Context: an optimization exercise on an open-source flow, tuned for small area. The choices shown serve that exercise and are no tape-out recipe. The RTL was checked by simulation tests, not by an equivalence proof against the original design. Not every run is shown, and edits may drop behaviour that the tests do not exercise.

--- flow/run.sh ---
#!/bin/bash
# synth_recipe.tcl (not shown) runs the flow's synth.tcl, then flattens the netlist and writes it again
# the make line also repeats each setting of config.mk as NAME=value (left out here)
make -C /OpenROAD-flow-scripts/flow DESIGN_CONFIG=/design/flow/config.mk WORK_HOME=/design/flow/orfs CLKGATE_MAP_FILE= SYNTH_SCRIPT=/design/flow/synth_recipe.tcl finish
--- flow/config.mk ---
export PLATFORM = sky130hd
export DESIGN_NAME = Arr4x4
export DESIGN_NICKNAME = Arr4x4
export VERILOG_FILES = /design/flow/design.v
export SDC_FILE = /design/flow/constraint.sdc
export NUM_CORES = 4
export LEC_CHECK = 0
export CAP_MARGIN = 20
export CORE_MARGIN = 2
export CORE_UTILIZATION = 40
export SLEW_MARGIN = 20
--- flow/constraint.sdc ---
create_clock -name core_clock -period 7.5 [get_ports {clk}]
set_input_delay 1.5000 -clock core_clock [delete_from_list [all_inputs] [get_ports {clk}]]
set_output_delay 1.5000 -clock core_clock [all_outputs]
set_load 0.01 [all_outputs]
--- flow/design.v ---
module MUX8(s,l,r,o);
input signed [7:0] l, r;
input s;
output signed [7:0] o;
reg signed [7:0] o;
always @ (*)
begin
    case(s)
        1'b0 : o = l;
        1'b1 : o = r;
    endcase
end
endmodule
module MUX16(s,l,r,o);
input signed [15:0] l, r;
input s;
output signed [15:0] o;
reg signed [15:0] o;
always @ (*)
begin
    case(s)
        1'b0 : o = l;
        1'b1 : o = r;
    endcase
end
endmodule
module MUX24(s,l,r,o);
input signed [23:0] l, r;
input s;
output signed [23:0] o;
reg signed [23:0] o;
always @ (*)
begin
    case(s)
        1'b0 : o = l;
        1'b1 : o = r;
    endcase
end
endmodule
module REG8_hold(clk,rst_n,in,out,s);
parameter N=8;
input clk,s,rst_n;
input signed [N-1:0] in;
output signed [N-1:0] out;
reg signed [N-1:0] in_wire;
reg signed [N-1:0] out;
always @ (*)
begin
    case(s)
    1'b0:in_wire <= in;
    1'b1:in_wire <= out;
    endcase
end
always @ (posedge clk or negedge rst_n)
begin
    if (!rst_n) out <= {N{1'b0}};
    else out <= in_wire;
end
endmodule
module REG24_hold(clk,rst_n,in,out,s);
parameter N=24;
input clk,s,rst_n;
input signed [N-1:0] in;
output signed [N-1:0] out;
reg signed [N-1:0] in_wire;
reg signed [N-1:0] out;
always @ (*)
begin
    case(s)
    1'b0:in_wire <= in;
    1'b1:in_wire <= out;
    endcase
end
always @ (posedge clk or negedge rst_n)
begin
    if (!rst_n) out <= {N{1'b0}};
    else out <= in_wire;
end
endmodule
module PE(Err_mac, Err_mult, w_in, a_in, c_in, c_out);
input signed [7:0] w_in, a_in;
input signed [23:0] c_in;
input Err_mac , Err_mult;
output signed [23:0] c_out;
wire signed [15:0] product;
wire signed [7:0] shift;
wire signed [15:0] acc_in;
wire signed [23:0] acc_out;
assign product = w_in * a_in;
MUX8 sft(w_in[1],{1'b0,a_in[6:0]},{a_in[6:0],1'b0},shift);
MUX16 bypass_mult(Err_mult,product,{8'h00,shift},acc_in);
MUX24 bypass_MAC(Err_mac,acc_out,c_in,c_out);
assign acc_out = c_in + acc_in;
endmodule
module PEreg(Err_mac, Err_mult, w_in, a_in, c_in, w_out, a_out, c_out, clk, rst_n, hold);
input signed [7:0] w_in, a_in;
input signed [23:0] c_in;
input Err_mac , Err_mult;
input clk;
input rst_n;
input hold;
output signed [7:0] w_out, a_out;
output signed [23:0] c_out;
wire signed [23:0] p_sum;
PE PE_no_reg(Err_mac, Err_mult, w_out, a_out, c_in, p_sum);
REG8_hold regW(clk, rst_n, w_in, w_out, hold);
REG8_hold regA(clk, rst_n, a_in, a_out, 1'b0);
REG24_hold regC(clk, rst_n, p_sum, c_out, 1'b0);
endmodule
module Arr4x4(Err_mac, Err_mult,
             w1_in, w2_in, w3_in, w4_in,
             a1_in, a2_in, a3_in, a4_in,
             w1_out, w2_out, w3_out, w4_out,
             a1_out, a2_out, a3_out, a4_out,
             c1_out, c2_out, c3_out, c4_out,
             clk, rst_n, hold);
input [7:0] w1_in, w2_in, w3_in, w4_in;
input [7:0] a1_in, a2_in, a3_in, a4_in;
input clk, rst_n, hold;
input [15:0] Err_mac, Err_mult;
output [7:0] w1_out, w2_out, w3_out, w4_out;
output [7:0] a1_out, a2_out, a3_out, a4_out;
output [23:0] c1_out, c2_out, c3_out, c4_out;
wire [7:0]  w11_out, w21_out, w31_out, w41_out,
            w12_out, w22_out, w32_out, w42_out,
            w13_out, w23_out, w33_out, w43_out,
            w14_out, w24_out, w34_out, w44_out;
wire [7:0]  a11_out, a21_out, a31_out, a41_out,
            a12_out, a22_out, a32_out, a42_out,
            a13_out, a23_out, a33_out, a43_out,
            a14_out, a24_out, a34_out, a44_out;
wire [23:0] c11_out, c21_out, c31_out, c41_out,
            c12_out, c22_out, c32_out, c42_out,
            c13_out, c23_out, c33_out, c43_out,
            c14_out, c24_out, c34_out, c44_out;
PEreg PE11( Err_mac[0],  Err_mult[0], w1_in, a1_in,   24'sh00_0000, w11_out, a11_out, c11_out, clk, rst_n, hold);
PEreg PE21( Err_mac[1],  Err_mult[1], w2_in, a11_out, 24'sh00_0000, w21_out, a21_out, c21_out, clk, rst_n, hold);
PEreg PE31( Err_mac[2],  Err_mult[2], w3_in, a21_out, 24'sh00_0000, w31_out, a31_out, c31_out, clk, rst_n, hold);
PEreg PE41( Err_mac[3],  Err_mult[3], w4_in, a31_out, 24'sh00_0000, w41_out, a41_out, c41_out, clk, rst_n, hold);
PEreg PE12( Err_mac[4],  Err_mult[4], w11_out, a2_in,   c11_out, w12_out, a12_out, c12_out, clk, rst_n, hold);
PEreg PE22( Err_mac[5],  Err_mult[5], w21_out, a12_out, c21_out, w22_out, a22_out, c22_out, clk, rst_n, hold);
PEreg PE32( Err_mac[6],  Err_mult[6], w31_out, a22_out, c31_out, w32_out, a32_out, c32_out, clk, rst_n, hold);
PEreg PE42( Err_mac[7],  Err_mult[7], w41_out, a32_out, c41_out, w42_out, a42_out, c42_out, clk, rst_n, hold);
PEreg PE13( Err_mac[8],  Err_mult[8], w12_out, a3_in,   c12_out, w13_out, a13_out, c13_out, clk, rst_n, hold);
PEreg PE23( Err_mac[9],  Err_mult[9], w22_out, a13_out, c22_out, w23_out, a23_out, c23_out, clk, rst_n, hold);
PEreg PE33(Err_mac[10], Err_mult[10], w32_out, a23_out, c32_out, w33_out, a33_out, c33_out, clk, rst_n, hold);
PEreg PE43(Err_mac[11], Err_mult[11], w42_out, a33_out, c42_out, w43_out, a43_out, c43_out, clk, rst_n, hold);
PEreg PE14(Err_mac[12], Err_mult[12], w13_out, a4_in,   c13_out, w14_out, a14_out, c14_out, clk, rst_n, hold);
PEreg PE24(Err_mac[13], Err_mult[13], w23_out, a14_out, c23_out, w24_out, a24_out, c24_out, clk, rst_n, hold);
PEreg PE34(Err_mac[14], Err_mult[14], w33_out, a24_out, c33_out, w34_out, a34_out, c34_out, clk, rst_n, hold);
PEreg PE44(Err_mac[15], Err_mult[15], w43_out, a34_out, c43_out, w44_out, a44_out, c44_out, clk, rst_n, hold);
assign c1_out = c14_out;
assign c2_out = c24_out;
assign c3_out = c34_out;
assign c4_out = c44_out;
assign w1_out = w14_out;
assign w2_out = w24_out;
assign w3_out = w34_out;
assign w4_out = w44_out;
assign a1_out = a41_out;
assign a2_out = a42_out;
assign a3_out = a43_out;
assign a4_out = a44_out;
endmodule
Run 1, placement density heat map:
22 x 22 tiles, from dark purple (low) to yellow (high), 0 to 100% covered.
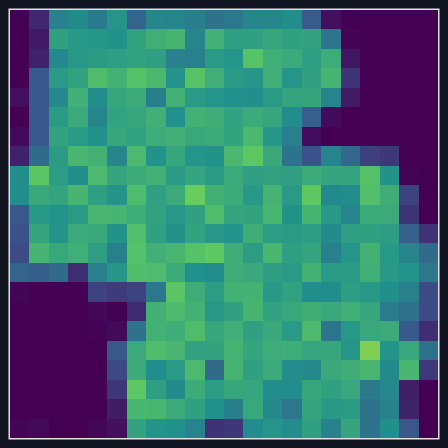
The emptiest ninth of the die: lower left. The fullest tile reaches 80%. 0.40% of the tiles are over 75% full. 18% of the tiles are nearly empty. The mean over all tiles is 42%.

Run 1, clock tree after CTS:
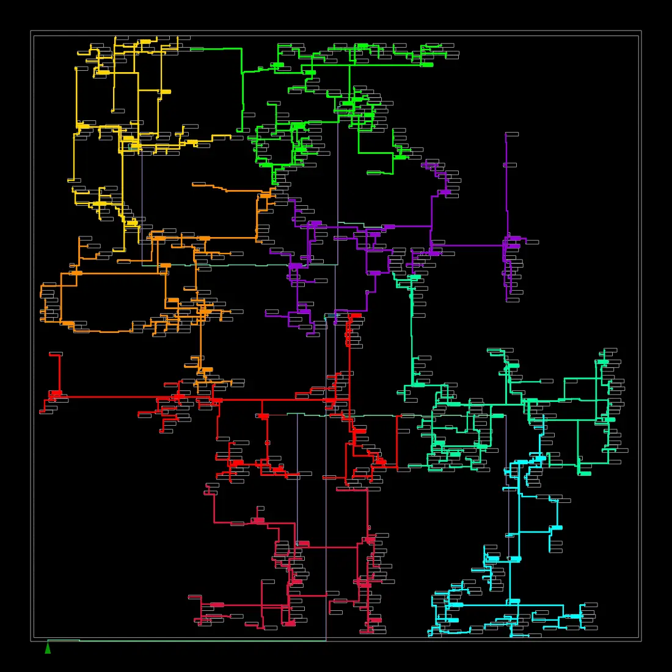
Seq cells: 608
total CTS buffers: 79
clock root buffer master: clkbuf_16
Clock Sink Count: 608

Run 1, clock distribution:
Bar = 100 um.
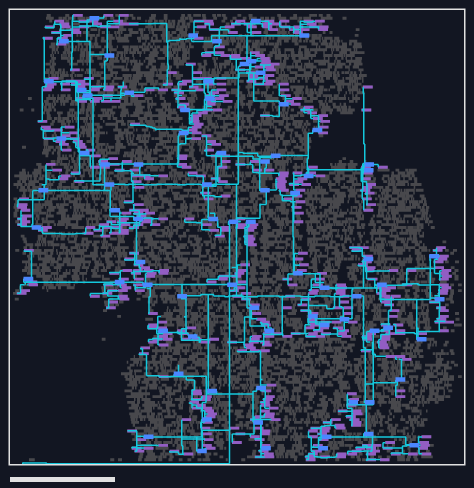
flip-flops: shown in purple, count 608. clock wires: shown in cyan, length 10100 um. clock-net drivers: shown in blue, count 79.
Position of the flops: all over the die.

==> flow_metrics.env, run 1 <==
export IMPL_cpLargestDelayFamily="adder cells"
export IMPL_crit_path_start_kind="register"
export IMPL_synth_avg_cell_area_um2=9.230
export IMPL_drc_errors=0
export IMPL_wl_met3_um=5359
export IMPL_yosysTopAreaCell="fa_1"
export IMPL_critPathMaxStageDelay_ps=540
export IMPL_use_met2_pct=34.84
export IMPL_hold_start="PE43.regC.out[23]"
export IMPL_clockBufferDepth=3
export IMPL_cts_max_level=3
export IMPL_wl_met2_um=89740
export IMPL_coreArea_um2=180900
export IMPL_synth_seq_cells=608
export IMPL_layout_min_cycle_time_ps=7013
export IMPL_path_depth=28
export IMPL_die_area_um2=185600
export IMPL_hold_violations=0
export IMPL_reg2regPathDepth=28
export IMPL_finalNonFillerCells=10520
export IMPL_ioPinCount=259
export IMPL_routedWlPerCell_um=16.98
export IMPL_synth_area_leaders="fa_1, dfrtp_1, ha_1, inv_1, and2_1"
export IMPL_postLayoutSetupSlackWorst_ps=487.1
export IMPL_grt_pass1_vias=55500
export IMPL_vias_per_cell=5.047
export IMPL_syn_nets=9596
export IMPL_clk_pin_slew_ps=60
export IMPL_drt_iter0_drc=2724
export IMPL_hold_end="PE44.regC.out[23]"
export IMPL_fin_util_pct=44.69
export IMPL_grt_use_met3_pct=1.816
export IMPL_grt_max_degree=168
export IMPL_first_pass_iters=7
export IMPL_dp_slack_ps=356.5
export IMPL_relSlewSlack_pct=33.44
export IMPL_ys_flop_type="dfrtp_1"
export IMPL_synth_cell_types=81
export IMPL_design_area_um2=80850
export IMPL_slew_viol_final=0
export IMPL_whs_ps=439.9
export IMPL_start_util_pct=40.26
export IMPL_ant_nets=0
export IMPL_cp_endpoint="PE44.regC.out[23]"
export IMPL_drt_total_wl_um=178600
export IMPL_worstMarginPinSlew_ps=995.3
export IMPL_setup_worst_path_end_class="register"
export IMPL_synth_warning_count=5
export IMPL_grt_pass1_wl_um=295200
export IMPL_place_congestion=0.8724
export IMPL_crit_arrival_ps=7630
export IMPL_tns_ps=0
export IMPL_syn_inst=7893
export IMPL_drive_above_1_share_pct=4.830
export IMPL_synthesis_area_um2=72850
export IMPL_antenna_found_initial=27
export IMPL_critPathKind="register to register"
export IMPL_maxCapViolations=0
export IMPL_synth_commonest_cells="inv_1, fa_1, ha_1"
export IMPL_hpwl_um=144400
export IMPL_seq_area_frac_synth_pct=20.88
export IMPL_grt_use_met1_pct=25.82
export IMPL_dieWidth_um=430.8
export IMPL_grt_use_total_pct=19.72
export IMPL_vias=53090
export IMPL_nNetsFinal=9774
export IMPL_status="timing/DRC/antenna clean"
export IMPL_rsz0062_at_grt="no"
export IMPL_fmax_mhz=142.6
export IMPL_hold_depth=1
export IMPL_cts_tree="yes"
export IMPL_dr_max_layer_used="met5"
export IMPL_hold_buffers=0
export IMPL_place_area_um2=77980
export IMPL_synth_edf_count=0
export IMPL_synth_top_cell_area_share_pct=24.51
export IMPL_worstSkewPairLatency_ps=720
export IMPL_grt_overflow=0
export IMPL_hold_class="register to register"
export IMPL_area_growth_syn_to_layout_pct=10.99
export IMPL_async_flop_share_pct=100.0
export IMPL_dp_cells=10360
export IMPL_startpoint="PE44.regW.out[4]"
export IMPL_rows=156
export IMPL_crit_required_ps=8110
export IMPL_finalCritPeriodShare_pct=93.51
export IMPL_die_h_um=430.8
export IMPL_top_usage_layer="met2"
export IMPL_critPathMaxFanout=10
export IMPL_synth_most_common_cell="inv_1"
export IMPL_rrSetupSlack_ps=490
export IMPL_timing_rr_end="PE44.regC.out[23]"
export IMPL_worstPathBufferInverterCount=4
export IMPL_finalClockSkew_ps=37.95
export IMPL_r2r_start="PE44.regW.out[4]"
export IMPL_wl_met1_um=79380
export IMPL_setup_viol=0
export IMPL_crit_slowest_cell="fa_1"
export IMPL_io_buffers=258
==> run 1: cells in the final DEF (no fill, tap or decap), types with 11 or more instances in the layout <==
| master | netlist | final |
|---|---|---|
| inv_1 | 1436 | 1436 |
| diode_2 | 0 | 12 |
| nor2b_1 | 119 | 119 |
| nor3_1 | 101 | 101 |
| nand2_1 | 601 | 601 |
| or2_2 | 19 | 19 |
| or3_1 | 27 | 27 |
| fa_1 | 892 | 892 |
| a21oi_1 | 437 | 437 |
| mux2i_1 | 32 | 32 |
| clkinv_2 | 0 | 12 |
| nor3b_1 | 20 | 20 |
| bufinv_16 | 0 | 12 |
| a21o_1 | 105 | 105 |
| o21bai_1 | 94 | 94 |
| xnor2_1 | 289 | 289 |
| o211ai_1 | 39 | 39 |
| a211o_1 | 18 | 18 |
| o31ai_1 | 31 | 30 |
| nand4_1 | 12 | 12 |
| o21ai_0 | 312 | 312 |
| a211oi_1 | 63 | 63 |
| and2_1 | 690 | 690 |
| nand3_1 | 64 | 64 |
| buf_4 | 4 | 38 |
| clkbuf_8 | 0 | 11 |
| xor2_1 | 125 | 125 |
| and3_1 | 30 | 30 |
| a31oi_1 | 47 | 47 |
| nand2b_1 | 52 | 52 |
| o21ai_1 | 24 | 24 |
| dfrtp_1 | 608 | 608 |
| ha_1 | 712 | 712 |
| clkbuf_16 | 0 | 80 |
| nor2_1 | 332 | 332 |
| o21a_1 | 26 | 26 |
| clkdlybuf4s50_1 | 0 | 254 |
| mux2_2 | 167 | 167 |
==> run 1: cell type report <==
class	count	area, um^2
clock inverter	48	660.6
antenna	12	30.03
timing repair buffer	299	2924
inverter	1440	5405
multi-input combinational	5643	51470
sequential	608	15210
fill	17350	100100
tap	2370	2965
clock buffer	99	2183
==> run 1: logic make-up (layout without fill, tap and decap cells) <==
logic type / count (synthesis) / in the layout / synth area share [%]
AND/OR/NAND/NOR: 2116 / 2116 / 14.84
buffers and inverters: 1642 / 1886 / 8.481
adder cells (fa/ha/maj): 1604 / 1604 / 36.74
AO/OA/AOI/OAI: 1310 / 1310 / 11.06
flip-flops: 608 / 608 / 20.88
XOR/XNOR: 414 / 414 / 4.977
multiplexers: 199 / 199 / 3.021
other: 0 / 12 / 0
==> run 1: timing repair <==
action	CTS	global route
gates resized for setup	0	2
endpoints found under the setup margin	0	1
hold endpoints to repair	0	0
buffers inserted	0	0
Run 1, routing congestion:
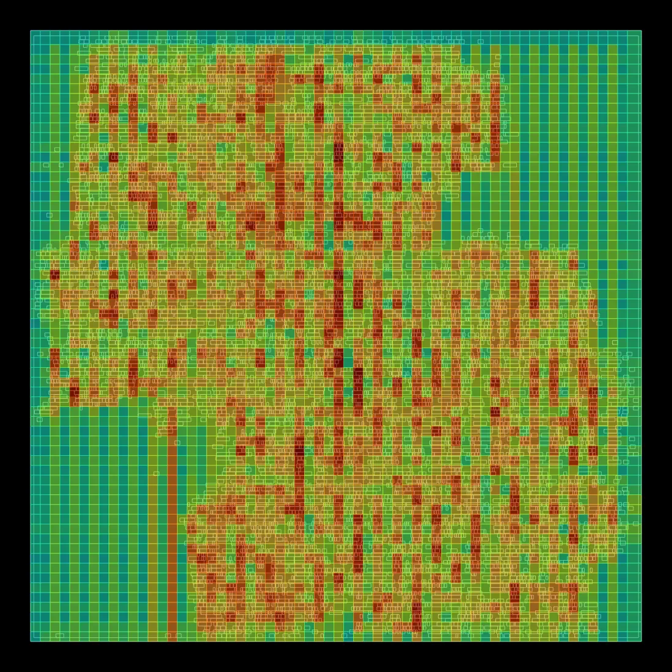

--- run 2 (changed files replaced; the others as in run 1) ---
==> flow/design.v <==
module REG8_hold(clk,rst_n,in,out,s);
parameter N=8;
input clk,s,rst_n;
input [N-1:0] in;
output [N-1:0] out;
reg [N-1:0] out;
always @ (posedge clk or negedge rst_n)
begin
    if (!rst_n) out <= {N{1'b0}};
    else if (!s) out <= in;
end
endmodule
module REG24_hold(clk,rst_n,in,out);
parameter N=24;
input clk,rst_n;
input [N-1:0] in;
output [N-1:0] out;
reg [N-1:0] out;
always @ (posedge clk or negedge rst_n)
begin
    if (!rst_n) out <= {N{1'b0}};
    else out <= in;
end
endmodule
module FA(a, b, c, s, co);
input a, b, c;
output s, co;
assign s = a ^ b ^ c;
assign co = (a & b) | (a & c) | (b & c);
endmodule
module HA(a, b, s, co);
input a, b;
output s, co;
assign s = a ^ b;
assign co = a & b;
endmodule
module PE_c1(Err_mac, Err_mult, w, a, c_out);
input Err_mac, Err_mult;
input [7:0] w, a;
output [15:0] c_out;
wire [7:0] x = {a[7] & ~(Err_mac | Err_mult), a[6:0] & {7{~Err_mac}}};
wire [7:0] y = {w[7:2] & {6{~Err_mult}}, w[1], Err_mult ? ~w[1] : w[0]};
  wire n65, n66, n67, n68, n69, n70, n71, n72, n73, n74, n75, n76, n77, n78, n79, n80, n81, n82, n83, n84, n85, n86, n87, n88, n89, n90, n91, n92, n93, n94, n95, n96, n97, n98, n99, n100, n101, n102, n103, n104, n105, n106, n107, n108, n109, n110, n111, n112, n113, n114, n115, n116, n117, n118, n119, n120, n121, n122, n123, n124, n125, n126, n127, n128, n129, n130, n131, n132, n133, n134, n135, n136, n137, n138, n139, n140, n141, n142, n143, n144, n145, n146, n147, n148, n150, n151, n152, n153, n154, n155, n156, n157, n158, n159, n160, n161, n162, n163, n164, n165, n166, n167, n168, n169, n170, n171, n172, n173, n174, n175, n176, n177;
  wire n1 = (x[0] & y[0]);
  wire n2 = (x[0] & y[1]);
  wire n3 = (x[1] & y[0]);
  wire n4 = (x[0] & y[2]);
  wire n5 = (x[1] & y[1]);
  wire n6 = (x[2] & y[0]);
  wire n7 = (x[0] & y[3]);
  wire n8 = (x[1] & y[2]);
  wire n9 = (x[2] & y[1]);
  wire n10 = (x[3] & y[0]);
  wire n11 = (x[0] & y[4]);
  wire n12 = (x[1] & y[3]);
  wire n13 = (x[2] & y[2]);
  wire n14 = (x[3] & y[1]);
  wire n15 = (x[4] & y[0]);
  wire n16 = (x[0] & y[5]);
  wire n17 = (x[1] & y[4]);
  wire n18 = (x[2] & y[3]);
  wire n19 = (x[3] & y[2]);
  wire n20 = (x[4] & y[1]);
  wire n21 = (x[5] & y[0]);
  wire n22 = (x[0] & y[6]);
  wire n23 = (x[1] & y[5]);
  wire n24 = (x[2] & y[4]);
  wire n25 = (x[3] & y[3]);
  wire n26 = (x[4] & y[2]);
  wire n27 = (x[5] & y[1]);
  wire n28 = (x[6] & y[0]);
  wire n29 = ~(x[0] & y[7]);
  wire n30 = (x[1] & y[6]);
  wire n31 = (x[2] & y[5]);
  wire n32 = (x[3] & y[4]);
  wire n33 = (x[4] & y[3]);
  wire n34 = (x[5] & y[2]);
  wire n35 = (x[6] & y[1]);
  wire n36 = ~(x[7] & y[0]);
  wire n37 = ~(x[1] & y[7]);
  wire n38 = (x[2] & y[6]);
  wire n39 = (x[3] & y[5]);
  wire n40 = (x[4] & y[4]);
  wire n41 = (x[5] & y[3]);
  wire n42 = (x[6] & y[2]);
  wire n43 = ~(x[7] & y[1]);
  wire n44 = ~(x[2] & y[7]);
  wire n45 = (x[3] & y[6]);
  wire n46 = (x[4] & y[5]);
  wire n47 = (x[5] & y[4]);
  wire n48 = (x[6] & y[3]);
  wire n49 = ~(x[7] & y[2]);
  wire n50 = ~(x[3] & y[7]);
  wire n51 = (x[4] & y[6]);
  wire n52 = (x[5] & y[5]);
  wire n53 = (x[6] & y[4]);
  wire n54 = ~(x[7] & y[3]);
  wire n55 = ~(x[4] & y[7]);
  wire n56 = (x[5] & y[6]);
  wire n57 = (x[6] & y[5]);
  wire n58 = ~(x[7] & y[4]);
  wire n59 = ~(x[5] & y[7]);
  wire n60 = (x[6] & y[6]);
  wire n61 = ~(x[7] & y[5]);
  wire n62 = ~(x[6] & y[7]);
  wire n63 = ~(x[7] & y[6]);
  wire n64 = (x[7] & y[7]);
  HA u_n65 (n22, n23, n65, n66);
  FA u_n67 (n29, n30, n31, n67, n68);
  HA u_n69 (n32, n33, n69, n70);
  FA u_n71 (n37, n38, n39, n71, n72);
  FA u_n73 (n40, n41, n42, n73, n74);
  FA u_n75 (n44, n45, n46, n75, n76);
  HA u_n77 (n11, n12, n77, n78);
  FA u_n79 (n16, n17, n18, n79, n80);
  HA u_n81 (n19, n20, n81, n82);
  FA u_n83 (n65, n24, n25, n83, n84);
  FA u_n85 (n26, n27, n28, n85, n86);
  FA u_n87 (n66, n67, n69, n87, n88);
  FA u_n89 (n34, n35, n36, n89, n90);
  FA u_n91 (n68, n70, n71, n91, n92);
  FA u_n93 (n73, n43, 1'b1, n93, n94);
  FA u_n95 (n72, n74, n75, n95, n96);
  FA u_n97 (n47, n48, n49, n97, n98);
  FA u_n99 (n76, n50, n51, n99, n100);
  FA u_n101 (n52, n53, n54, n101, n102);
  FA u_n103 (n55, n56, n57, n103, n104);
  HA u_n105 (n7, n8, n105, n106);
  FA u_n107 (n77, n13, n14, n107, n108);
  FA u_n109 (n78, n79, n81, n109, n110);
  FA u_n111 (n80, n82, n83, n111, n112);
  FA u_n113 (n84, n86, n87, n113, n114);
  FA u_n115 (n88, n90, n91, n115, n116);
  FA u_n117 (n92, n94, n95, n117, n118);
  FA u_n119 (n96, n98, n99, n119, n120);
  FA u_n121 (n100, n102, n103, n121, n122);
  FA u_n123 (n104, n59, n60, n123, n124);
  HA u_n125 (n4, n5, n125, n126);
  FA u_n127 (n105, n9, n10, n127, n128);
  FA u_n129 (n106, n107, n15, n129, n130);
  FA u_n131 (n108, n109, n21, n131, n132);
  FA u_n133 (n110, n111, n85, n133, n134);
  FA u_n135 (n112, n113, n89, n135, n136);
  FA u_n137 (n114, n115, n93, n137, n138);
  FA u_n139 (n116, n117, n97, n139, n140);
  FA u_n141 (n118, n119, n101, n141, n142);
  FA u_n143 (n120, n121, n58, n143, n144);
  FA u_n145 (n122, n123, n61, n145, n146);
  FA u_n147 (n124, n62, n63, n147, n148);
  wire n149 = n1;
  HA u_n150 (n2, n3, n150, n151);
  FA u_n152 (n125, n6, n151, n152, n153);
  FA u_n154 (n126, n127, n153, n154, n155);
  FA u_n156 (n128, n129, n155, n156, n157);
  FA u_n158 (n130, n131, n157, n158, n159);
  FA u_n160 (n132, n133, n159, n160, n161);
  FA u_n162 (n134, n135, n161, n162, n163);
  FA u_n164 (n136, n137, n163, n164, n165);
  FA u_n166 (n138, n139, n165, n166, n167);
  FA u_n168 (n140, n141, n167, n168, n169);
  FA u_n170 (n142, n143, n169, n170, n171);
  FA u_n172 (n144, n145, n171, n172, n173);
  FA u_n174 (n146, n147, n173, n174, n175);
  FA u_n176 (n148, n64, n175, n176, n177);
  wire n178 = 1'b1 ^ n177;
assign c_out = {n178, n176, n174, n172, n170, n168, n166, n164, n162, n160, n158, n156, n154, n152, n150, n149};
endmodule
module PE_c2(Err_mac, Err_mult, w, a, c_in, c_out);
input Err_mac, Err_mult;
input [7:0] w, a;
input [15:0] c_in;
output [16:0] c_out;
wire [7:0] x = {a[7] & ~(Err_mac | Err_mult), a[6:0] & {7{~Err_mac}}};
wire [7:0] y = {w[7:2] & {6{~Err_mult}}, w[1], Err_mult ? ~w[1] : w[0]};
  wire n66, n67, n68, n69, n70, n71, n72, n73, n74, n75, n76, n77, n78, n79, n80, n81, n82, n83, n84, n85, n86, n87, n88, n89, n90, n91, n92, n93, n94, n95, n96, n97, n98, n99, n100, n101, n102, n103, n104, n105, n106, n107, n108, n109, n110, n111, n112, n113, n114, n115, n116, n117, n118, n119, n120, n121, n122, n123, n124, n125, n126, n127, n128, n129, n130, n131, n132, n133, n134, n135, n136, n137, n138, n139, n140, n141, n142, n143, n144, n145, n146, n147, n148, n149, n150, n151, n152, n153, n154, n155, n156, n157, n158, n159, n160, n161, n162, n163, n164, n165, n166, n167, n168, n169, n170, n171, n172, n173, n174, n175, n176, n177, n178, n179, n180, n181, n182, n183, n184, n185, n186, n187, n188, n189, n190, n191, n192, n193, n194, n195, n196, n197, n198, n199, n200, n201, n202, n203, n204, n205, n206, n207, n208, n209;
  wire n1 = (x[0] & y[0]);
  wire n2 = (x[0] & y[1]);
  wire n3 = (x[1] & y[0]);
  wire n4 = (x[0] & y[2]);
  wire n5 = (x[1] & y[1]);
  wire n6 = (x[2] & y[0]);
  wire n7 = (x[0] & y[3]);
  wire n8 = (x[1] & y[2]);
  wire n9 = (x[2] & y[1]);
  wire n10 = (x[3] & y[0]);
  wire n11 = (x[0] & y[4]);
  wire n12 = (x[1] & y[3]);
  wire n13 = (x[2] & y[2]);
  wire n14 = (x[3] & y[1]);
  wire n15 = (x[4] & y[0]);
  wire n16 = (x[0] & y[5]);
  wire n17 = (x[1] & y[4]);
  wire n18 = (x[2] & y[3]);
  wire n19 = (x[3] & y[2]);
  wire n20 = (x[4] & y[1]);
  wire n21 = (x[5] & y[0]);
  wire n22 = (x[0] & y[6]);
  wire n23 = (x[1] & y[5]);
  wire n24 = (x[2] & y[4]);
  wire n25 = (x[3] & y[3]);
  wire n26 = (x[4] & y[2]);
  wire n27 = (x[5] & y[1]);
  wire n28 = (x[6] & y[0]);
  wire n29 = ~(x[0] & y[7]);
  wire n30 = (x[1] & y[6]);
  wire n31 = (x[2] & y[5]);
  wire n32 = (x[3] & y[4]);
  wire n33 = (x[4] & y[3]);
  wire n34 = (x[5] & y[2]);
  wire n35 = (x[6] & y[1]);
  wire n36 = ~(x[7] & y[0]);
  wire n37 = ~(x[1] & y[7]);
  wire n38 = (x[2] & y[6]);
  wire n39 = (x[3] & y[5]);
  wire n40 = (x[4] & y[4]);
  wire n41 = (x[5] & y[3]);
  wire n42 = (x[6] & y[2]);
  wire n43 = ~(x[7] & y[1]);
  wire n44 = ~(x[2] & y[7]);
  wire n45 = (x[3] & y[6]);
  wire n46 = (x[4] & y[5]);
  wire n47 = (x[5] & y[4]);
  wire n48 = (x[6] & y[3]);
  wire n49 = ~(x[7] & y[2]);
  wire n50 = ~(x[3] & y[7]);
  wire n51 = (x[4] & y[6]);
  wire n52 = (x[5] & y[5]);
  wire n53 = (x[6] & y[4]);
  wire n54 = ~(x[7] & y[3]);
  wire n55 = ~(x[4] & y[7]);
  wire n56 = (x[5] & y[6]);
  wire n57 = (x[6] & y[5]);
  wire n58 = ~(x[7] & y[4]);
  wire n59 = ~(x[5] & y[7]);
  wire n60 = (x[6] & y[6]);
  wire n61 = ~(x[7] & y[5]);
  wire n62 = ~(x[6] & y[7]);
  wire n63 = ~(x[7] & y[6]);
  wire n64 = (x[7] & y[7]);
  wire n65 = ~c_in[15];
  HA u_n66 (n16, n17, n66, n67);
  FA u_n68 (n22, n23, n24, n68, n69);
  HA u_n70 (n25, n26, n70, n71);
  FA u_n72 (n29, n30, n31, n72, n73);
  FA u_n74 (n32, n33, n34, n74, n75);
  HA u_n76 (n35, n36, n76, n77);
  FA u_n78 (n37, n38, n39, n78, n79);
  FA u_n80 (n40, n41, n42, n80, n81);
  FA u_n82 (n43, c_in[8], 1'b1, n82, n83);
  FA u_n84 (n44, n45, n46, n84, n85);
  FA u_n86 (n47, n48, n49, n86, n87);
  FA u_n88 (n50, n51, n52, n88, n89);
  HA u_n90 (n7, n8, n90, n91);
  FA u_n92 (n11, n12, n13, n92, n93);
  HA u_n94 (n14, n15, n94, n95);
  FA u_n96 (n66, n18, n19, n96, n97);
  FA u_n98 (n20, n21, c_in[5], n98, n99);
  FA u_n100 (n67, n68, n70, n100, n101);
  FA u_n102 (n27, n28, c_in[6], n102, n103);
  FA u_n104 (n69, n71, n72, n104, n105);
  FA u_n106 (n74, n76, c_in[7], n106, n107);
  FA u_n108 (n73, n75, n77, n108, n109);
  FA u_n110 (n78, n80, n82, n110, n111);
  FA u_n112 (n79, n81, n83, n112, n113);
  FA u_n114 (n84, n86, c_in[9], n114, n115);
  FA u_n116 (n85, n87, n88, n116, n117);
  FA u_n118 (n53, n54, c_in[10], n118, n119);
  FA u_n120 (n89, n55, n56, n120, n121);
  FA u_n122 (n57, n58, c_in[11], n122, n123);
  FA u_n124 (n59, n60, n61, n124, n125);
  HA u_n126 (n4, n5, n126, n127);
  FA u_n128 (n90, n9, n10, n128, n129);
  FA u_n130 (n91, n92, n94, n130, n131);
  FA u_n132 (n93, n95, n96, n132, n133);
  FA u_n134 (n97, n99, n100, n134, n135);
  FA u_n136 (n101, n103, n104, n136, n137);
  FA u_n138 (n105, n107, n108, n138, n139);
  FA u_n140 (n109, n111, n112, n140, n141);
  FA u_n142 (n113, n115, n116, n142, n143);
  FA u_n144 (n117, n119, n120, n144, n145);
  FA u_n146 (n121, n123, n124, n146, n147);
  FA u_n148 (n125, n62, n63, n148, n149);
  HA u_n150 (n2, n3, n150, n151);
  FA u_n152 (n126, n6, c_in[2], n152, n153);
  FA u_n154 (n127, n128, c_in[3], n154, n155);
  FA u_n156 (n129, n130, c_in[4], n156, n157);
  FA u_n158 (n131, n132, n98, n158, n159);
  FA u_n160 (n133, n134, n102, n160, n161);
  FA u_n162 (n135, n136, n106, n162, n163);
  FA u_n164 (n137, n138, n110, n164, n165);
  FA u_n166 (n139, n140, n114, n166, n167);
  FA u_n168 (n141, n142, n118, n168, n169);
  FA u_n170 (n143, n144, n122, n170, n171);
  FA u_n172 (n145, n146, c_in[12], n172, n173);
  FA u_n174 (n147, n148, c_in[13], n174, n175);
  FA u_n176 (n149, n64, c_in[14], n176, n177);
  HA u_n178 (n1, c_in[0], n178, n179);
  FA u_n180 (n150, c_in[1], n179, n180, n181);
  FA u_n182 (n151, n152, n181, n182, n183);
  FA u_n184 (n153, n154, n183, n184, n185);
  FA u_n186 (n155, n156, n185, n186, n187);
  FA u_n188 (n157, n158, n187, n188, n189);
  FA u_n190 (n159, n160, n189, n190, n191);
  FA u_n192 (n161, n162, n191, n192, n193);
  FA u_n194 (n163, n164, n193, n194, n195);
  FA u_n196 (n165, n166, n195, n196, n197);
  FA u_n198 (n167, n168, n197, n198, n199);
  FA u_n200 (n169, n170, n199, n200, n201);
  FA u_n202 (n171, n172, n201, n202, n203);
  FA u_n204 (n173, n174, n203, n204, n205);
  FA u_n206 (n175, n176, n205, n206, n207);
  FA u_n208 (n177, n65, n207, n208, n209);
  wire n210 = 1'b1 ^ n209;
assign c_out = {n210, n208, n206, n204, n202, n200, n198, n196, n194, n192, n190, n188, n186, n184, n182, n180, n178};
endmodule
module PE_c3(Err_mac, Err_mult, w, a, c_in, c_out);
input Err_mac, Err_mult;
input [7:0] w, a;
input [16:0] c_in;
output [16:0] c_out;
wire [7:0] x = {a[7] & ~(Err_mac | Err_mult), a[6:0] & {7{~Err_mac}}};
wire [7:0] y = {w[7:2] & {6{~Err_mult}}, w[1], Err_mult ? ~w[1] : w[0]};
  wire n66, n67, n68, n69, n70, n71, n72, n73, n74, n75, n76, n77, n78, n79, n80, n81, n82, n83, n84, n85, n86, n87, n88, n89, n90, n91, n92, n93, n94, n95, n96, n97, n98, n99, n100, n101, n102, n103, n104, n105, n106, n107, n108, n109, n110, n111, n112, n113, n114, n115, n116, n117, n118, n119, n120, n121, n122, n123, n124, n125, n126, n127, n128, n129, n130, n131, n132, n133, n134, n135, n136, n137, n138, n139, n140, n141, n142, n143, n144, n145, n146, n147, n148, n149, n150, n151, n152, n153, n154, n155, n156, n157, n158, n159, n160, n161, n162, n163, n164, n165, n166, n167, n168, n169, n170, n171, n172, n173, n174, n175, n176, n177, n178, n179, n180, n181, n182, n183, n184, n185, n186, n187, n188, n189, n190, n191, n192, n193, n194, n195, n196, n197, n198, n199, n200, n201, n202, n203, n204, n205, n206, n207, n208, n209, n210, n211;
  wire n1 = (x[0] & y[0]);
  wire n2 = (x[0] & y[1]);
  wire n3 = (x[1] & y[0]);
  wire n4 = (x[0] & y[2]);
  wire n5 = (x[1] & y[1]);
  wire n6 = (x[2] & y[0]);
  wire n7 = (x[0] & y[3]);
  wire n8 = (x[1] & y[2]);
  wire n9 = (x[2] & y[1]);
  wire n10 = (x[3] & y[0]);
  wire n11 = (x[0] & y[4]);
  wire n12 = (x[1] & y[3]);
  wire n13 = (x[2] & y[2]);
  wire n14 = (x[3] & y[1]);
  wire n15 = (x[4] & y[0]);
  wire n16 = (x[0] & y[5]);
  wire n17 = (x[1] & y[4]);
  wire n18 = (x[2] & y[3]);
  wire n19 = (x[3] & y[2]);
  wire n20 = (x[4] & y[1]);
  wire n21 = (x[5] & y[0]);
  wire n22 = (x[0] & y[6]);
  wire n23 = (x[1] & y[5]);
  wire n24 = (x[2] & y[4]);
  wire n25 = (x[3] & y[3]);
  wire n26 = (x[4] & y[2]);
  wire n27 = (x[5] & y[1]);
  wire n28 = (x[6] & y[0]);
  wire n29 = ~(x[0] & y[7]);
  wire n30 = (x[1] & y[6]);
  wire n31 = (x[2] & y[5]);
  wire n32 = (x[3] & y[4]);
  wire n33 = (x[4] & y[3]);
  wire n34 = (x[5] & y[2]);
  wire n35 = (x[6] & y[1]);
  wire n36 = ~(x[7] & y[0]);
  wire n37 = ~(x[1] & y[7]);
  wire n38 = (x[2] & y[6]);
  wire n39 = (x[3] & y[5]);
  wire n40 = (x[4] & y[4]);
  wire n41 = (x[5] & y[3]);
  wire n42 = (x[6] & y[2]);
  wire n43 = ~(x[7] & y[1]);
  wire n44 = ~(x[2] & y[7]);
  wire n45 = (x[3] & y[6]);
  wire n46 = (x[4] & y[5]);
  wire n47 = (x[5] & y[4]);
  wire n48 = (x[6] & y[3]);
  wire n49 = ~(x[7] & y[2]);
  wire n50 = ~(x[3] & y[7]);
  wire n51 = (x[4] & y[6]);
  wire n52 = (x[5] & y[5]);
  wire n53 = (x[6] & y[4]);
  wire n54 = ~(x[7] & y[3]);
  wire n55 = ~(x[4] & y[7]);
  wire n56 = (x[5] & y[6]);
  wire n57 = (x[6] & y[5]);
  wire n58 = ~(x[7] & y[4]);
  wire n59 = ~(x[5] & y[7]);
  wire n60 = (x[6] & y[6]);
  wire n61 = ~(x[7] & y[5]);
  wire n62 = ~(x[6] & y[7]);
  wire n63 = ~(x[7] & y[6]);
  wire n64 = (x[7] & y[7]);
  wire n65 = ~c_in[16];
  HA u_n66 (n16, n17, n66, n67);
  FA u_n68 (n22, n23, n24, n68, n69);
  HA u_n70 (n25, n26, n70, n71);
  FA u_n72 (n29, n30, n31, n72, n73);
  FA u_n74 (n32, n33, n34, n74, n75);
  HA u_n76 (n35, n36, n76, n77);
  FA u_n78 (n37, n38, n39, n78, n79);
  FA u_n80 (n40, n41, n42, n80, n81);
  FA u_n82 (n43, c_in[8], 1'b1, n82, n83);
  FA u_n84 (n44, n45, n46, n84, n85);
  FA u_n86 (n47, n48, n49, n86, n87);
  FA u_n88 (n50, n51, n52, n88, n89);
  HA u_n90 (n7, n8, n90, n91);
  FA u_n92 (n11, n12, n13, n92, n93);
  HA u_n94 (n14, n15, n94, n95);
  FA u_n96 (n66, n18, n19, n96, n97);
  FA u_n98 (n20, n21, c_in[5], n98, n99);
  FA u_n100 (n67, n68, n70, n100, n101);
  FA u_n102 (n27, n28, c_in[6], n102, n103);
  FA u_n104 (n69, n71, n72, n104, n105);
  FA u_n106 (n74, n76, c_in[7], n106, n107);
  FA u_n108 (n73, n75, n77, n108, n109);
  FA u_n110 (n78, n80, n82, n110, n111);
  FA u_n112 (n79, n81, n83, n112, n113);
  FA u_n114 (n84, n86, c_in[9], n114, n115);
  FA u_n116 (n85, n87, n88, n116, n117);
  FA u_n118 (n53, n54, c_in[10], n118, n119);
  FA u_n120 (n89, n55, n56, n120, n121);
  FA u_n122 (n57, n58, c_in[11], n122, n123);
  FA u_n124 (n59, n60, n61, n124, n125);
  HA u_n126 (n4, n5, n126, n127);
  FA u_n128 (n90, n9, n10, n128, n129);
  FA u_n130 (n91, n92, n94, n130, n131);
  FA u_n132 (n93, n95, n96, n132, n133);
  FA u_n134 (n97, n99, n100, n134, n135);
  FA u_n136 (n101, n103, n104, n136, n137);
  FA u_n138 (n105, n107, n108, n138, n139);
  FA u_n140 (n109, n111, n112, n140, n141);
  FA u_n142 (n113, n115, n116, n142, n143);
  FA u_n144 (n117, n119, n120, n144, n145);
  FA u_n146 (n121, n123, n124, n146, n147);
  FA u_n148 (n125, n62, n63, n148, n149);
  HA u_n150 (n2, n3, n150, n151);
  FA u_n152 (n126, n6, c_in[2], n152, n153);
  FA u_n154 (n127, n128, c_in[3], n154, n155);
  FA u_n156 (n129, n130, c_in[4], n156, n157);
  FA u_n158 (n131, n132, n98, n158, n159);
  FA u_n160 (n133, n134, n102, n160, n161);
  FA u_n162 (n135, n136, n106, n162, n163);
  FA u_n164 (n137, n138, n110, n164, n165);
  FA u_n166 (n139, n140, n114, n166, n167);
  FA u_n168 (n141, n142, n118, n168, n169);
  FA u_n170 (n143, n144, n122, n170, n171);
  FA u_n172 (n145, n146, c_in[12], n172, n173);
  FA u_n174 (n147, n148, c_in[13], n174, n175);
  FA u_n176 (n149, n64, c_in[14], n176, n177);
  HA u_n178 (c_in[15], 1'b1, n178, n179);
  HA u_n180 (n1, c_in[0], n180, n181);
  FA u_n182 (n150, c_in[1], n181, n182, n183);
  FA u_n184 (n151, n152, n183, n184, n185);
  FA u_n186 (n153, n154, n185, n186, n187);
  FA u_n188 (n155, n156, n187, n188, n189);
  FA u_n190 (n157, n158, n189, n190, n191);
  FA u_n192 (n159, n160, n191, n192, n193);
  FA u_n194 (n161, n162, n193, n194, n195);
  FA u_n196 (n163, n164, n195, n196, n197);
  FA u_n198 (n165, n166, n197, n198, n199);
  FA u_n200 (n167, n168, n199, n200, n201);
  FA u_n202 (n169, n170, n201, n202, n203);
  FA u_n204 (n171, n172, n203, n204, n205);
  FA u_n206 (n173, n174, n205, n206, n207);
  FA u_n208 (n175, n176, n207, n208, n209);
  FA u_n210 (n177, n178, n209, n210, n211);
  wire n212 = n179 ^ n65 ^ n211;
assign c_out = {n212, n210, n208, n206, n204, n202, n200, n198, n196, n194, n192, n190, n188, n186, n184, n182, n180};
endmodule
module PE_c4(Err_mac, Err_mult, w, a, c_in, c_out);
input Err_mac, Err_mult;
input [7:0] w, a;
input [16:0] c_in;
output [17:0] c_out;
wire [7:0] x = {a[7] & ~(Err_mac | Err_mult), a[6:0] & {7{~Err_mac}}};
wire [7:0] y = {w[7:2] & {6{~Err_mult}}, w[1], Err_mult ? ~w[1] : w[0]};
  wire n66, n67, n68, n69, n70, n71, n72, n73, n74, n75, n76, n77, n78, n79, n80, n81, n82, n83, n84, n85, n86, n87, n88, n89, n90, n91, n92, n93, n94, n95, n96, n97, n98, n99, n100, n101, n102, n103, n104, n105, n106, n107, n108, n109, n110, n111, n112, n113, n114, n115, n116, n117, n118, n119, n120, n121, n122, n123, n124, n125, n126, n127, n128, n129, n130, n131, n132, n133, n134, n135, n136, n137, n138, n139, n140, n141, n142, n143, n144, n145, n146, n147, n148, n149, n150, n151, n152, n153, n154, n155, n156, n157, n158, n159, n160, n161, n162, n163, n164, n165, n166, n167, n168, n169, n170, n171, n172, n173, n174, n175, n176, n177, n178, n179, n180, n181, n182, n183, n184, n185, n186, n187, n188, n189, n190, n191, n192, n193, n194, n195, n196, n197, n198, n199, n200, n201, n202, n203, n204, n205, n206, n207, n208, n209, n210, n211, n212, n213;
  wire n1 = (x[0] & y[0]);
  wire n2 = (x[0] & y[1]);
  wire n3 = (x[1] & y[0]);
  wire n4 = (x[0] & y[2]);
  wire n5 = (x[1] & y[1]);
  wire n6 = (x[2] & y[0]);
  wire n7 = (x[0] & y[3]);
  wire n8 = (x[1] & y[2]);
  wire n9 = (x[2] & y[1]);
  wire n10 = (x[3] & y[0]);
  wire n11 = (x[0] & y[4]);
  wire n12 = (x[1] & y[3]);
  wire n13 = (x[2] & y[2]);
  wire n14 = (x[3] & y[1]);
  wire n15 = (x[4] & y[0]);
  wire n16 = (x[0] & y[5]);
  wire n17 = (x[1] & y[4]);
  wire n18 = (x[2] & y[3]);
  wire n19 = (x[3] & y[2]);
  wire n20 = (x[4] & y[1]);
  wire n21 = (x[5] & y[0]);
  wire n22 = (x[0] & y[6]);
  wire n23 = (x[1] & y[5]);
  wire n24 = (x[2] & y[4]);
  wire n25 = (x[3] & y[3]);
  wire n26 = (x[4] & y[2]);
  wire n27 = (x[5] & y[1]);
  wire n28 = (x[6] & y[0]);
  wire n29 = ~(x[0] & y[7]);
  wire n30 = (x[1] & y[6]);
  wire n31 = (x[2] & y[5]);
  wire n32 = (x[3] & y[4]);
  wire n33 = (x[4] & y[3]);
  wire n34 = (x[5] & y[2]);
  wire n35 = (x[6] & y[1]);
  wire n36 = ~(x[7] & y[0]);
  wire n37 = ~(x[1] & y[7]);
  wire n38 = (x[2] & y[6]);
  wire n39 = (x[3] & y[5]);
  wire n40 = (x[4] & y[4]);
  wire n41 = (x[5] & y[3]);
  wire n42 = (x[6] & y[2]);
  wire n43 = ~(x[7] & y[1]);
  wire n44 = ~(x[2] & y[7]);
  wire n45 = (x[3] & y[6]);
  wire n46 = (x[4] & y[5]);
  wire n47 = (x[5] & y[4]);
  wire n48 = (x[6] & y[3]);
  wire n49 = ~(x[7] & y[2]);
  wire n50 = ~(x[3] & y[7]);
  wire n51 = (x[4] & y[6]);
  wire n52 = (x[5] & y[5]);
  wire n53 = (x[6] & y[4]);
  wire n54 = ~(x[7] & y[3]);
  wire n55 = ~(x[4] & y[7]);
  wire n56 = (x[5] & y[6]);
  wire n57 = (x[6] & y[5]);
  wire n58 = ~(x[7] & y[4]);
  wire n59 = ~(x[5] & y[7]);
  wire n60 = (x[6] & y[6]);
  wire n61 = ~(x[7] & y[5]);
  wire n62 = ~(x[6] & y[7]);
  wire n63 = ~(x[7] & y[6]);
  wire n64 = (x[7] & y[7]);
  wire n65 = ~c_in[16];
  HA u_n66 (n16, n17, n66, n67);
  FA u_n68 (n22, n23, n24, n68, n69);
  HA u_n70 (n25, n26, n70, n71);
  FA u_n72 (n29, n30, n31, n72, n73);
  FA u_n74 (n32, n33, n34, n74, n75);
  HA u_n76 (n35, n36, n76, n77);
  FA u_n78 (n37, n38, n39, n78, n79);
  FA u_n80 (n40, n41, n42, n80, n81);
  FA u_n82 (n43, c_in[8], 1'b1, n82, n83);
  FA u_n84 (n44, n45, n46, n84, n85);
  FA u_n86 (n47, n48, n49, n86, n87);
  FA u_n88 (n50, n51, n52, n88, n89);
  HA u_n90 (n7, n8, n90, n91);
  FA u_n92 (n11, n12, n13, n92, n93);
  HA u_n94 (n14, n15, n94, n95);
  FA u_n96 (n66, n18, n19, n96, n97);
  FA u_n98 (n20, n21, c_in[5], n98, n99);
  FA u_n100 (n67, n68, n70, n100, n101);
  FA u_n102 (n27, n28, c_in[6], n102, n103);
  FA u_n104 (n69, n71, n72, n104, n105);
  FA u_n106 (n74, n76, c_in[7], n106, n107);
  FA u_n108 (n73, n75, n77, n108, n109);
  FA u_n110 (n78, n80, n82, n110, n111);
  FA u_n112 (n79, n81, n83, n112, n113);
  FA u_n114 (n84, n86, c_in[9], n114, n115);
  FA u_n116 (n85, n87, n88, n116, n117);
  FA u_n118 (n53, n54, c_in[10], n118, n119);
  FA u_n120 (n89, n55, n56, n120, n121);
  FA u_n122 (n57, n58, c_in[11], n122, n123);
  FA u_n124 (n59, n60, n61, n124, n125);
  HA u_n126 (n4, n5, n126, n127);
  FA u_n128 (n90, n9, n10, n128, n129);
  FA u_n130 (n91, n92, n94, n130, n131);
  FA u_n132 (n93, n95, n96, n132, n133);
  FA u_n134 (n97, n99, n100, n134, n135);
  FA u_n136 (n101, n103, n104, n136, n137);
  FA u_n138 (n105, n107, n108, n138, n139);
  FA u_n140 (n109, n111, n112, n140, n141);
  FA u_n142 (n113, n115, n116, n142, n143);
  FA u_n144 (n117, n119, n120, n144, n145);
  FA u_n146 (n121, n123, n124, n146, n147);
  FA u_n148 (n125, n62, n63, n148, n149);
  HA u_n150 (n2, n3, n150, n151);
  FA u_n152 (n126, n6, c_in[2], n152, n153);
  FA u_n154 (n127, n128, c_in[3], n154, n155);
  FA u_n156 (n129, n130, c_in[4], n156, n157);
  FA u_n158 (n131, n132, n98, n158, n159);
  FA u_n160 (n133, n134, n102, n160, n161);
  FA u_n162 (n135, n136, n106, n162, n163);
  FA u_n164 (n137, n138, n110, n164, n165);
  FA u_n166 (n139, n140, n114, n166, n167);
  FA u_n168 (n141, n142, n118, n168, n169);
  FA u_n170 (n143, n144, n122, n170, n171);
  FA u_n172 (n145, n146, c_in[12], n172, n173);
  FA u_n174 (n147, n148, c_in[13], n174, n175);
  FA u_n176 (n149, n64, c_in[14], n176, n177);
  HA u_n178 (c_in[15], 1'b1, n178, n179);
  HA u_n180 (n1, c_in[0], n180, n181);
  FA u_n182 (n150, c_in[1], n181, n182, n183);
  FA u_n184 (n151, n152, n183, n184, n185);
  FA u_n186 (n153, n154, n185, n186, n187);
  FA u_n188 (n155, n156, n187, n188, n189);
  FA u_n190 (n157, n158, n189, n190, n191);
  FA u_n192 (n159, n160, n191, n192, n193);
  FA u_n194 (n161, n162, n193, n194, n195);
  FA u_n196 (n163, n164, n195, n196, n197);
  FA u_n198 (n165, n166, n197, n198, n199);
  FA u_n200 (n167, n168, n199, n200, n201);
  FA u_n202 (n169, n170, n201, n202, n203);
  FA u_n204 (n171, n172, n203, n204, n205);
  FA u_n206 (n173, n174, n205, n206, n207);
  FA u_n208 (n175, n176, n207, n208, n209);
  FA u_n210 (n177, n178, n209, n210, n211);
  FA u_n212 (n179, n65, n211, n212, n213);
  wire n214 = 1'b1 ^ n213;
assign c_out = {n214, n212, n210, n208, n206, n204, n202, n200, n198, n196, n194, n192, n190, n188, n186, n184, n182, n180};
endmodule
module PEreg_c1(Err_mac, Err_mult, w_in, a_in, w_out, a_out, c_out, clk, rst_n, hold);
input [7:0] w_in, a_in;
input Err_mac, Err_mult, clk, rst_n, hold;
output [7:0] w_out, a_out;
output [15:0] c_out;
wire [15:0] p_sum;
PE_c1 PE_no_reg(Err_mac, Err_mult, w_out, a_out, p_sum);
REG8_hold regW(clk, rst_n, w_in, w_out, hold);
REG8_hold regA(clk, rst_n, a_in, a_out, 1'b0);
REG24_hold #(16) regC(clk, rst_n, p_sum, c_out);
endmodule
module PEreg_c2(Err_mac, Err_mult, w_in, a_in, c_in, w_out, a_out, c_out, clk, rst_n, hold);
input [7:0] w_in, a_in;
input [15:0] c_in;
input Err_mac, Err_mult, clk, rst_n, hold;
output [7:0] w_out, a_out;
output [16:0] c_out;
wire [16:0] p_sum;
PE_c2 PE_no_reg(Err_mac, Err_mult, w_out, a_out, c_in, p_sum);
REG8_hold regW(clk, rst_n, w_in, w_out, hold);
REG8_hold regA(clk, rst_n, a_in, a_out, 1'b0);
REG24_hold #(17) regC(clk, rst_n, p_sum, c_out);
endmodule
module PEreg_c3(Err_mac, Err_mult, w_in, a_in, c_in, w_out, a_out, c_out, clk, rst_n, hold);
input [7:0] w_in, a_in;
input [16:0] c_in;
input Err_mac, Err_mult, clk, rst_n, hold;
output [7:0] w_out, a_out;
output [16:0] c_out;
wire [16:0] p_sum;
PE_c3 PE_no_reg(Err_mac, Err_mult, w_out, a_out, c_in, p_sum);
REG8_hold regW(clk, rst_n, w_in, w_out, hold);
REG8_hold regA(clk, rst_n, a_in, a_out, 1'b0);
REG24_hold #(17) regC(clk, rst_n, p_sum, c_out);
endmodule
module PEreg_c4(Err_mac, Err_mult, w_in, a_in, c_in, w_out, a_out, c_out, clk, rst_n, hold);
input [7:0] w_in, a_in;
input [16:0] c_in;
input Err_mac, Err_mult, clk, rst_n, hold;
output [7:0] w_out, a_out;
output [17:0] c_out;
wire [17:0] p_sum;
PE_c4 PE_no_reg(Err_mac, Err_mult, w_out, a_out, c_in, p_sum);
REG8_hold regW(clk, rst_n, w_in, w_out, hold);
REG8_hold regA(clk, rst_n, a_in, a_out, 1'b0);
REG24_hold #(18) regC(clk, rst_n, p_sum, c_out);
endmodule
module Arr4x4(Err_mac, Err_mult,
             w1_in, w2_in, w3_in, w4_in,
             a1_in, a2_in, a3_in, a4_in,
             w1_out, w2_out, w3_out, w4_out,
             a1_out, a2_out, a3_out, a4_out,
             c1_out, c2_out, c3_out, c4_out,
             clk, rst_n, hold);
input [7:0] w1_in, w2_in, w3_in, w4_in;
input [7:0] a1_in, a2_in, a3_in, a4_in;
input clk, rst_n, hold;
input [15:0] Err_mac, Err_mult;
output [7:0] w1_out, w2_out, w3_out, w4_out;
output [7:0] a1_out, a2_out, a3_out, a4_out;
output [23:0] c1_out, c2_out, c3_out, c4_out;
wire [7:0] w11, a11;
wire [15:0] c11;
wire [7:0] w12, a12;
wire [16:0] c12;
wire [7:0] w13, a13;
wire [16:0] c13;
wire [7:0] w14, a14;
wire [17:0] c14;
wire [7:0] w21, a21;
wire [15:0] c21;
wire [7:0] w22, a22;
wire [16:0] c22;
wire [7:0] w23, a23;
wire [16:0] c23;
wire [7:0] w24, a24;
wire [17:0] c24;
wire [7:0] w31, a31;
wire [15:0] c31;
wire [7:0] w32, a32;
wire [16:0] c32;
wire [7:0] w33, a33;
wire [16:0] c33;
wire [7:0] w34, a34;
wire [17:0] c34;
wire [7:0] w41, a41;
wire [15:0] c41;
wire [7:0] w42, a42;
wire [16:0] c42;
wire [7:0] w43, a43;
wire [16:0] c43;
wire [7:0] w44, a44;
wire [17:0] c44;
PEreg_c1 PE11(Err_mac[0], Err_mult[0], w1_in, a1_in, w11, a11, c11, clk, rst_n, hold);
PEreg_c1 PE21(Err_mac[1], Err_mult[1], w2_in, a11, w21, a21, c21, clk, rst_n, hold);
PEreg_c1 PE31(Err_mac[2], Err_mult[2], w3_in, a21, w31, a31, c31, clk, rst_n, hold);
PEreg_c1 PE41(Err_mac[3], Err_mult[3], w4_in, a31, w41, a41, c41, clk, rst_n, hold);
PEreg_c2 PE12(Err_mac[4], Err_mult[4], w11, a2_in, c11, w12, a12, c12, clk, rst_n, hold);
PEreg_c2 PE22(Err_mac[5], Err_mult[5], w21, a12, c21, w22, a22, c22, clk, rst_n, hold);
PEreg_c2 PE32(Err_mac[6], Err_mult[6], w31, a22, c31, w32, a32, c32, clk, rst_n, hold);
PEreg_c2 PE42(Err_mac[7], Err_mult[7], w41, a32, c41, w42, a42, c42, clk, rst_n, hold);
PEreg_c3 PE13(Err_mac[8], Err_mult[8], w12, a3_in, c12, w13, a13, c13, clk, rst_n, hold);
PEreg_c3 PE23(Err_mac[9], Err_mult[9], w22, a13, c22, w23, a23, c23, clk, rst_n, hold);
PEreg_c3 PE33(Err_mac[10], Err_mult[10], w32, a23, c32, w33, a33, c33, clk, rst_n, hold);
PEreg_c3 PE43(Err_mac[11], Err_mult[11], w42, a33, c42, w43, a43, c43, clk, rst_n, hold);
PEreg_c4 PE14(Err_mac[12], Err_mult[12], w13, a4_in, c13, w14, a14, c14, clk, rst_n, hold);
PEreg_c4 PE24(Err_mac[13], Err_mult[13], w23, a14, c23, w24, a24, c24, clk, rst_n, hold);
PEreg_c4 PE34(Err_mac[14], Err_mult[14], w33, a24, c33, w34, a34, c34, clk, rst_n, hold);
PEreg_c4 PE44(Err_mac[15], Err_mult[15], w43, a34, c43, w44, a44, c44, clk, rst_n, hold);
assign c1_out = {{6{c14[17]}}, c14};
assign w1_out = w14;
assign a1_out = a41;
assign c2_out = {{6{c24[17]}}, c24};
assign w2_out = w24;
assign a2_out = a42;
assign c3_out = {{6{c34[17]}}, c34};
assign w3_out = w34;
assign a3_out = a43;
assign c4_out = {{6{c44[17]}}, c44};
assign w4_out = w44;
assign a4_out = a44;
endmodule
Run 2, routing congestion:
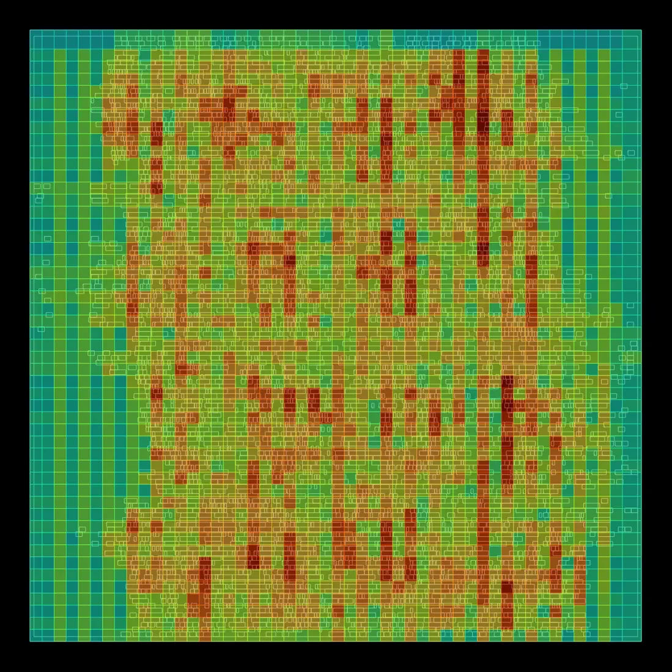
post-DR wirelength/cell: 17.33 um
met3 Usage GRT: 2.938%
Tot GR Track Use: 19.43%
layer with the highest usage: met2

Run 2, signal wires by layer:
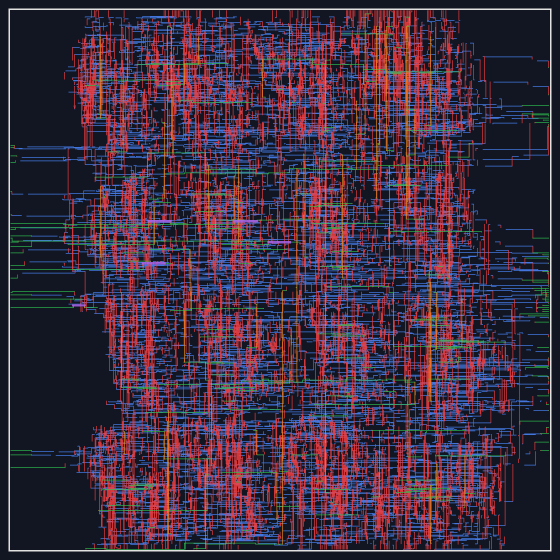
M4: shown in orange, wire length 3530 um. M1: shown in blue, wire length 52.2 mm. M2: shown in red, wire length 52.2 mm. M5: shown in purple, wire length 63.5 um. M3: shown in green, wire length 4550 um.

==> run 2 against run 1 <==
Now fails the layout checks on setup timing; synthesized cell count is 45% lower; critical path type is now primary input to register; highest routed layer unchanged.
==> flow_metrics.env, run 2 <==
export IMPL_synth_top_cell_area_share_pct=40.03
export IMPL_hold_violations=0
export IMPL_dieWidth_um=349.0
export IMPL_dp_slack_ps=-1480
export IMPL_cts_made_buffers=69
export IMPL_seq_area_frac_synth_pct=27.75
export IMPL_hpwl_um=94030
export IMPL_die_area_um2=121800
export IMPL_postLayoutSetupSlackWorst_ps=-346.0
export IMPL_ys_flop_type="dfrtp_1"
export IMPL_drc_errors=0
export IMPL_first_pass_iters=5
export IMPL_drive_above_1_share_pct=20.99
export IMPL_relSlewSlack_pct=38.68
export IMPL_coreArea_um2=118100
export IMPL_hold_buffers=0
export IMPL_synth_simple_area_share_pct=14.43
export IMPL_reg2regPathDepth=23
export IMPL_critPathKind="primary input to register"
export IMPL_area_growth_syn_to_layout_pct=21.90
export IMPL_synth_area_leaders="fa_1, dfrtp_1, inv_1, ha_1, nand2b_1"
export IMPL_violatedChecks="setup timing"
export IMPL_clkSinkCount=528
export IMPL_tns_ps=-992.0
export IMPL_clockBufferDepth=3
export IMPL_setup_worst_path_end_class="register"
export IMPL_cts_tree="yes"
export IMPL_rrSetupSlack_ps=160
export IMPL_synthesis_area_um2=47610
export IMPL_synth_commonest_cells="inv_1, fa_1, dfrtp_1"
export IMPL_antenna_found_initial=6
export IMPL_clk_pin_slew_ps=60
export IMPL_synth_mux_area_share_pct=2.980
export IMPL_layout_commonest_cell="inv_1"
export IMPL_hold_start="PE14.regA.out[7]"
export IMPL_grt_max_degree=146
export IMPL_synth_cell_types=39
export IMPL_crit_slowest_cell="fa_1"
export IMPL_finalCritPeriodShare_pct=104.6
export IMPL_cts_max_level=3
export IMPL_clockRootBuffer="clkbuf_16"
export IMPL_io_buffers=258
export IMPL_synth_top_family_by_area="adder cells"
export IMPL_r2r_start="PE24.regA.out[0]"
export IMPL_die_h_um=349.0
export IMPL_ant_nets=0
export IMPL_timing_rr_end="PE24.regC.out[16]"
export IMPL_path_cells="buf_12 > nor3b_4 > and2_1 > ha_1 > inv_2 > fa_1 > inv_1 > fa_1 > fa_2 > fa_2 > fa_2 > fa_2 > fa_2 > fa_2 > fa_2 > fa_2 > fa_2 > fa_2 > fa_2 > fa_2 > fa_2 > inv_2 > fa_2 > inv_2"
export IMPL_vias_per_cell=4.563
export IMPL_crit_arrival_ps=8420
export IMPL_setup_viol=6
export IMPL_crit_required_ps=8070
export IMPL_cp_common_cell="fa_2"
export IMPL_cp_endpoint="PE24.regC.out[16]"
export IMPL_drt_total_wl_um=112600
export IMPL_diodes=0
export IMPL_critPathMaxStageDelay_ps=530
export IMPL_grt_pass1_wl_um=183900
export IMPL_slew_viol_final=0
export IMPL_grt_overflow=0
export IMPL_start_util_pct=40.32
export IMPL_maxCapViolations=0
export IMPL_yosysTopAreaCell="fa_1"
export IMPL_place_congestion=0.9077
export IMPL_finalClockSkew_ps=29.01
export IMPL_fmax_mhz=127.5
export IMPL_synth_avg_cell_area_um2=11.01
export IMPL_layout_min_cycle_time_ps=7846
export IMPL_hold_depth=0
export IMPL_crit_path_start_kind="primary input"
export IMPL_grt_pass1_vias=33070
export IMPL_synth_compound_area_share_pct=1.180
export IMPL_cpLargestDelayFamily="adder cells"
export IMPL_syn_nets=5515
export IMPL_ioPinCount=259
export IMPL_hold_class="register to register"
export IMPL_critPathMaxFanout=5
export IMPL_worstPathBufferInverterCount=5
export IMPL_rsz0062_at_grt="yes"
export IMPL_worstSkewPairLatency_ps=640
export IMPL_synth_edf_count=0
export IMPL_startpoint="Err_mult[13]"
export IMPL_syn_inst=4324
export IMPL_status="complete, but fails checks"
export IMPL_synth_most_common_cell="inv_1"
export IMPL_drt_iter0_drc=1546
export IMPL_synth_seq_cells=528
export IMPL_worstMarginPinSlew_ps=919.8
export IMPL_layout_common_cells="inv_1, fa_1, dfrtp_1"
export IMPL_synthAdderAreaFrac_pct=43.71
export IMPL_vias=29640
export IMPL_rows=126
export IMPL_synth_xor_area_share_pct=0.1472
export IMPL_synth_warning_count=4
export IMPL_path_depth=24
export IMPL_async_flop_share_pct=100.0
export IMPL_nNetsFinal=6096
## run 2: per-layer routing
layer  vias up  GRT usage (%)  share of wire [%]
met5         -              0              0.056
met4        10          6.158                3.1
met3       181          2.938                4.0
met2       509          30.81                 46
met1     15190          27.55                 46
li1      13750              -                  -
## run 2: cell families (layout without fill, tap and decap cells)
family,Yosys count,count (layout)
compound gates,107,107
xor+xnor,8,8
fa+ha+maj,1092,1092
buf+inv,1188,1823
flops,528,528
mux,126,126
simple gates,1275,1275
## run 2: cell type report
cell class / count / area, um^2
fillers: 10580 / 60050
clock buffers: 91 / 1962
clock inverters: 34 / 539.3
repair buffers: 634 / 5523
multi-input cells: 2608 / 30880
well taps: 1536 / 1922
flip-flops and latches: 528 / 13210
inverters: 1064 / 3994
## run 2: metrics by stage
stage                     utilization [%]  area (um^2)  instances  hold slack, ps
after floorplan                         -        48690       4324           354.6
after global placement              46.60        55020       6354           381.0
after detailed placement            46.60        55020       6354           385.3
after CTS                           48.88        57720       6487           391.4
after global routing                49.15        58030       6495           394.3
final                               49.15        58030       6495           387.1
## run 2: how the worst min path moves through the flow
| stage | endpoint | slack, ps |
|---|---|---|
| 2_1_floorplan | PE22.regA.out[7] | 350 |
| 3_3_place_gp | PE24.regA.out[7] | 380 |
| 3_5_place_dp | PE24.regA.out[7] | 390 |
| 4_1_cts | PE24.regA.out[7] | 390 |
| 5_1_grt | PE24.regA.out[7] | 390 |
| 6_report | PE24.regA.out[7] | 390 |
## run 2: what timing repair did
item | CTS | global route
pin swaps | 53 | 50
setup buffers | 8 | 8
cloned | 0 | 1
endpoints found under the hold margin | 0 | 0
endpoints found under the setup margin | 37 | 31
gates resized for setup | 147 | 115
Run 2, clock tree after CTS:
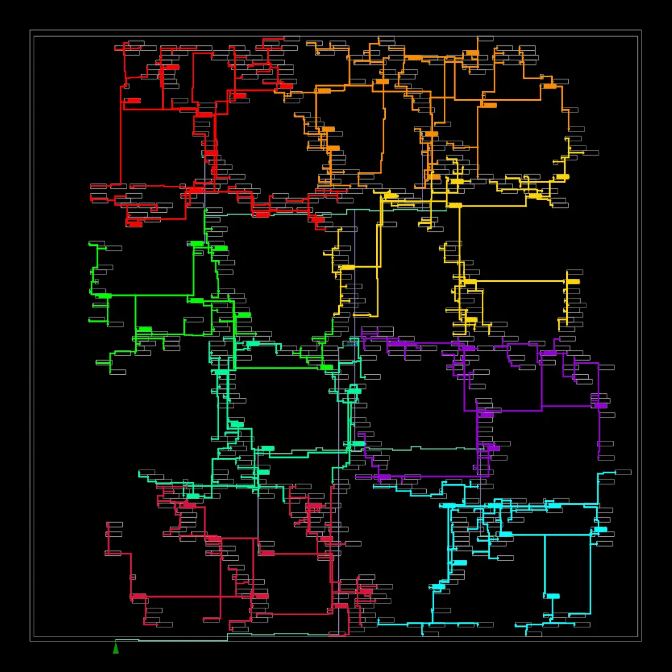

## Run 3: what changed since run 2
--- a/flow/config.mk
+++ b/flow/config.mk
@@ -5,6 +5,7 @@
 export SDC_FILE = /design/flow/constraint.sdc
 export NUM_CORES = 4
 export LEC_CHECK = 0
+export ABC_AREA = 1
 export CAP_MARGIN = 20
 export CORE_MARGIN = 2
 export CORE_UTILIZATION = 40
Run 3, clock tree after CTS:
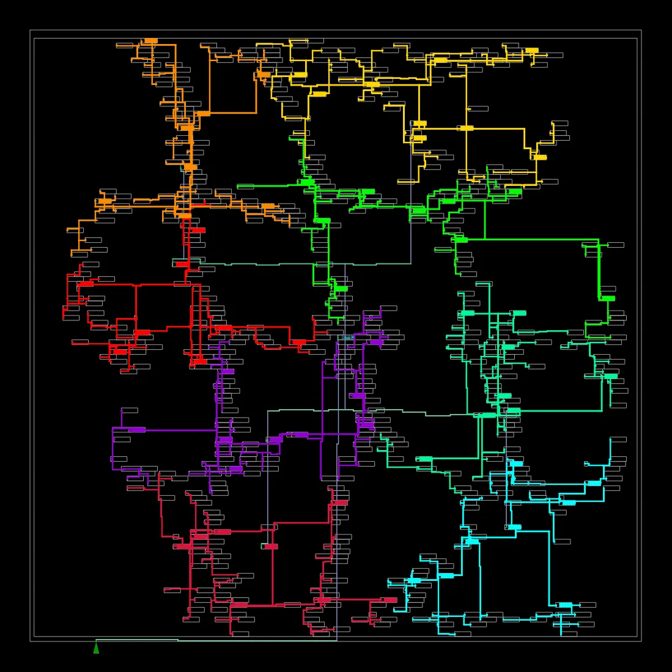
total CTS buffers: 68
Clock Sink Count: 528
H-Tree Depth: 3
Seq cells: 528

==> run 3 against run 2 <==
The layout still fails its checks (setup timing); synthesized area is 4.1% lower; hold slack got worse by 6.8 ps; routed wire length rose by 3.0%; final cell count increased by 6.7%; maximum frequency increased by 1.5%; non-clock buffer count rose by 141; clock-buffer cell count up 3; largest cell class unchanged.
==> flow_metrics.env, run 3 <==
export IMPL_rrSetupSlack_ps=330
export IMPL_yosysTopAreaCell="fa_1"
export IMPL_crit_arrival_ps=8310
export IMPL_synth_seq_cells=528
export IMPL_grt_use_total_pct=20.75
export IMPL_startpoint="Err_mult[13]"
export IMPL_slew_viol_final=0
export IMPL_rows=123
export IMPL_clockBufferDepth=3
export IMPL_synth_area_leaders="fa_1, dfrtp_1, inv_1, nor2_1, nand2_1"
export IMPL_setup_viol=5
export IMPL_whs_ps=380.3
export IMPL_ant_nets=0
export IMPL_synth_warning_count=4
export IMPL_grt_pass1_vias=34400
export IMPL_worstSkewPairLatency_ps=630
export IMPL_layout_min_cycle_time_ps=7733
export IMPL_finalClockSkew_ps=19.19
export IMPL_maxCapViolations=0
export IMPL_drt_iter0_drc=1542
export IMPL_status="complete, but fails checks"
export IMPL_wl_met3_um=4856
export IMPL_async_flop_share_pct=100.0
export IMPL_dieWidth_um=341.9
export IMPL_fmax_mhz=129.3
export IMPL_die_h_um=341.9
export IMPL_dp_slack_ps=-1420
export IMPL_nNetsFinal=6568
export IMPL_reg2regPathDepth=23
export IMPL_drive_above_1_share_pct=19.72
export IMPL_wl_met1_um=52320
export IMPL_cts_tree="yes"
export IMPL_layout_common_cells="inv_1, fa_1, nor2_1"
export IMPL_synth_commonest_cells="inv_1, fa_1, nor2_1"
export IMPL_grt_overflow=0
export IMPL_hold_class="register to register"
export IMPL_syn_nets=5777
export IMPL_violatedChecks="setup timing"
export IMPL_finalCritPeriodShare_pct=103.1
export IMPL_routedWlPerCell_um=16.75
export IMPL_layout_commonest_cell="inv_1"
export IMPL_synth_edf_count=0
export IMPL_start_util_pct=40.48
export IMPL_postLayoutSetupSlackWorst_ps=-232.5
export IMPL_clk_pin_slew_ps=60
export IMPL_ys_flop_type="dfrtp_1"
export IMPL_dp_cells=6766
export IMPL_cpLargestDelayFamily="adder cells"
export IMPL_path_depth=27
export IMPL_setup_worst_path_end_class="register"
export IMPL_dr_max_layer_used="met5"
export IMPL_design_area_um2=57510
export IMPL_ioPinCount=259
export IMPL_vias_per_cell=4.444
export IMPL_crit_path_start_kind="primary input"
export IMPL_crit_required_ps=8070
export IMPL_synth_cell_types=19
export IMPL_vias=30790
export IMPL_place_area_um2=54380
export IMPL_coreArea_um2=112800
export IMPL_top_usage_layer="met2"
export IMPL_crit_slowest_cell="fa_1"
export IMPL_area_growth_syn_to_layout_pct=25.93
export IMPL_drc_errors=0
export IMPL_diodes=0
export IMPL_worstMarginPinSlew_ps=947.3
export IMPL_hpwl_um=98340
export IMPL_timing_rr_end="PE34.regC.out[16]"
export IMPL_grt_pass1_wl_um=186800
export IMPL_drt_total_wl_um=116000
export IMPL_critPathMaxStageDelay_ps=480
export IMPL_wl_met2_um=54630
export IMPL_relSlewSlack_pct=36.85
export IMPL_hold_violations=0
export IMPL_clockRootBuffer="clkbuf_16"
export IMPL_io_buffers=258
export IMPL_cp_common_cell="fa_2"
export IMPL_rsz0062_at_grt="yes"
export IMPL_critPathKind="primary input to register"
export IMPL_antenna_found_initial=3
export IMPL_synthesis_area_um2=45670
export IMPL_synth_most_common_cell="inv_1"
export IMPL_worstPathBufferInverterCount=8
export IMPL_die_area_um2=116900
export IMPL_synth_top_cell_area_share_pct=41.73
export IMPL_synth_avg_cell_area_um2=9.958
export IMPL_place_congestion=0.9450
export IMPL_first_pass_iters=5
export IMPL_finalNonFillerCells=6927
export IMPL_critPathMaxFanout=6
export IMPL_grt_max_degree=132
export IMPL_r2r_start="PE34.regA.out[0]"
export IMPL_seq_area_frac_synth_pct=28.93
export IMPL_cp_endpoint="PE24.regC.out[16]"
export IMPL_syn_inst=4586
export IMPL_tns_ps=-798.2
Run 3, routing congestion:
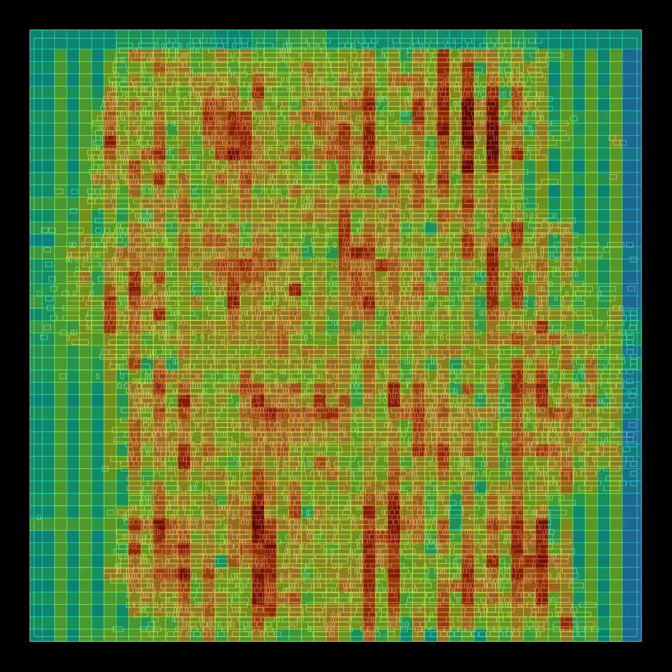
met1 Usage GRT: 28.80%
M2 GR Usage: 33.55%
met3 Usage GRT: 2.957%

run 3: cell count changes after synthesis, moves of 116 or more:
cell | previous run | this run
and2_1 | 116 | 0
and3_1 | 146 | 0
inv_1 | 1064 | 1330
mux2_2 | 126 | 0
nand2_1 | 82 | 506
nand2b_1 | 259 | 0
nor2_1 | 385 | 828
run 3: how the worst min path moves through the flow:
stage	cells after the start	startpoint	endpoint	slack [ps]
global placement	0	PE11.regA.out[5]	PE21.regA.out[5]	360
finish	0	PE11.regA.out[5]	PE21.regA.out[5]	380
detailed placement	0	PE11.regA.out[5]	PE21.regA.out[5]	370
floorplan	0	PE11.regA.out[2]	PE21.regA.out[2]	350
CTS	0	PE11.regA.out[5]	PE21.regA.out[5]	380
global route	0	PE11.regA.out[7]	PE21.regA.out[7]	390
run 3: cells by family (layout without fill, tap and decap cells):
kind of cell,count (synthesis),in the layout,share of synthesized area (%)
simple gates,1426,1426,11.98
buf+inv,1399,2240,11.94
fa+ha+maj,1092,1092,45.57
flops,528,528,28.93
compound gates,141,141,1.575
run 3: area by class of cell:
class / count / area, um^2
well taps: 1500 / 1877
multi-input cells: 2659 / 28310
repair buffers: 775 / 6556
inverters: 1345 / 5207
flip-flops and latches: 528 / 13210
clock inverters: 26 / 345.3
fillers: 10270 / 55300
clock buffers: 94 / 2006
run 3: worst reg2reg max path: cells and delay by family, from the launching register on:
| family | cells | cell delay, ps |
|---|---|---|
| AND/OR/NAND/NOR | 2 | 200 |
| flip-flops | 1 | 480 |
| buffers and inverters | 4 | 210 |
| adder cells (fa/ha/maj) | 17 | 6230 |
run 3: through the flow:
step           util [%]
6_report          50.98
5_1_grt           50.98
3_5_place_dp      48.20
3_3_place_gp      48.20
2_1_floorplan         -
4_1_cts           50.54
run 3: timing repair:
action	in CTS	in global routing
pin swaps	47	70
setup endpoints to repair	44	33
endpoints found under the hold margin	0	0
gates resized for setup	154	170
setup buffers	28	16
hold buffers	0	0
Run 3, clock distribution:
Bar = 100 um.
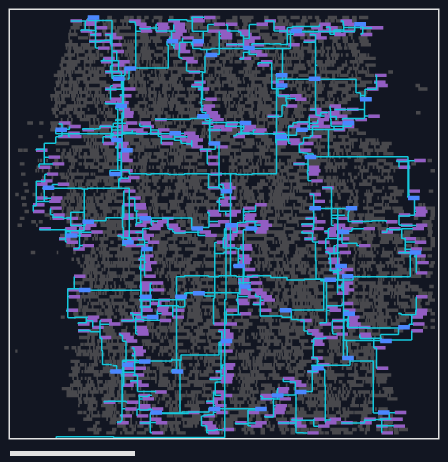

--- run 4: outline of the changes from run 3 ---
flow/design.v: 736 -> 805 lines; modules unchanged: 4
  PE_c1: edited, 131 -> 132 lines
  PE_c2: edited, 148 -> 156 lines
  PE_c3: edited, 149 -> 156 lines
  PE_c4: edited, 150 -> 157 lines
  CSUM_out: new, 15 lines
  PEreg_c1: edited, 11 -> 14 lines
  PEreg_c2: edited, 12 -> 16 lines
  PEreg_c3: edited, 12 -> 16 lines
  PEreg_c4: edited, 12 -> 16 lines
  Arr4x4: edited, 75 -> 91 lines
==> module Arr4x4 as of run 4 <==
module Arr4x4(Err_mac, Err_mult,
             w1_in, w2_in, w3_in, w4_in,
             a1_in, a2_in, a3_in, a4_in,
             w1_out, w2_out, w3_out, w4_out,
             a1_out, a2_out, a3_out, a4_out,
             c1_out, c2_out, c3_out, c4_out,
             clk, rst_n, hold);
input [7:0] w1_in, w2_in, w3_in, w4_in;
input [7:0] a1_in, a2_in, a3_in, a4_in;
input clk, rst_n, hold;
input [15:0] Err_mac, Err_mult;
output [7:0] w1_out, w2_out, w3_out, w4_out;
output [7:0] a1_out, a2_out, a3_out, a4_out;
output [23:0] c1_out, c2_out, c3_out, c4_out;
wire [7:0] w11, a11;
wire [15:0] c11;
wire [0:0] k11;
wire [7:0] w12, a12;
wire [16:0] c12;
wire [0:0] k12;
wire [7:0] w13, a13;
wire [16:0] c13;
wire [0:0] k13;
wire [7:0] w14, a14;
wire [17:0] c14;
wire [0:0] k14;
wire [7:0] w21, a21;
wire [15:0] c21;
wire [0:0] k21;
wire [7:0] w22, a22;
wire [16:0] c22;
wire [0:0] k22;
wire [7:0] w23, a23;
wire [16:0] c23;
wire [0:0] k23;
wire [7:0] w24, a24;
wire [17:0] c24;
wire [0:0] k24;
wire [7:0] w31, a31;
wire [15:0] c31;
wire [0:0] k31;
wire [7:0] w32, a32;
wire [16:0] c32;
wire [0:0] k32;
wire [7:0] w33, a33;
wire [16:0] c33;
wire [0:0] k33;
wire [7:0] w34, a34;
wire [17:0] c34;
wire [0:0] k34;
wire [7:0] w41, a41;
wire [15:0] c41;
wire [0:0] k41;
wire [7:0] w42, a42;
wire [16:0] c42;
wire [0:0] k42;
wire [7:0] w43, a43;
wire [16:0] c43;
wire [0:0] k43;
wire [7:0] w44, a44;
wire [17:0] c44;
wire [0:0] k44;
PEreg_c1 PE11(Err_mac[0], Err_mult[0], w1_in, a1_in, w11, a11, c11, k11, clk, rst_n, hold);
PEreg_c1 PE21(Err_mac[1], Err_mult[1], w2_in, a11, w21, a21, c21, k21, clk, rst_n, hold);
PEreg_c1 PE31(Err_mac[2], Err_mult[2], w3_in, a21, w31, a31, c31, k31, clk, rst_n, hold);
PEreg_c1 PE41(Err_mac[3], Err_mult[3], w4_in, a31, w41, a41, c41, k41, clk, rst_n, hold);
PEreg_c2 PE12(Err_mac[4], Err_mult[4], w11, a2_in, c11, k11, w12, a12, c12, k12, clk, rst_n, hold);
PEreg_c2 PE22(Err_mac[5], Err_mult[5], w21, a12, c21, k21, w22, a22, c22, k22, clk, rst_n, hold);
PEreg_c2 PE32(Err_mac[6], Err_mult[6], w31, a22, c31, k31, w32, a32, c32, k32, clk, rst_n, hold);
PEreg_c2 PE42(Err_mac[7], Err_mult[7], w41, a32, c41, k41, w42, a42, c42, k42, clk, rst_n, hold);
PEreg_c3 PE13(Err_mac[8], Err_mult[8], w12, a3_in, c12, k12, w13, a13, c13, k13, clk, rst_n, hold);
PEreg_c3 PE23(Err_mac[9], Err_mult[9], w22, a13, c22, k22, w23, a23, c23, k23, clk, rst_n, hold);
PEreg_c3 PE33(Err_mac[10], Err_mult[10], w32, a23, c32, k32, w33, a33, c33, k33, clk, rst_n, hold);
PEreg_c3 PE43(Err_mac[11], Err_mult[11], w42, a33, c42, k42, w43, a43, c43, k43, clk, rst_n, hold);
PEreg_c4 PE14(Err_mac[12], Err_mult[12], w13, a4_in, c13, k13, w14, a14, c14, k14, clk, rst_n, hold);
PEreg_c4 PE24(Err_mac[13], Err_mult[13], w23, a14, c23, k23, w24, a24, c24, k24, clk, rst_n, hold);
PEreg_c4 PE34(Err_mac[14], Err_mult[14], w33, a24, c33, k33, w34, a34, c34, k34, clk, rst_n, hold);
PEreg_c4 PE44(Err_mac[15], Err_mult[15], w43, a34, c43, k43, w44, a44, c44, k44, clk, rst_n, hold);
CSUM_out out1(c14, k14, c1_out);
assign w1_out = w14;
assign a1_out = a41;
CSUM_out out2(c24, k24, c2_out);
assign w2_out = w24;
assign a2_out = a42;
CSUM_out out3(c34, k34, c3_out);
assign w3_out = w34;
assign a3_out = a43;
CSUM_out out4(c44, k44, c4_out);
assign w4_out = w44;
assign a4_out = a44;
endmodule
==> module PEreg_c4 as of run 4 <==
module PEreg_c4(Err_mac, Err_mult, w_in, a_in, c_in, k_in, w_out, a_out, c_out, k_out, clk, rst_n, hold);
input [7:0] w_in, a_in;
input [16:0] c_in;
input [0:0] k_in;
input Err_mac, Err_mult, clk, rst_n, hold;
output [7:0] w_out, a_out;
output [17:0] c_out;
output [0:0] k_out;
wire [17:0] p_sum;
wire [0:0] p_k;
PE_c4 PE_no_reg(Err_mac, Err_mult, w_out, a_out, c_in, k_in, p_sum, p_k);
REG8_hold regW(clk, rst_n, w_in, w_out, hold);
REG8_hold regA(clk, rst_n, a_in, a_out, 1'b0);
REG24_hold #(18) regC(clk, rst_n, p_sum, c_out);
REG24_hold #(1) regK(clk, rst_n, p_k, k_out);
endmodule
==> module PEreg_c1 as of run 4 <==
module PEreg_c1(Err_mac, Err_mult, w_in, a_in, w_out, a_out, c_out, k_out, clk, rst_n, hold);
input [7:0] w_in, a_in;
input Err_mac, Err_mult, clk, rst_n, hold;
output [7:0] w_out, a_out;
output [15:0] c_out;
output [0:0] k_out;
wire [15:0] p_sum;
wire [0:0] p_k;
PE_c1 PE_no_reg(Err_mac, Err_mult, w_out, a_out, p_sum, p_k);
REG8_hold regW(clk, rst_n, w_in, w_out, hold);
REG8_hold regA(clk, rst_n, a_in, a_out, 1'b0);
REG24_hold #(16) regC(clk, rst_n, p_sum, c_out);
REG24_hold #(1) regK(clk, rst_n, p_k, k_out);
endmodule
==> module PEreg_c3 as of run 4 <==
module PEreg_c3(Err_mac, Err_mult, w_in, a_in, c_in, k_in, w_out, a_out, c_out, k_out, clk, rst_n, hold);
input [7:0] w_in, a_in;
input [16:0] c_in;
input [0:0] k_in;
input Err_mac, Err_mult, clk, rst_n, hold;
output [7:0] w_out, a_out;
output [16:0] c_out;
output [0:0] k_out;
wire [16:0] p_sum;
wire [0:0] p_k;
PE_c3 PE_no_reg(Err_mac, Err_mult, w_out, a_out, c_in, k_in, p_sum, p_k);
REG8_hold regW(clk, rst_n, w_in, w_out, hold);
REG8_hold regA(clk, rst_n, a_in, a_out, 1'b0);
REG24_hold #(17) regC(clk, rst_n, p_sum, c_out);
REG24_hold #(1) regK(clk, rst_n, p_k, k_out);
endmodule
==> module PEreg_c2 as of run 4 <==
module PEreg_c2(Err_mac, Err_mult, w_in, a_in, c_in, k_in, w_out, a_out, c_out, k_out, clk, rst_n, hold);
input [7:0] w_in, a_in;
input [15:0] c_in;
input [0:0] k_in;
input Err_mac, Err_mult, clk, rst_n, hold;
output [7:0] w_out, a_out;
output [16:0] c_out;
output [0:0] k_out;
wire [16:0] p_sum;
wire [0:0] p_k;
PE_c2 PE_no_reg(Err_mac, Err_mult, w_out, a_out, c_in, k_in, p_sum, p_k);
REG8_hold regW(clk, rst_n, w_in, w_out, hold);
REG8_hold regA(clk, rst_n, a_in, a_out, 1'b0);
REG24_hold #(17) regC(clk, rst_n, p_sum, c_out);
REG24_hold #(1) regK(clk, rst_n, p_k, k_out);
endmodule
==> module CSUM_out as of run 4 <==
module CSUM_out(s, k, c);
input [17:0] s;
input [0:0] k;
output [23:0] c;
wire n1, n2, n3, n4, n5, n6, n7, n8, n9, n10, n11, n12, n13;
HA u_n1 (s[11], k[0], n1, n2);
HA u_n3 (s[12], n2, n3, n4);
HA u_n5 (s[13], n4, n5, n6);
HA u_n7 (s[14], n6, n7, n8);
HA u_n9 (s[15], n8, n9, n10);
HA u_n11 (s[16], n10, n11, n12);
assign n13 = s[17] ^ n12;
wire [17:0] r = {n13, n11, n9, n7, n5, n3, n1, s[10], s[9], s[8], s[7], s[6], s[5], s[4], s[3], s[2], s[1], s[0]};
assign c = {{6{r[17]}}, r};
endmodule
==> flow/flow/run.sh (new file) <==
#!/bin/bash
# Standard layout, with one netlist step added after synthesis: invpush.py
# removes inverters around full-adder cells (a full adder is self-dual), which
# leaves the logic and every register unchanged.
set -euo pipefail
W=$(pwd)
R=$W/orfs/results/$FLOW_PLATFORM/Arr4x4/base
bash standard.sh synth > $W/synth.log 2>&1
python3 $W/flow/invpush.py $R/1_2_yosys.v $R/1_2_yosys_invpush.v > $W/invpush.log 2>&1
cp $R/1_2_yosys.v $W/1_2_yosys_standard.v
mv $R/1_2_yosys_invpush.v $R/1_2_yosys.v
rm -f $R/1_synth.odb $R/1_synth.sdc
bash standard.sh > $W/layout.log 2>&1
==> flow/flow/invpush.py (new file) <==
#!/usr/bin/env python3
"""Remove inverters around full-adder cells in a flat Yosys netlist.

A full adder is self-dual: FA(~a, ~b, ~c) = (~sum, ~cout). extract_fa often
leaves inverters on full-adder inputs and outputs; flipping the polarity of a
full adder (moving the inversion from its inputs to its outputs, or the other
way round) removes them. Each flip is taken only when it lowers the number of
inverters. The logic function of the netlist does not change.

usage: invpush.py IN.v OUT.v
"""
import re
import sys
from collections import defaultdict

OUT_PINS = {"X", "Y", "Q", "Q_N", "SUM", "COUT", "HI", "LO"}
INV_RE = re.compile(r"sky130_fd_sc_hd__(inv|clkinv)_\d+$")
FA_RE = re.compile(r"sky130_fd_sc_hd__fa_\d+$")

src = open(sys.argv[1]).read()
src = re.sub(r"^\s*\(\*.*?\*\)\s*\n", "", src, flags=re.M)

m = re.search(r"^module\s+(\S+)\s*\(", src, re.M)
mod_start = m.start()
end = src.index("endmodule", mod_start)
body = src[mod_start:end]

cell_re = re.compile(r"^  (sky130_fd_sc_hd__\w+)\s+(\S+)\s*\((.*?)\);\n", re.M | re.S)
pin_re = re.compile(r"\.(\w+)\(([^()]*)\)")

cells = {}
order = []
spans = []
for cm in cell_re.finditer(body):
    typ, name, pins = cm.group(1), cm.group(2), cm.group(3)
    pd = {p: n.strip() for p, n in pin_re.findall(pins)}
    cells[name] = [typ, pd]
    order.append(name)
    spans.append((cm.start(), cm.end()))

# nets that are used outside cell instances (ports, assigns): their polarity is fixed
rest = body
for s, e in reversed(spans):
    rest = rest[:s] + rest[e:]
fixed = set()
for am in re.finditer(r"assign\s+(.*?);", rest, re.S):
    for tok in re.findall(r"\\\S+(?:\s*\[\d+\])?|[A-Za-z_][\w$]*(?:\s*\[\d+\])?", am.group(1)):
        fixed.add(tok.strip())
ports = set()
for pm in re.finditer(r"^\s*(input|output|inout)\s+(?:\[(\d+):(\d+)\]\s+)?(\S+)\s*;", rest, re.M):
    nm = pm.group(4)
    ports.add(nm)
    if pm.group(2) is not None:
        a, b = int(pm.group(2)), int(pm.group(3))
        for i in range(min(a, b), max(a, b) + 1):
            fixed.add(f"{nm} [{i}]")
            fixed.add(f"{nm}[{i}]")
    else:
        fixed.add(nm)

drv = {}
loads = defaultdict(set)


def index():
    drv.clear()
    loads.clear()
    for name, (typ, pd) in cells.items():
        for p, n in pd.items():
            if p in OUT_PINS:
                drv[n] = (name, p)
            else:
                loads[n].add((name, p))


index()

new_id = [0]
new_wires = []


def fresh():
    new_id[0] += 1
    w = f"_invpush_{new_id[0]}_"
    new_wires.append(w)
    return w


def is_inv(name):
    return name in cells and INV_RE.match(cells[name][0])


def inv_of(net):
    """an existing inverter whose input is net, or None"""
    for (c, p) in loads.get(net, ()):
        if is_inv(c) and cells[c][1]["Y"] not in fixed:
            return c
    return None


def connect(c, p, net):
    old = cells[c][1][p]
    loads[old].discard((c, p))
    cells[c][1][p] = net
    loads[net].add((c, p))


def remove(c):
    for p, n in cells[c][1].items():
        if p in OUT_PINS:
            drv.pop(n, None)
        else:
            loads[n].discard((c, p))
    del cells[c]


inv_count = [0]


def add_inv(a):
    inv_count[0] += 1
    name = f"_invpush_inv_{inv_count[0]}_"
    y = fresh()
    cells[name] = ["sky130_fd_sc_hd__inv_1", {"A": a, "Y": y}]
    loads[a].add((name, "A"))
    drv[y] = (name, "Y")
    order.append(name)
    return name, y


def gain(f):
    typ, pd = cells[f]
    g = 0
    used = defaultdict(int)
    for p in ("A", "B", "CIN"):
        n = pd[p]
        d = drv.get(n)
        if d and is_inv(d[0]) and n not in fixed:
            used[d[0]] += 1
        elif inv_of(n) is None:
            g -= 1
    for c, k in used.items():
        out = cells[c][1]["Y"]
        if len(loads[out]) == k:
            g += 1
    for p in ("SUM", "COUT"):
        o = pd[p]
        other = 0
        for (c, q) in loads[o]:
            if is_inv(c) and cells[c][1]["Y"] not in fixed:
                g += 1
            else:
                other += 1
        if other or o in fixed:
            g -= 1
    return g


def flip(f):
    typ, pd = cells[f]
    for p in ("A", "B", "CIN"):
        n = pd[p]
        d = drv.get(n)
        if d and is_inv(d[0]) and n not in fixed:
            i = d[0]
            connect(f, p, cells[i][1]["A"])
            if not loads[n]:
                remove(i)
        else:
            j = inv_of(n)
            if j is None:
                j, _ = add_inv(n)
            connect(f, p, cells[j][1]["Y"])
    for p in ("SUM", "COUT"):
        o = pd[p]
        no = fresh()
        drv.pop(o, None)
        pd[p] = no
        drv[no] = (f, p)
        keep = o in fixed
        for (c, q) in list(loads[o]):
            if is_inv(c) and cells[c][1]["Y"] not in fixed:
                y = cells[c][1]["Y"]
                for (c2, q2) in list(loads[y]):
                    connect(c2, q2, no)
                remove(c)
            else:
                keep = True
        if keep:
            # an inverter from the new output rebuilds the old net
            inv_count[0] += 1
            name = f"_invpush_inv_{inv_count[0]}_"
            cells[name] = ["sky130_fd_sc_hd__inv_1", {"A": no, "Y": o}]
            loads[no].add((name, "A"))
            drv[o] = (name, "Y")
            order.append(name)


def ninv():
    return sum(1 for c in cells if is_inv(c))


before = ninv()
for it in range(50):
    changed = 0
    for f in list(cells):
        if f in cells and FA_RE.match(cells[f][0]) and gain(f) > 0:
            flip(f)
            changed += 1
    # inverters left with no load
    for c in list(cells):
        if c in cells and is_inv(c) and not loads[cells[c][1]["Y"]] and cells[c][1]["Y"] not in fixed:
            remove(c)
    if not changed:
        break
after = ninv()
sys.stderr.write(f"invpush: inverters {before} -> {after}\n")

# write back: drop the old cell instances, add wires and all cells before endmodule
out_body = rest
decl = "".join(f"  wire {w};\n" for w in new_wires)
inst = []
for name in order:
    if name not in cells:
        continue
    typ, pd = cells[name]
    pins = ",\n".join(f"    .{p}({n}{' ' if n.startswith(chr(92)) else ''})" for p, n in pd.items())
    inst.append(f"  {typ} {name} (\n{pins}\n  );\n")
# insert declarations after the port list header (first ';' after module)
hdr_end = out_body.index(";") + 1
out_body = out_body[:hdr_end] + "\n" + decl + out_body[hdr_end:]
out_body = out_body.rstrip() + "\n" + "".join(inst)
open(sys.argv[2], "w").write(src[:mod_start] + out_body + src[end:])
==> flow/standard.sh (new file) <==
#!/bin/bash
# synth_recipe.tcl (not shown) runs the flow's synth.tcl, then flattens the netlist and writes it again
# the make line also repeats each setting of config.mk as NAME=value (left out here)
make -C /OpenROAD-flow-scripts/flow DESIGN_CONFIG=/design/flow/config.mk WORK_HOME=/design/flow/orfs CLKGATE_MAP_FILE= SYNTH_SCRIPT=/design/flow/synth_recipe.tcl "${@:-finish}"
removed: flow/run.sh
Run 4, clock distribution:
Bar = 100 um.
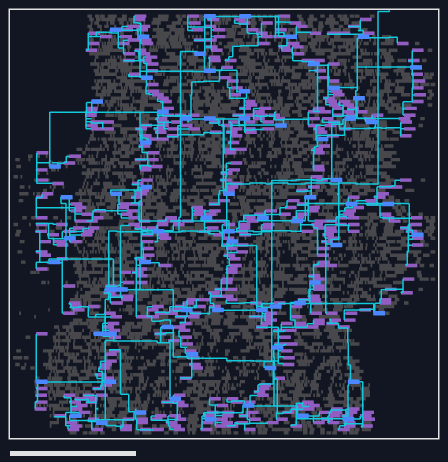
clock-net drivers: shown in blue, count 70. flip-flops: shown in purple, count 544. clock wires: shown in cyan, length 8450 um.
There are 71 routed clock nets.

Run 4, routing congestion:
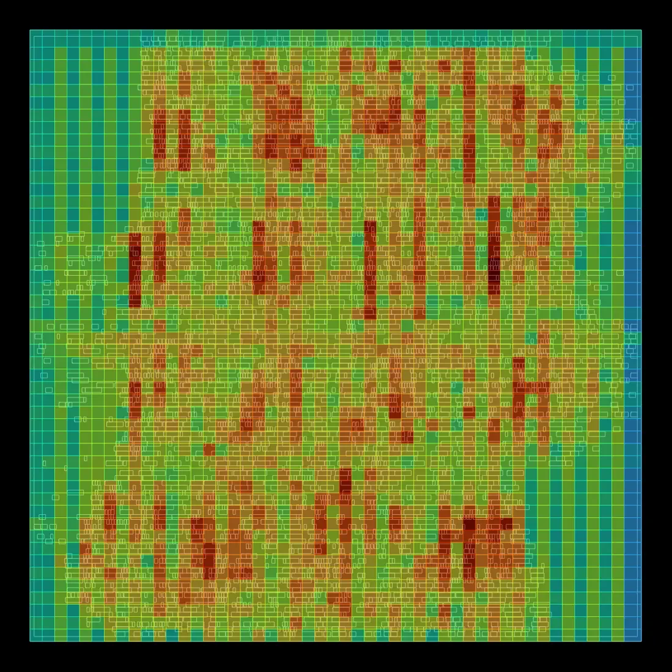
M2 GR Usage: 32.73%
post-DR wirelength/cell: 18.83 um
Tot GR Track Use: 20.46%

==> run 4 against run 3 <==
Synthesized cell count shrank 8.7%; synthesized area down 0.64%; hold slack improved by 3.0 ps; sequential cell count rose by 16; global-route usage decreased by 0.29 points; clock-buffer cell count down 6; register-to-register slack improved by 1300 ps; utilization fell by 4.7 points; die area decreased by 0.63%; cell area shrank 9.5%; the run now finishes clean.
==> flow_metrics.env, run 4 <==
export IMPL_layout_min_cycle_time_ps=6853
export IMPL_design_area_um2=52040
export IMPL_synth_warning_count=5
export IMPL_die_area_um2=116200
export IMPL_cts_made_buffers=70
export IMPL_area_growth_syn_to_layout_pct=14.68
export IMPL_layout_commonest_cell="fa_1"
export IMPL_cts_max_level=3
export IMPL_place_congestion=0.9358
export IMPL_cts_setup_buffers=0
export IMPL_synthesis_area_um2=45380
export IMPL_rows=123
export IMPL_worstMarginPinSlew_ps=952.2
export IMPL_dp_cells=5901
export IMPL_finalNonFillerCells=6023
export IMPL_start_util_pct=40.34
export IMPL_cts_tree="yes"
export IMPL_fill_cells=10480
export IMPL_grt_pass1_vias=31860
export IMPL_worstSkewPairLatency_ps=640
export IMPL_grt_pass1_wl_um=182500
export IMPL_crit_path_start_kind="primary input"
export IMPL_drc_errors=0
export IMPL_grt_max_degree=153
export IMPL_relSlewSlack_pct=36.52
export IMPL_setup_worst_path_end_class="register"
export IMPL_drive_above_1_share_pct=4.644
export IMPL_finalClockSkew_ps=23.12
export IMPL_status="timing/DRC/antenna clean"
export IMPL_coreArea_um2=112500
export IMPL_ant_nets=0
export IMPL_first_pass_iters=5
export IMPL_io_buffers=258
export IMPL_syn_inst=4185
export IMPL_vias=28130
export IMPL_clockBufferDepth=3
export IMPL_post_cts_resized=0
export IMPL_hpwl_um=95890
export IMPL_critPathKind="primary input to register"
export IMPL_synth_avg_cell_area_um2=10.84
export IMPL_hold_buffers=0
export IMPL_fmax_mhz=145.9
export IMPL_layout_common_cells="fa_1, inv_1, nor2_1"
export IMPL_rsz0062_at_grt="no"
export IMPL_place_area_um2=49610
export IMPL_nNetsFinal=5748
export IMPL_hold_violations=0
export IMPL_drt_iter0_drc=1662
export IMPL_grt_overflow=0
export IMPL_dieWidth_um=340.8
export IMPL_clockRootBuffer="clkbuf_16"
export IMPL_drt_total_wl_um=113400
export IMPL_hold_class="register to register"
export IMPL_die_h_um=340.8
export IMPL_clk_pin_slew_ps=60
export IMPL_vias_per_cell=4.671
export IMPL_slew_viol_final=0
==> run 4: path summary, 6_finish.rpt <==
kind	start	to	slack [ps]	cells after the start
worst max register to register	PE12.regW.out[1]	PE12.regC.out[10]	1580	15
max in group asynchronous	rst_n	PE44.regC.out[9]	5240	2
min in group asynchronous	rst_n	PE11.regC.out[15]	900	1
worst min register to register	PE21.regA.out[1]	PE31.regA.out[1]	380	0
worst max-delay path	Err_mult[8]	PE13.regC.out[10]	650	15
worst min-delay path	PE21.regA.out[1]	PE31.regA.out[1]	380	0
==> run 4: critical path, cell delays in order <==
cell	delay (ps)
clkdlybuf4s50_1	520
buf_4	200
nor2_1	240
nand2_1	120
fa_1	490
inv_1	60
fa_1	530
fa_1	450
fa_1	440
fa_1	470
fa_1	460
fa_1	470
fa_1	460
fa_1	460
fa_1	490
==> run 4: final cells by class <==
| type | instances | area, um^2 | area share (%) |
|---|---|---|---|
| antenna | 1 | 2.502 | 0.004809 |
| clock buffer | 88 | 1973 | 3.792 |
| clock inverter | 33 | 456.7 | 0.8776 |
| inverter | 755 | 2834 | 5.446 |
| multi-input combinational | 2754 | 27990 | 53.79 |
| sequential | 544 | 13610 | 26.16 |
| tap | 1500 | 1877 | 3.607 |
| timing repair buffer | 348 | 3292 | 6.326 |
==> run 4: layer usage <==
metal  global-route usage (%)  routed length [um]
met1                    28.90               51610
met2                    32.73               53170
met3                    2.813                4869
met4                    6.874                3745
met5                        0                  13
==> run 4: through the flow <==
stage                     setup TNS, ps  setup WS, ps  hold slack [ps]  utilization, %
after floorplan                       0         593.7            354.0               -
after global placement                0         29.46            373.9           44.09
after detailed placement         -52.05        -44.08            368.2           44.09
after CTS                             0         640.5            382.0           46.25
after global routing                  0         381.8            392.0           46.25
final                                 0         647.1            383.3           46.26
Run 4, clock tree after CTS:
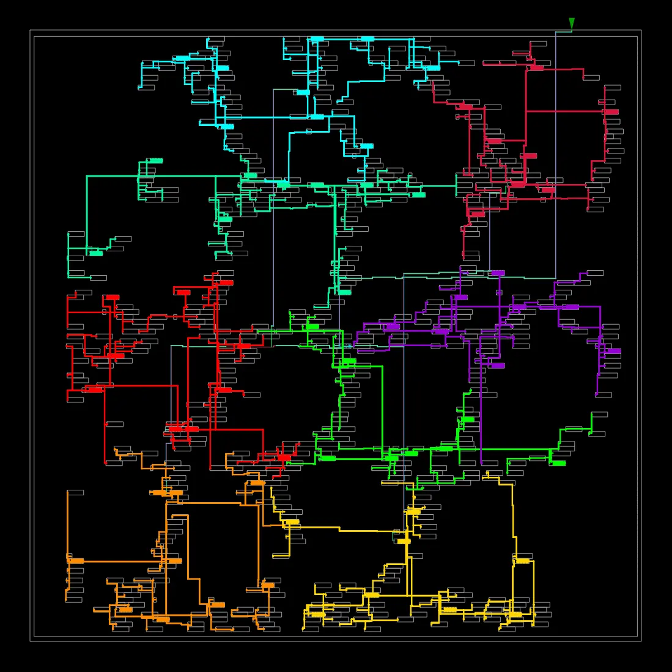

## Run 5: large edit since run 4, in outline
flow/design.v: 805 -> 817 lines; modules unchanged: 4
  PE_c1: edited, 132 -> 132 lines
  PE_c2: edited, 156 -> 159 lines
  PE_c3: edited, 156 -> 159 lines
  PE_c4: edited, 157 -> 160 lines
  CSUM_out: edited, 15 -> 18 lines
  PEreg_c1: edited, 14 -> 14 lines
  PEreg_c2: edited, 16 -> 16 lines
  PEreg_c3: edited, 16 -> 16 lines
  PEreg_c4: edited, 16 -> 16 lines
  Arr4x4: edited, 91 -> 91 lines
==> module PEreg_c2 as of run 5 <==
module PEreg_c2(Err_mac, Err_mult, w_in, a_in, c_in, k_in, w_out, a_out, c_out, k_out, clk, rst_n, hold);
input [7:0] w_in, a_in;
input [15:0] c_in;
input [1:0] k_in;
input Err_mac, Err_mult, clk, rst_n, hold;
output [7:0] w_out, a_out;
output [16:0] c_out;
output [1:0] k_out;
wire [16:0] p_sum;
wire [1:0] p_k;
PE_c2 PE_no_reg(Err_mac, Err_mult, w_out, a_out, c_in, k_in, p_sum, p_k);
REG8_hold regW(clk, rst_n, w_in, w_out, hold);
REG8_hold regA(clk, rst_n, a_in, a_out, 1'b0);
REG24_hold #(17) regC(clk, rst_n, p_sum, c_out);
REG24_hold #(2) regK(clk, rst_n, p_k, k_out);
endmodule
==> module Arr4x4 as of run 5 <==
module Arr4x4(Err_mac, Err_mult,
             w1_in, w2_in, w3_in, w4_in,
             a1_in, a2_in, a3_in, a4_in,
             w1_out, w2_out, w3_out, w4_out,
             a1_out, a2_out, a3_out, a4_out,
             c1_out, c2_out, c3_out, c4_out,
             clk, rst_n, hold);
input [7:0] w1_in, w2_in, w3_in, w4_in;
input [7:0] a1_in, a2_in, a3_in, a4_in;
input clk, rst_n, hold;
input [15:0] Err_mac, Err_mult;
output [7:0] w1_out, w2_out, w3_out, w4_out;
output [7:0] a1_out, a2_out, a3_out, a4_out;
output [23:0] c1_out, c2_out, c3_out, c4_out;
wire [7:0] w11, a11;
wire [15:0] c11;
wire [1:0] k11;
wire [7:0] w12, a12;
wire [16:0] c12;
wire [1:0] k12;
wire [7:0] w13, a13;
wire [16:0] c13;
wire [1:0] k13;
wire [7:0] w14, a14;
wire [17:0] c14;
wire [1:0] k14;
wire [7:0] w21, a21;
wire [15:0] c21;
wire [1:0] k21;
wire [7:0] w22, a22;
wire [16:0] c22;
wire [1:0] k22;
wire [7:0] w23, a23;
wire [16:0] c23;
wire [1:0] k23;
wire [7:0] w24, a24;
wire [17:0] c24;
wire [1:0] k24;
wire [7:0] w31, a31;
wire [15:0] c31;
wire [1:0] k31;
wire [7:0] w32, a32;
wire [16:0] c32;
wire [1:0] k32;
wire [7:0] w33, a33;
wire [16:0] c33;
wire [1:0] k33;
wire [7:0] w34, a34;
wire [17:0] c34;
wire [1:0] k34;
wire [7:0] w41, a41;
wire [15:0] c41;
wire [1:0] k41;
wire [7:0] w42, a42;
wire [16:0] c42;
wire [1:0] k42;
wire [7:0] w43, a43;
wire [16:0] c43;
wire [1:0] k43;
wire [7:0] w44, a44;
wire [17:0] c44;
wire [1:0] k44;
PEreg_c1 PE11(Err_mac[0], Err_mult[0], w1_in, a1_in, w11, a11, c11, k11, clk, rst_n, hold);
PEreg_c1 PE21(Err_mac[1], Err_mult[1], w2_in, a11, w21, a21, c21, k21, clk, rst_n, hold);
PEreg_c1 PE31(Err_mac[2], Err_mult[2], w3_in, a21, w31, a31, c31, k31, clk, rst_n, hold);
PEreg_c1 PE41(Err_mac[3], Err_mult[3], w4_in, a31, w41, a41, c41, k41, clk, rst_n, hold);
PEreg_c2 PE12(Err_mac[4], Err_mult[4], w11, a2_in, c11, k11, w12, a12, c12, k12, clk, rst_n, hold);
PEreg_c2 PE22(Err_mac[5], Err_mult[5], w21, a12, c21, k21, w22, a22, c22, k22, clk, rst_n, hold);
PEreg_c2 PE32(Err_mac[6], Err_mult[6], w31, a22, c31, k31, w32, a32, c32, k32, clk, rst_n, hold);
PEreg_c2 PE42(Err_mac[7], Err_mult[7], w41, a32, c41, k41, w42, a42, c42, k42, clk, rst_n, hold);
PEreg_c3 PE13(Err_mac[8], Err_mult[8], w12, a3_in, c12, k12, w13, a13, c13, k13, clk, rst_n, hold);
PEreg_c3 PE23(Err_mac[9], Err_mult[9], w22, a13, c22, k22, w23, a23, c23, k23, clk, rst_n, hold);
PEreg_c3 PE33(Err_mac[10], Err_mult[10], w32, a23, c32, k32, w33, a33, c33, k33, clk, rst_n, hold);
PEreg_c3 PE43(Err_mac[11], Err_mult[11], w42, a33, c42, k42, w43, a43, c43, k43, clk, rst_n, hold);
PEreg_c4 PE14(Err_mac[12], Err_mult[12], w13, a4_in, c13, k13, w14, a14, c14, k14, clk, rst_n, hold);
PEreg_c4 PE24(Err_mac[13], Err_mult[13], w23, a14, c23, k23, w24, a24, c24, k24, clk, rst_n, hold);
PEreg_c4 PE34(Err_mac[14], Err_mult[14], w33, a24, c33, k33, w34, a34, c34, k34, clk, rst_n, hold);
PEreg_c4 PE44(Err_mac[15], Err_mult[15], w43, a34, c43, k43, w44, a44, c44, k44, clk, rst_n, hold);
CSUM_out out1(c14, k14, c1_out);
assign w1_out = w14;
assign a1_out = a41;
CSUM_out out2(c24, k24, c2_out);
assign w2_out = w24;
assign a2_out = a42;
CSUM_out out3(c34, k34, c3_out);
assign w3_out = w34;
assign a3_out = a43;
CSUM_out out4(c44, k44, c4_out);
assign w4_out = w44;
assign a4_out = a44;
endmodule
==> module CSUM_out as of run 5 <==
module CSUM_out(s, k, c);
input [17:0] s;
input [1:0] k;
output [23:0] c;
wire n1, n2, n3, n4, n5, n6, n7, n8, n9, n10, n11, n12, n13, n14, n15, n16, n17, n18, n19;
HA u_n1 (s[8], k[0], n1, n2);
HA u_n3 (s[9], n2, n3, n4);
HA u_n5 (s[10], n4, n5, n6);
HA u_n7 (s[11], n6, n7, n8);
HA u_n9 (s[12], n8, n9, n10);
FA u_n11 (s[13], k[1], n10, n11, n12);
HA u_n13 (s[14], n12, n13, n14);
HA u_n15 (s[15], n14, n15, n16);
HA u_n17 (s[16], n16, n17, n18);
assign n19 = s[17] ^ n18;
wire [17:0] r = {n19, n17, n15, n13, n11, n9, n7, n5, n3, n1, s[7], s[6], s[5], s[4], s[3], s[2], s[1], s[0]};
assign c = {{6{r[17]}}, r};
endmodule
Run 5, clock tree after CTS:
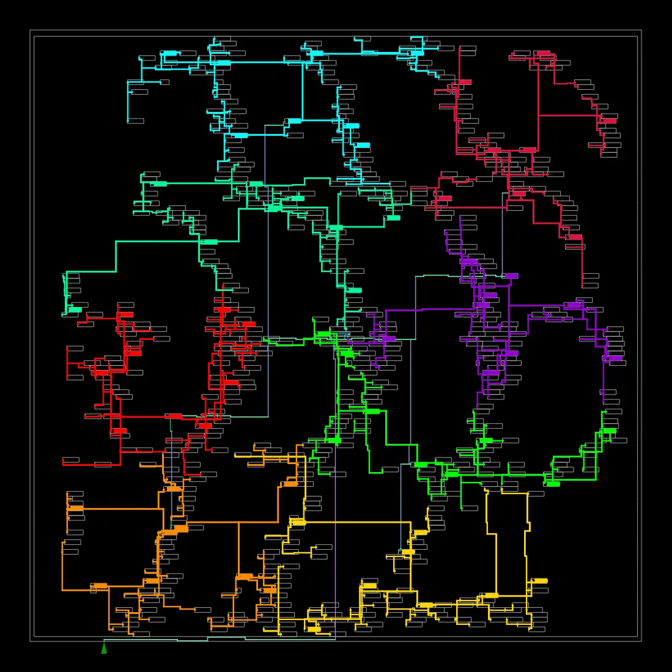
total CTS buffers: 70
Seq cells: 560
Clock Sink Count: 560

Run 5, routing congestion:
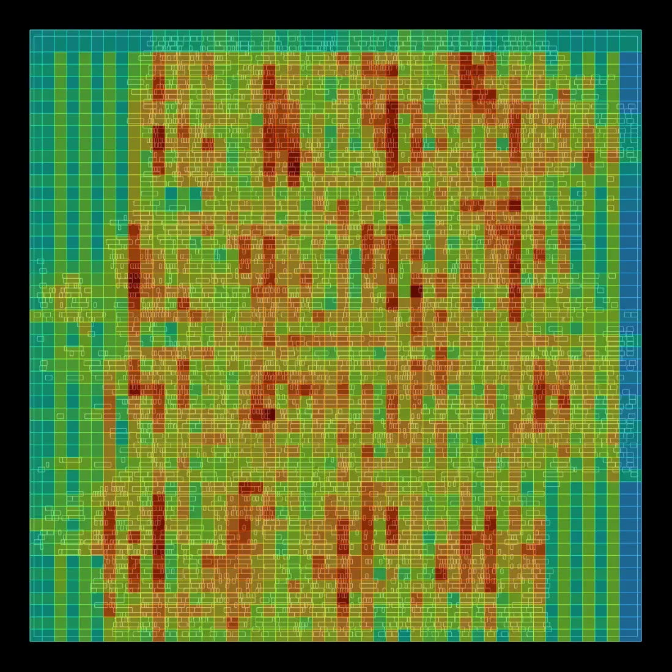
met3 Usage GRT: 2.741%
post-DR wirelength/cell: 19.24 um
met1 Usage GRT: 29.39%
M2 GR Usage: 31.41%
Tot GR Track Use: 20.22%

==> run 5 against run 4 <==
Worst setup slack better by 570 ps; sequential cell count grew 16; register-to-register slack better by 730 ps.
==> flow_metrics.env, run 5 <==
export IMPL_status="timing/DRC/antenna clean"
export IMPL_critPathKind="primary input to register"
export IMPL_syn_inst=4145
export IMPL_setup_viol=0
export IMPL_start_util_pct=40.33
export IMPL_vias_per_cell=4.748
export IMPL_rrSetupSlack_ps=2310
export IMPL_synthesis_area_um2=46110
export IMPL_drc_errors=0
export IMPL_rows=124
export IMPL_grt_overflow=0
export IMPL_first_pass_iters=6
export IMPL_cts_tree="yes"
export IMPL_cts_max_level=3
export IMPL_coreArea_um2=114300
export IMPL_ant_nets=0
export IMPL_dieWidth_um=343.5
export IMPL_worstSkewPairLatency_ps=640
export IMPL_slew_viol_final=0
export IMPL_finalClockSkew_ps=21.92
export IMPL_die_h_um=343.5
export IMPL_critPathMaxFanout=10
export IMPL_rsz0062_at_grt="no"
export IMPL_grt_pass1_wl_um=181800
export IMPL_hpwl_um=95680
export IMPL_worstPathBufferInverterCount=3
export IMPL_tns_ps=0
export IMPL_drt_iter0_drc=1717
export IMPL_cts_setup_buffers=0
export IMPL_setup_worst_path_end_class="register"
export IMPL_post_cts_resized=0
export IMPL_grt_max_degree=147
export IMPL_cp_common_cell="fa_1"
export IMPL_hold_class="register to register"
export IMPL_ioPinCount=259
export IMPL_crit_arrival_ps=6790
export IMPL_path_cells="clkdlybuf4s50_1 > clkinv_1 > nand2_1 > inv_1 > nand2_1 > ha_1 > fa_1 > fa_1 > fa_1 > fa_1 > fa_1 > fa_1 > fa_1 > fa_1"
export IMPL_relSlewSlack_pct=32.38
export IMPL_critPathMaxStageDelay_ps=650
export IMPL_drt_total_wl_um=113800
export IMPL_layout_common_cells="fa_1, nor2_1, inv_1"
export IMPL_maxCapViolations=0
export IMPL_crit_path_start_kind="primary input"
export IMPL_clockRootBuffer="clkbuf_16"
export IMPL_drive_above_1_share_pct=2.954
export IMPL_r2r_start="PE14.regW.out[7]"
export IMPL_synth_avg_cell_area_um2=11.13
export IMPL_clockBufferDepth=3
export IMPL_synth_warning_count=5
export IMPL_timing_rr_end="PE14.regC.out[12]"
export IMPL_reg2regPathDepth=12
export IMPL_die_area_um2=118000
export IMPL_place_congestion=0.9367
export IMPL_layout_min_cycle_time_ps=6284
export IMPL_hold_start="PE21.regA.out[1]"
export IMPL_syn_nets=5468
export IMPL_area_growth_syn_to_layout_pct=12.93
export IMPL_clk_pin_slew_ps=50
export IMPL_fin_util_pct=45.54
export IMPL_fill_cells=10620
export IMPL_hold_end="PE31.regA.out[1]"
export IMPL_hold_depth=0
export IMPL_io_buffers=258
export IMPL_vias=28080
export IMPL_finalCritPeriodShare_pct=83.79
export IMPL_hold_buffers=0
export IMPL_cpLargestDelayFamily="adder cells"
export IMPL_nNetsFinal=5672
export IMPL_grt_pass1_vias=31380
export IMPL_worstMarginPinSlew_ps=1014
export IMPL_crit_required_ps=8010
export IMPL_hold_violations=0
export IMPL_top_usage_layer="met2"
export IMPL_fmax_mhz=159.1
export IMPL_layout_commonest_cell="fa_1"
export IMPL_crit_slowest_cell="clkdlybuf4s50_1"
export IMPL_antenna_found_initial=4
run 5: metal layers:
layer	up-vias	part of all wire [%]
met4	4	3.2
met1	14470	46
li1	12740	-
met5	-	0.028
met2	689	46
met3	178	4.6
run 5: cell type report:
class,count,area (um^2),share of cell area [%]
repair buffers,269,2711,5.207
multi-input cells,2797,28650,55.01
clock buffers,97,2027,3.892
clock inverters,27,337.8,0.6487
flip-flops and latches,560,14010,26.91
well taps,1512,1892,3.633
inverters,651,2444,4.692
diodes,1,2.502,0.004805
run 5: worst max-delay path by stage:
stage                   endpoint        start  slack, ps  cells after the start
2_1_floorplan  PE11.regC.out[12]  Err_mult[0]       1360                     13
3_3_place_gp   PE33.regC.out[12]  Err_mac[10]        560                     14
3_5_place_dp   PE33.regC.out[12]  Err_mac[10]        560                     14
4_1_cts        PE33.regC.out[12]  Err_mac[10]       1240                     14
5_1_grt        PE33.regC.out[12]  Err_mac[10]       1000                     14
6_report       PE33.regC.out[12]  Err_mac[10]       1220                     14
run 5: through the flow:
stage	cell area, um^2	setup slack (ps)	instances	hold WS [ps]
3_3_place_gp	49710	559.6	5789	365.5
3_5_place_dp	49710	555.8	5789	364.9
4_1_cts	52070	1237	5913	376.7
2_1_floorplan	46110	1364	4145	354.0
6_report	52080	1216	5914	377.1
5_1_grt	52080	1004	5914	396.2

==> notes/layouts.md <==
Pictures saved along the way, in no particular order.

Signal wires by layer.
(a)
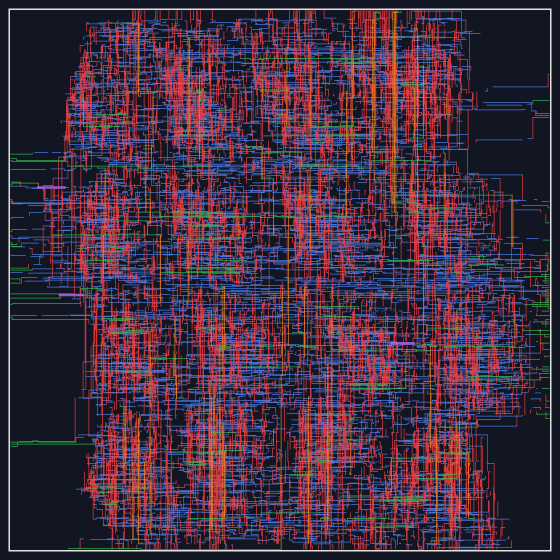
(b)
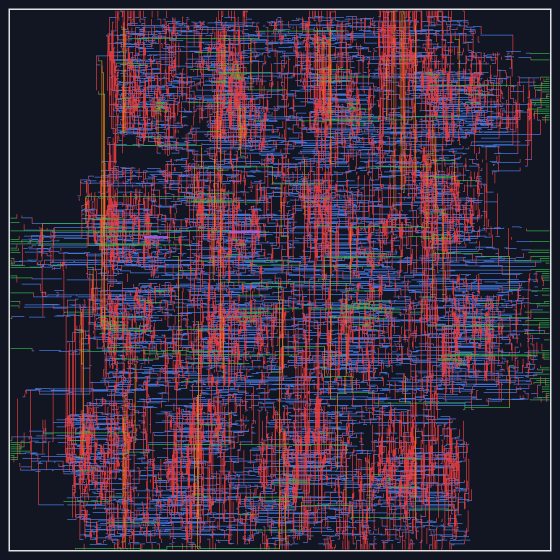
(c)
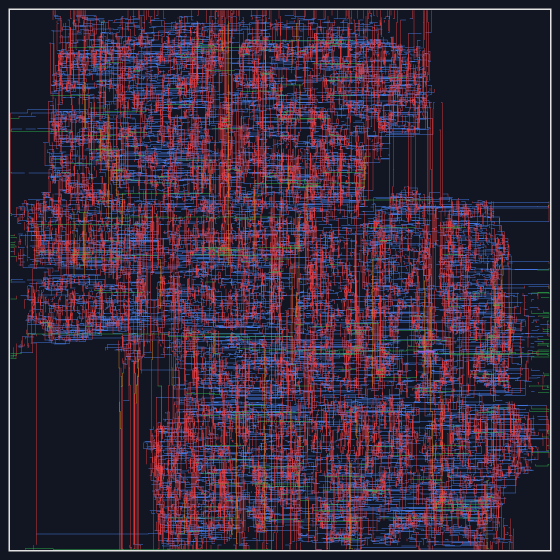
(d)
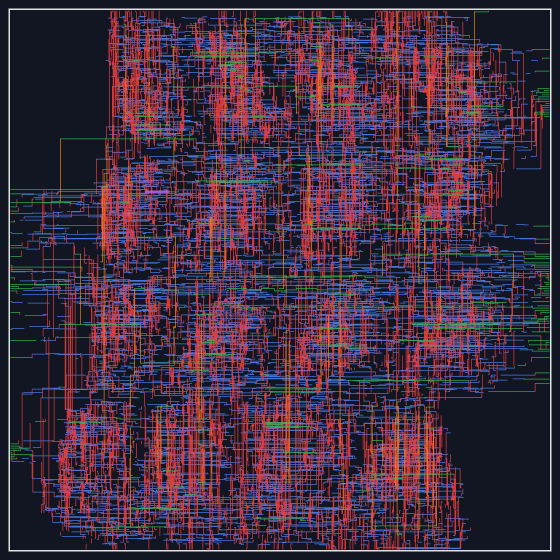
Run 1 is (c).
Run 3 is (a).
Run 4 is (d).
Run 5 is (b).


==> gallery <==
Placement density heat map.
picture 1
34 x 34 tiles, from dark purple (low) to yellow (high), 0 to 100% covered.
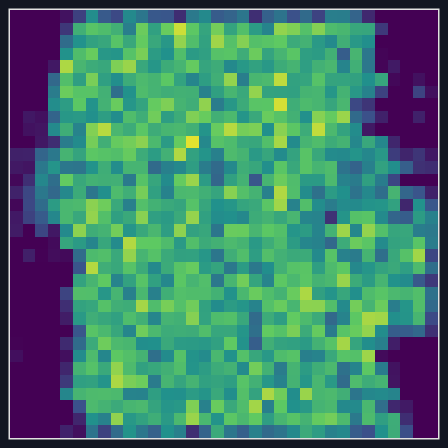
picture 2
34 x 34 tiles, from dark purple (low) to yellow (high), 0 to 100% covered.
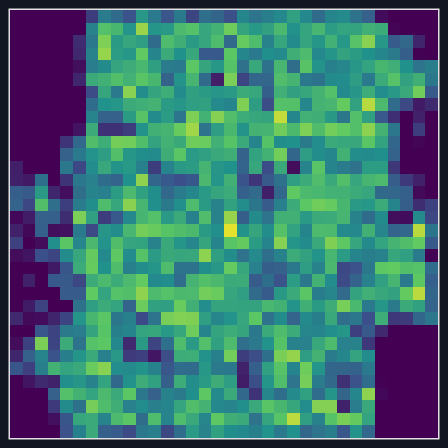
picture 3
35 x 35 tiles, from dark purple (low) to yellow (high), 0 to 100% covered.
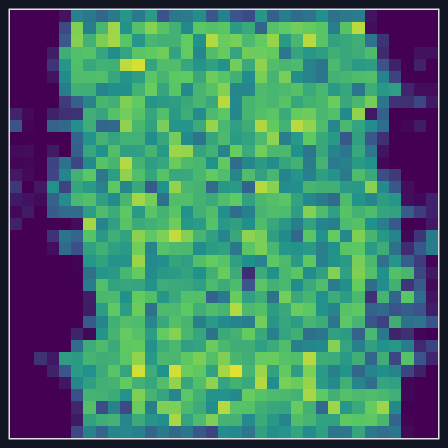
Run 5 is picture 2.
Run 3 is picture 1.
Run 2 is picture 3.

-- port drivers added, routing unchanged --
The flow's constraints put no driver on any port. The routed layouts listed below were extracted and timed again, unchanged, in two steps. Step 1, drivers: a clkbuf_16 drives clk and a buf_2 each remaining input, both assumed. Step 2 times the ports against the registers' clock, not the clock port: input delays grow and output delays shrink by t, the midpoint of the rising clock arrivals with the driver on. Three values: ideal, step 1, step 2; two values: the first two.
run | t (ns) | setup WS [ns] | worst setup path after step 2 | worst data-port slew with drivers (ns)
run 1 | 0.780 | 0.487 / 0.487 / 0.487 | register to register | 0.18
run 2 | 0.696 | -0.346 / -0.352 / -1.048 | input to register | 0.17
run 3 | 0.686 | -0.233 / -0.339 / -1.025 | input to register | 0.17
run 4 | 0.702 | 0.647 / 0.697 / -0.005 | input to register | 0.13
run 5 | 0.692 | 1.216 / 1.258 / 0.566 | input to register | 0.15
Met with ideal ports but missed after step 2: setup timing in run 4. The setup slack of run 3, which loses most, moves by -0.106 ns with the drivers and by -0.792 ns with both steps.
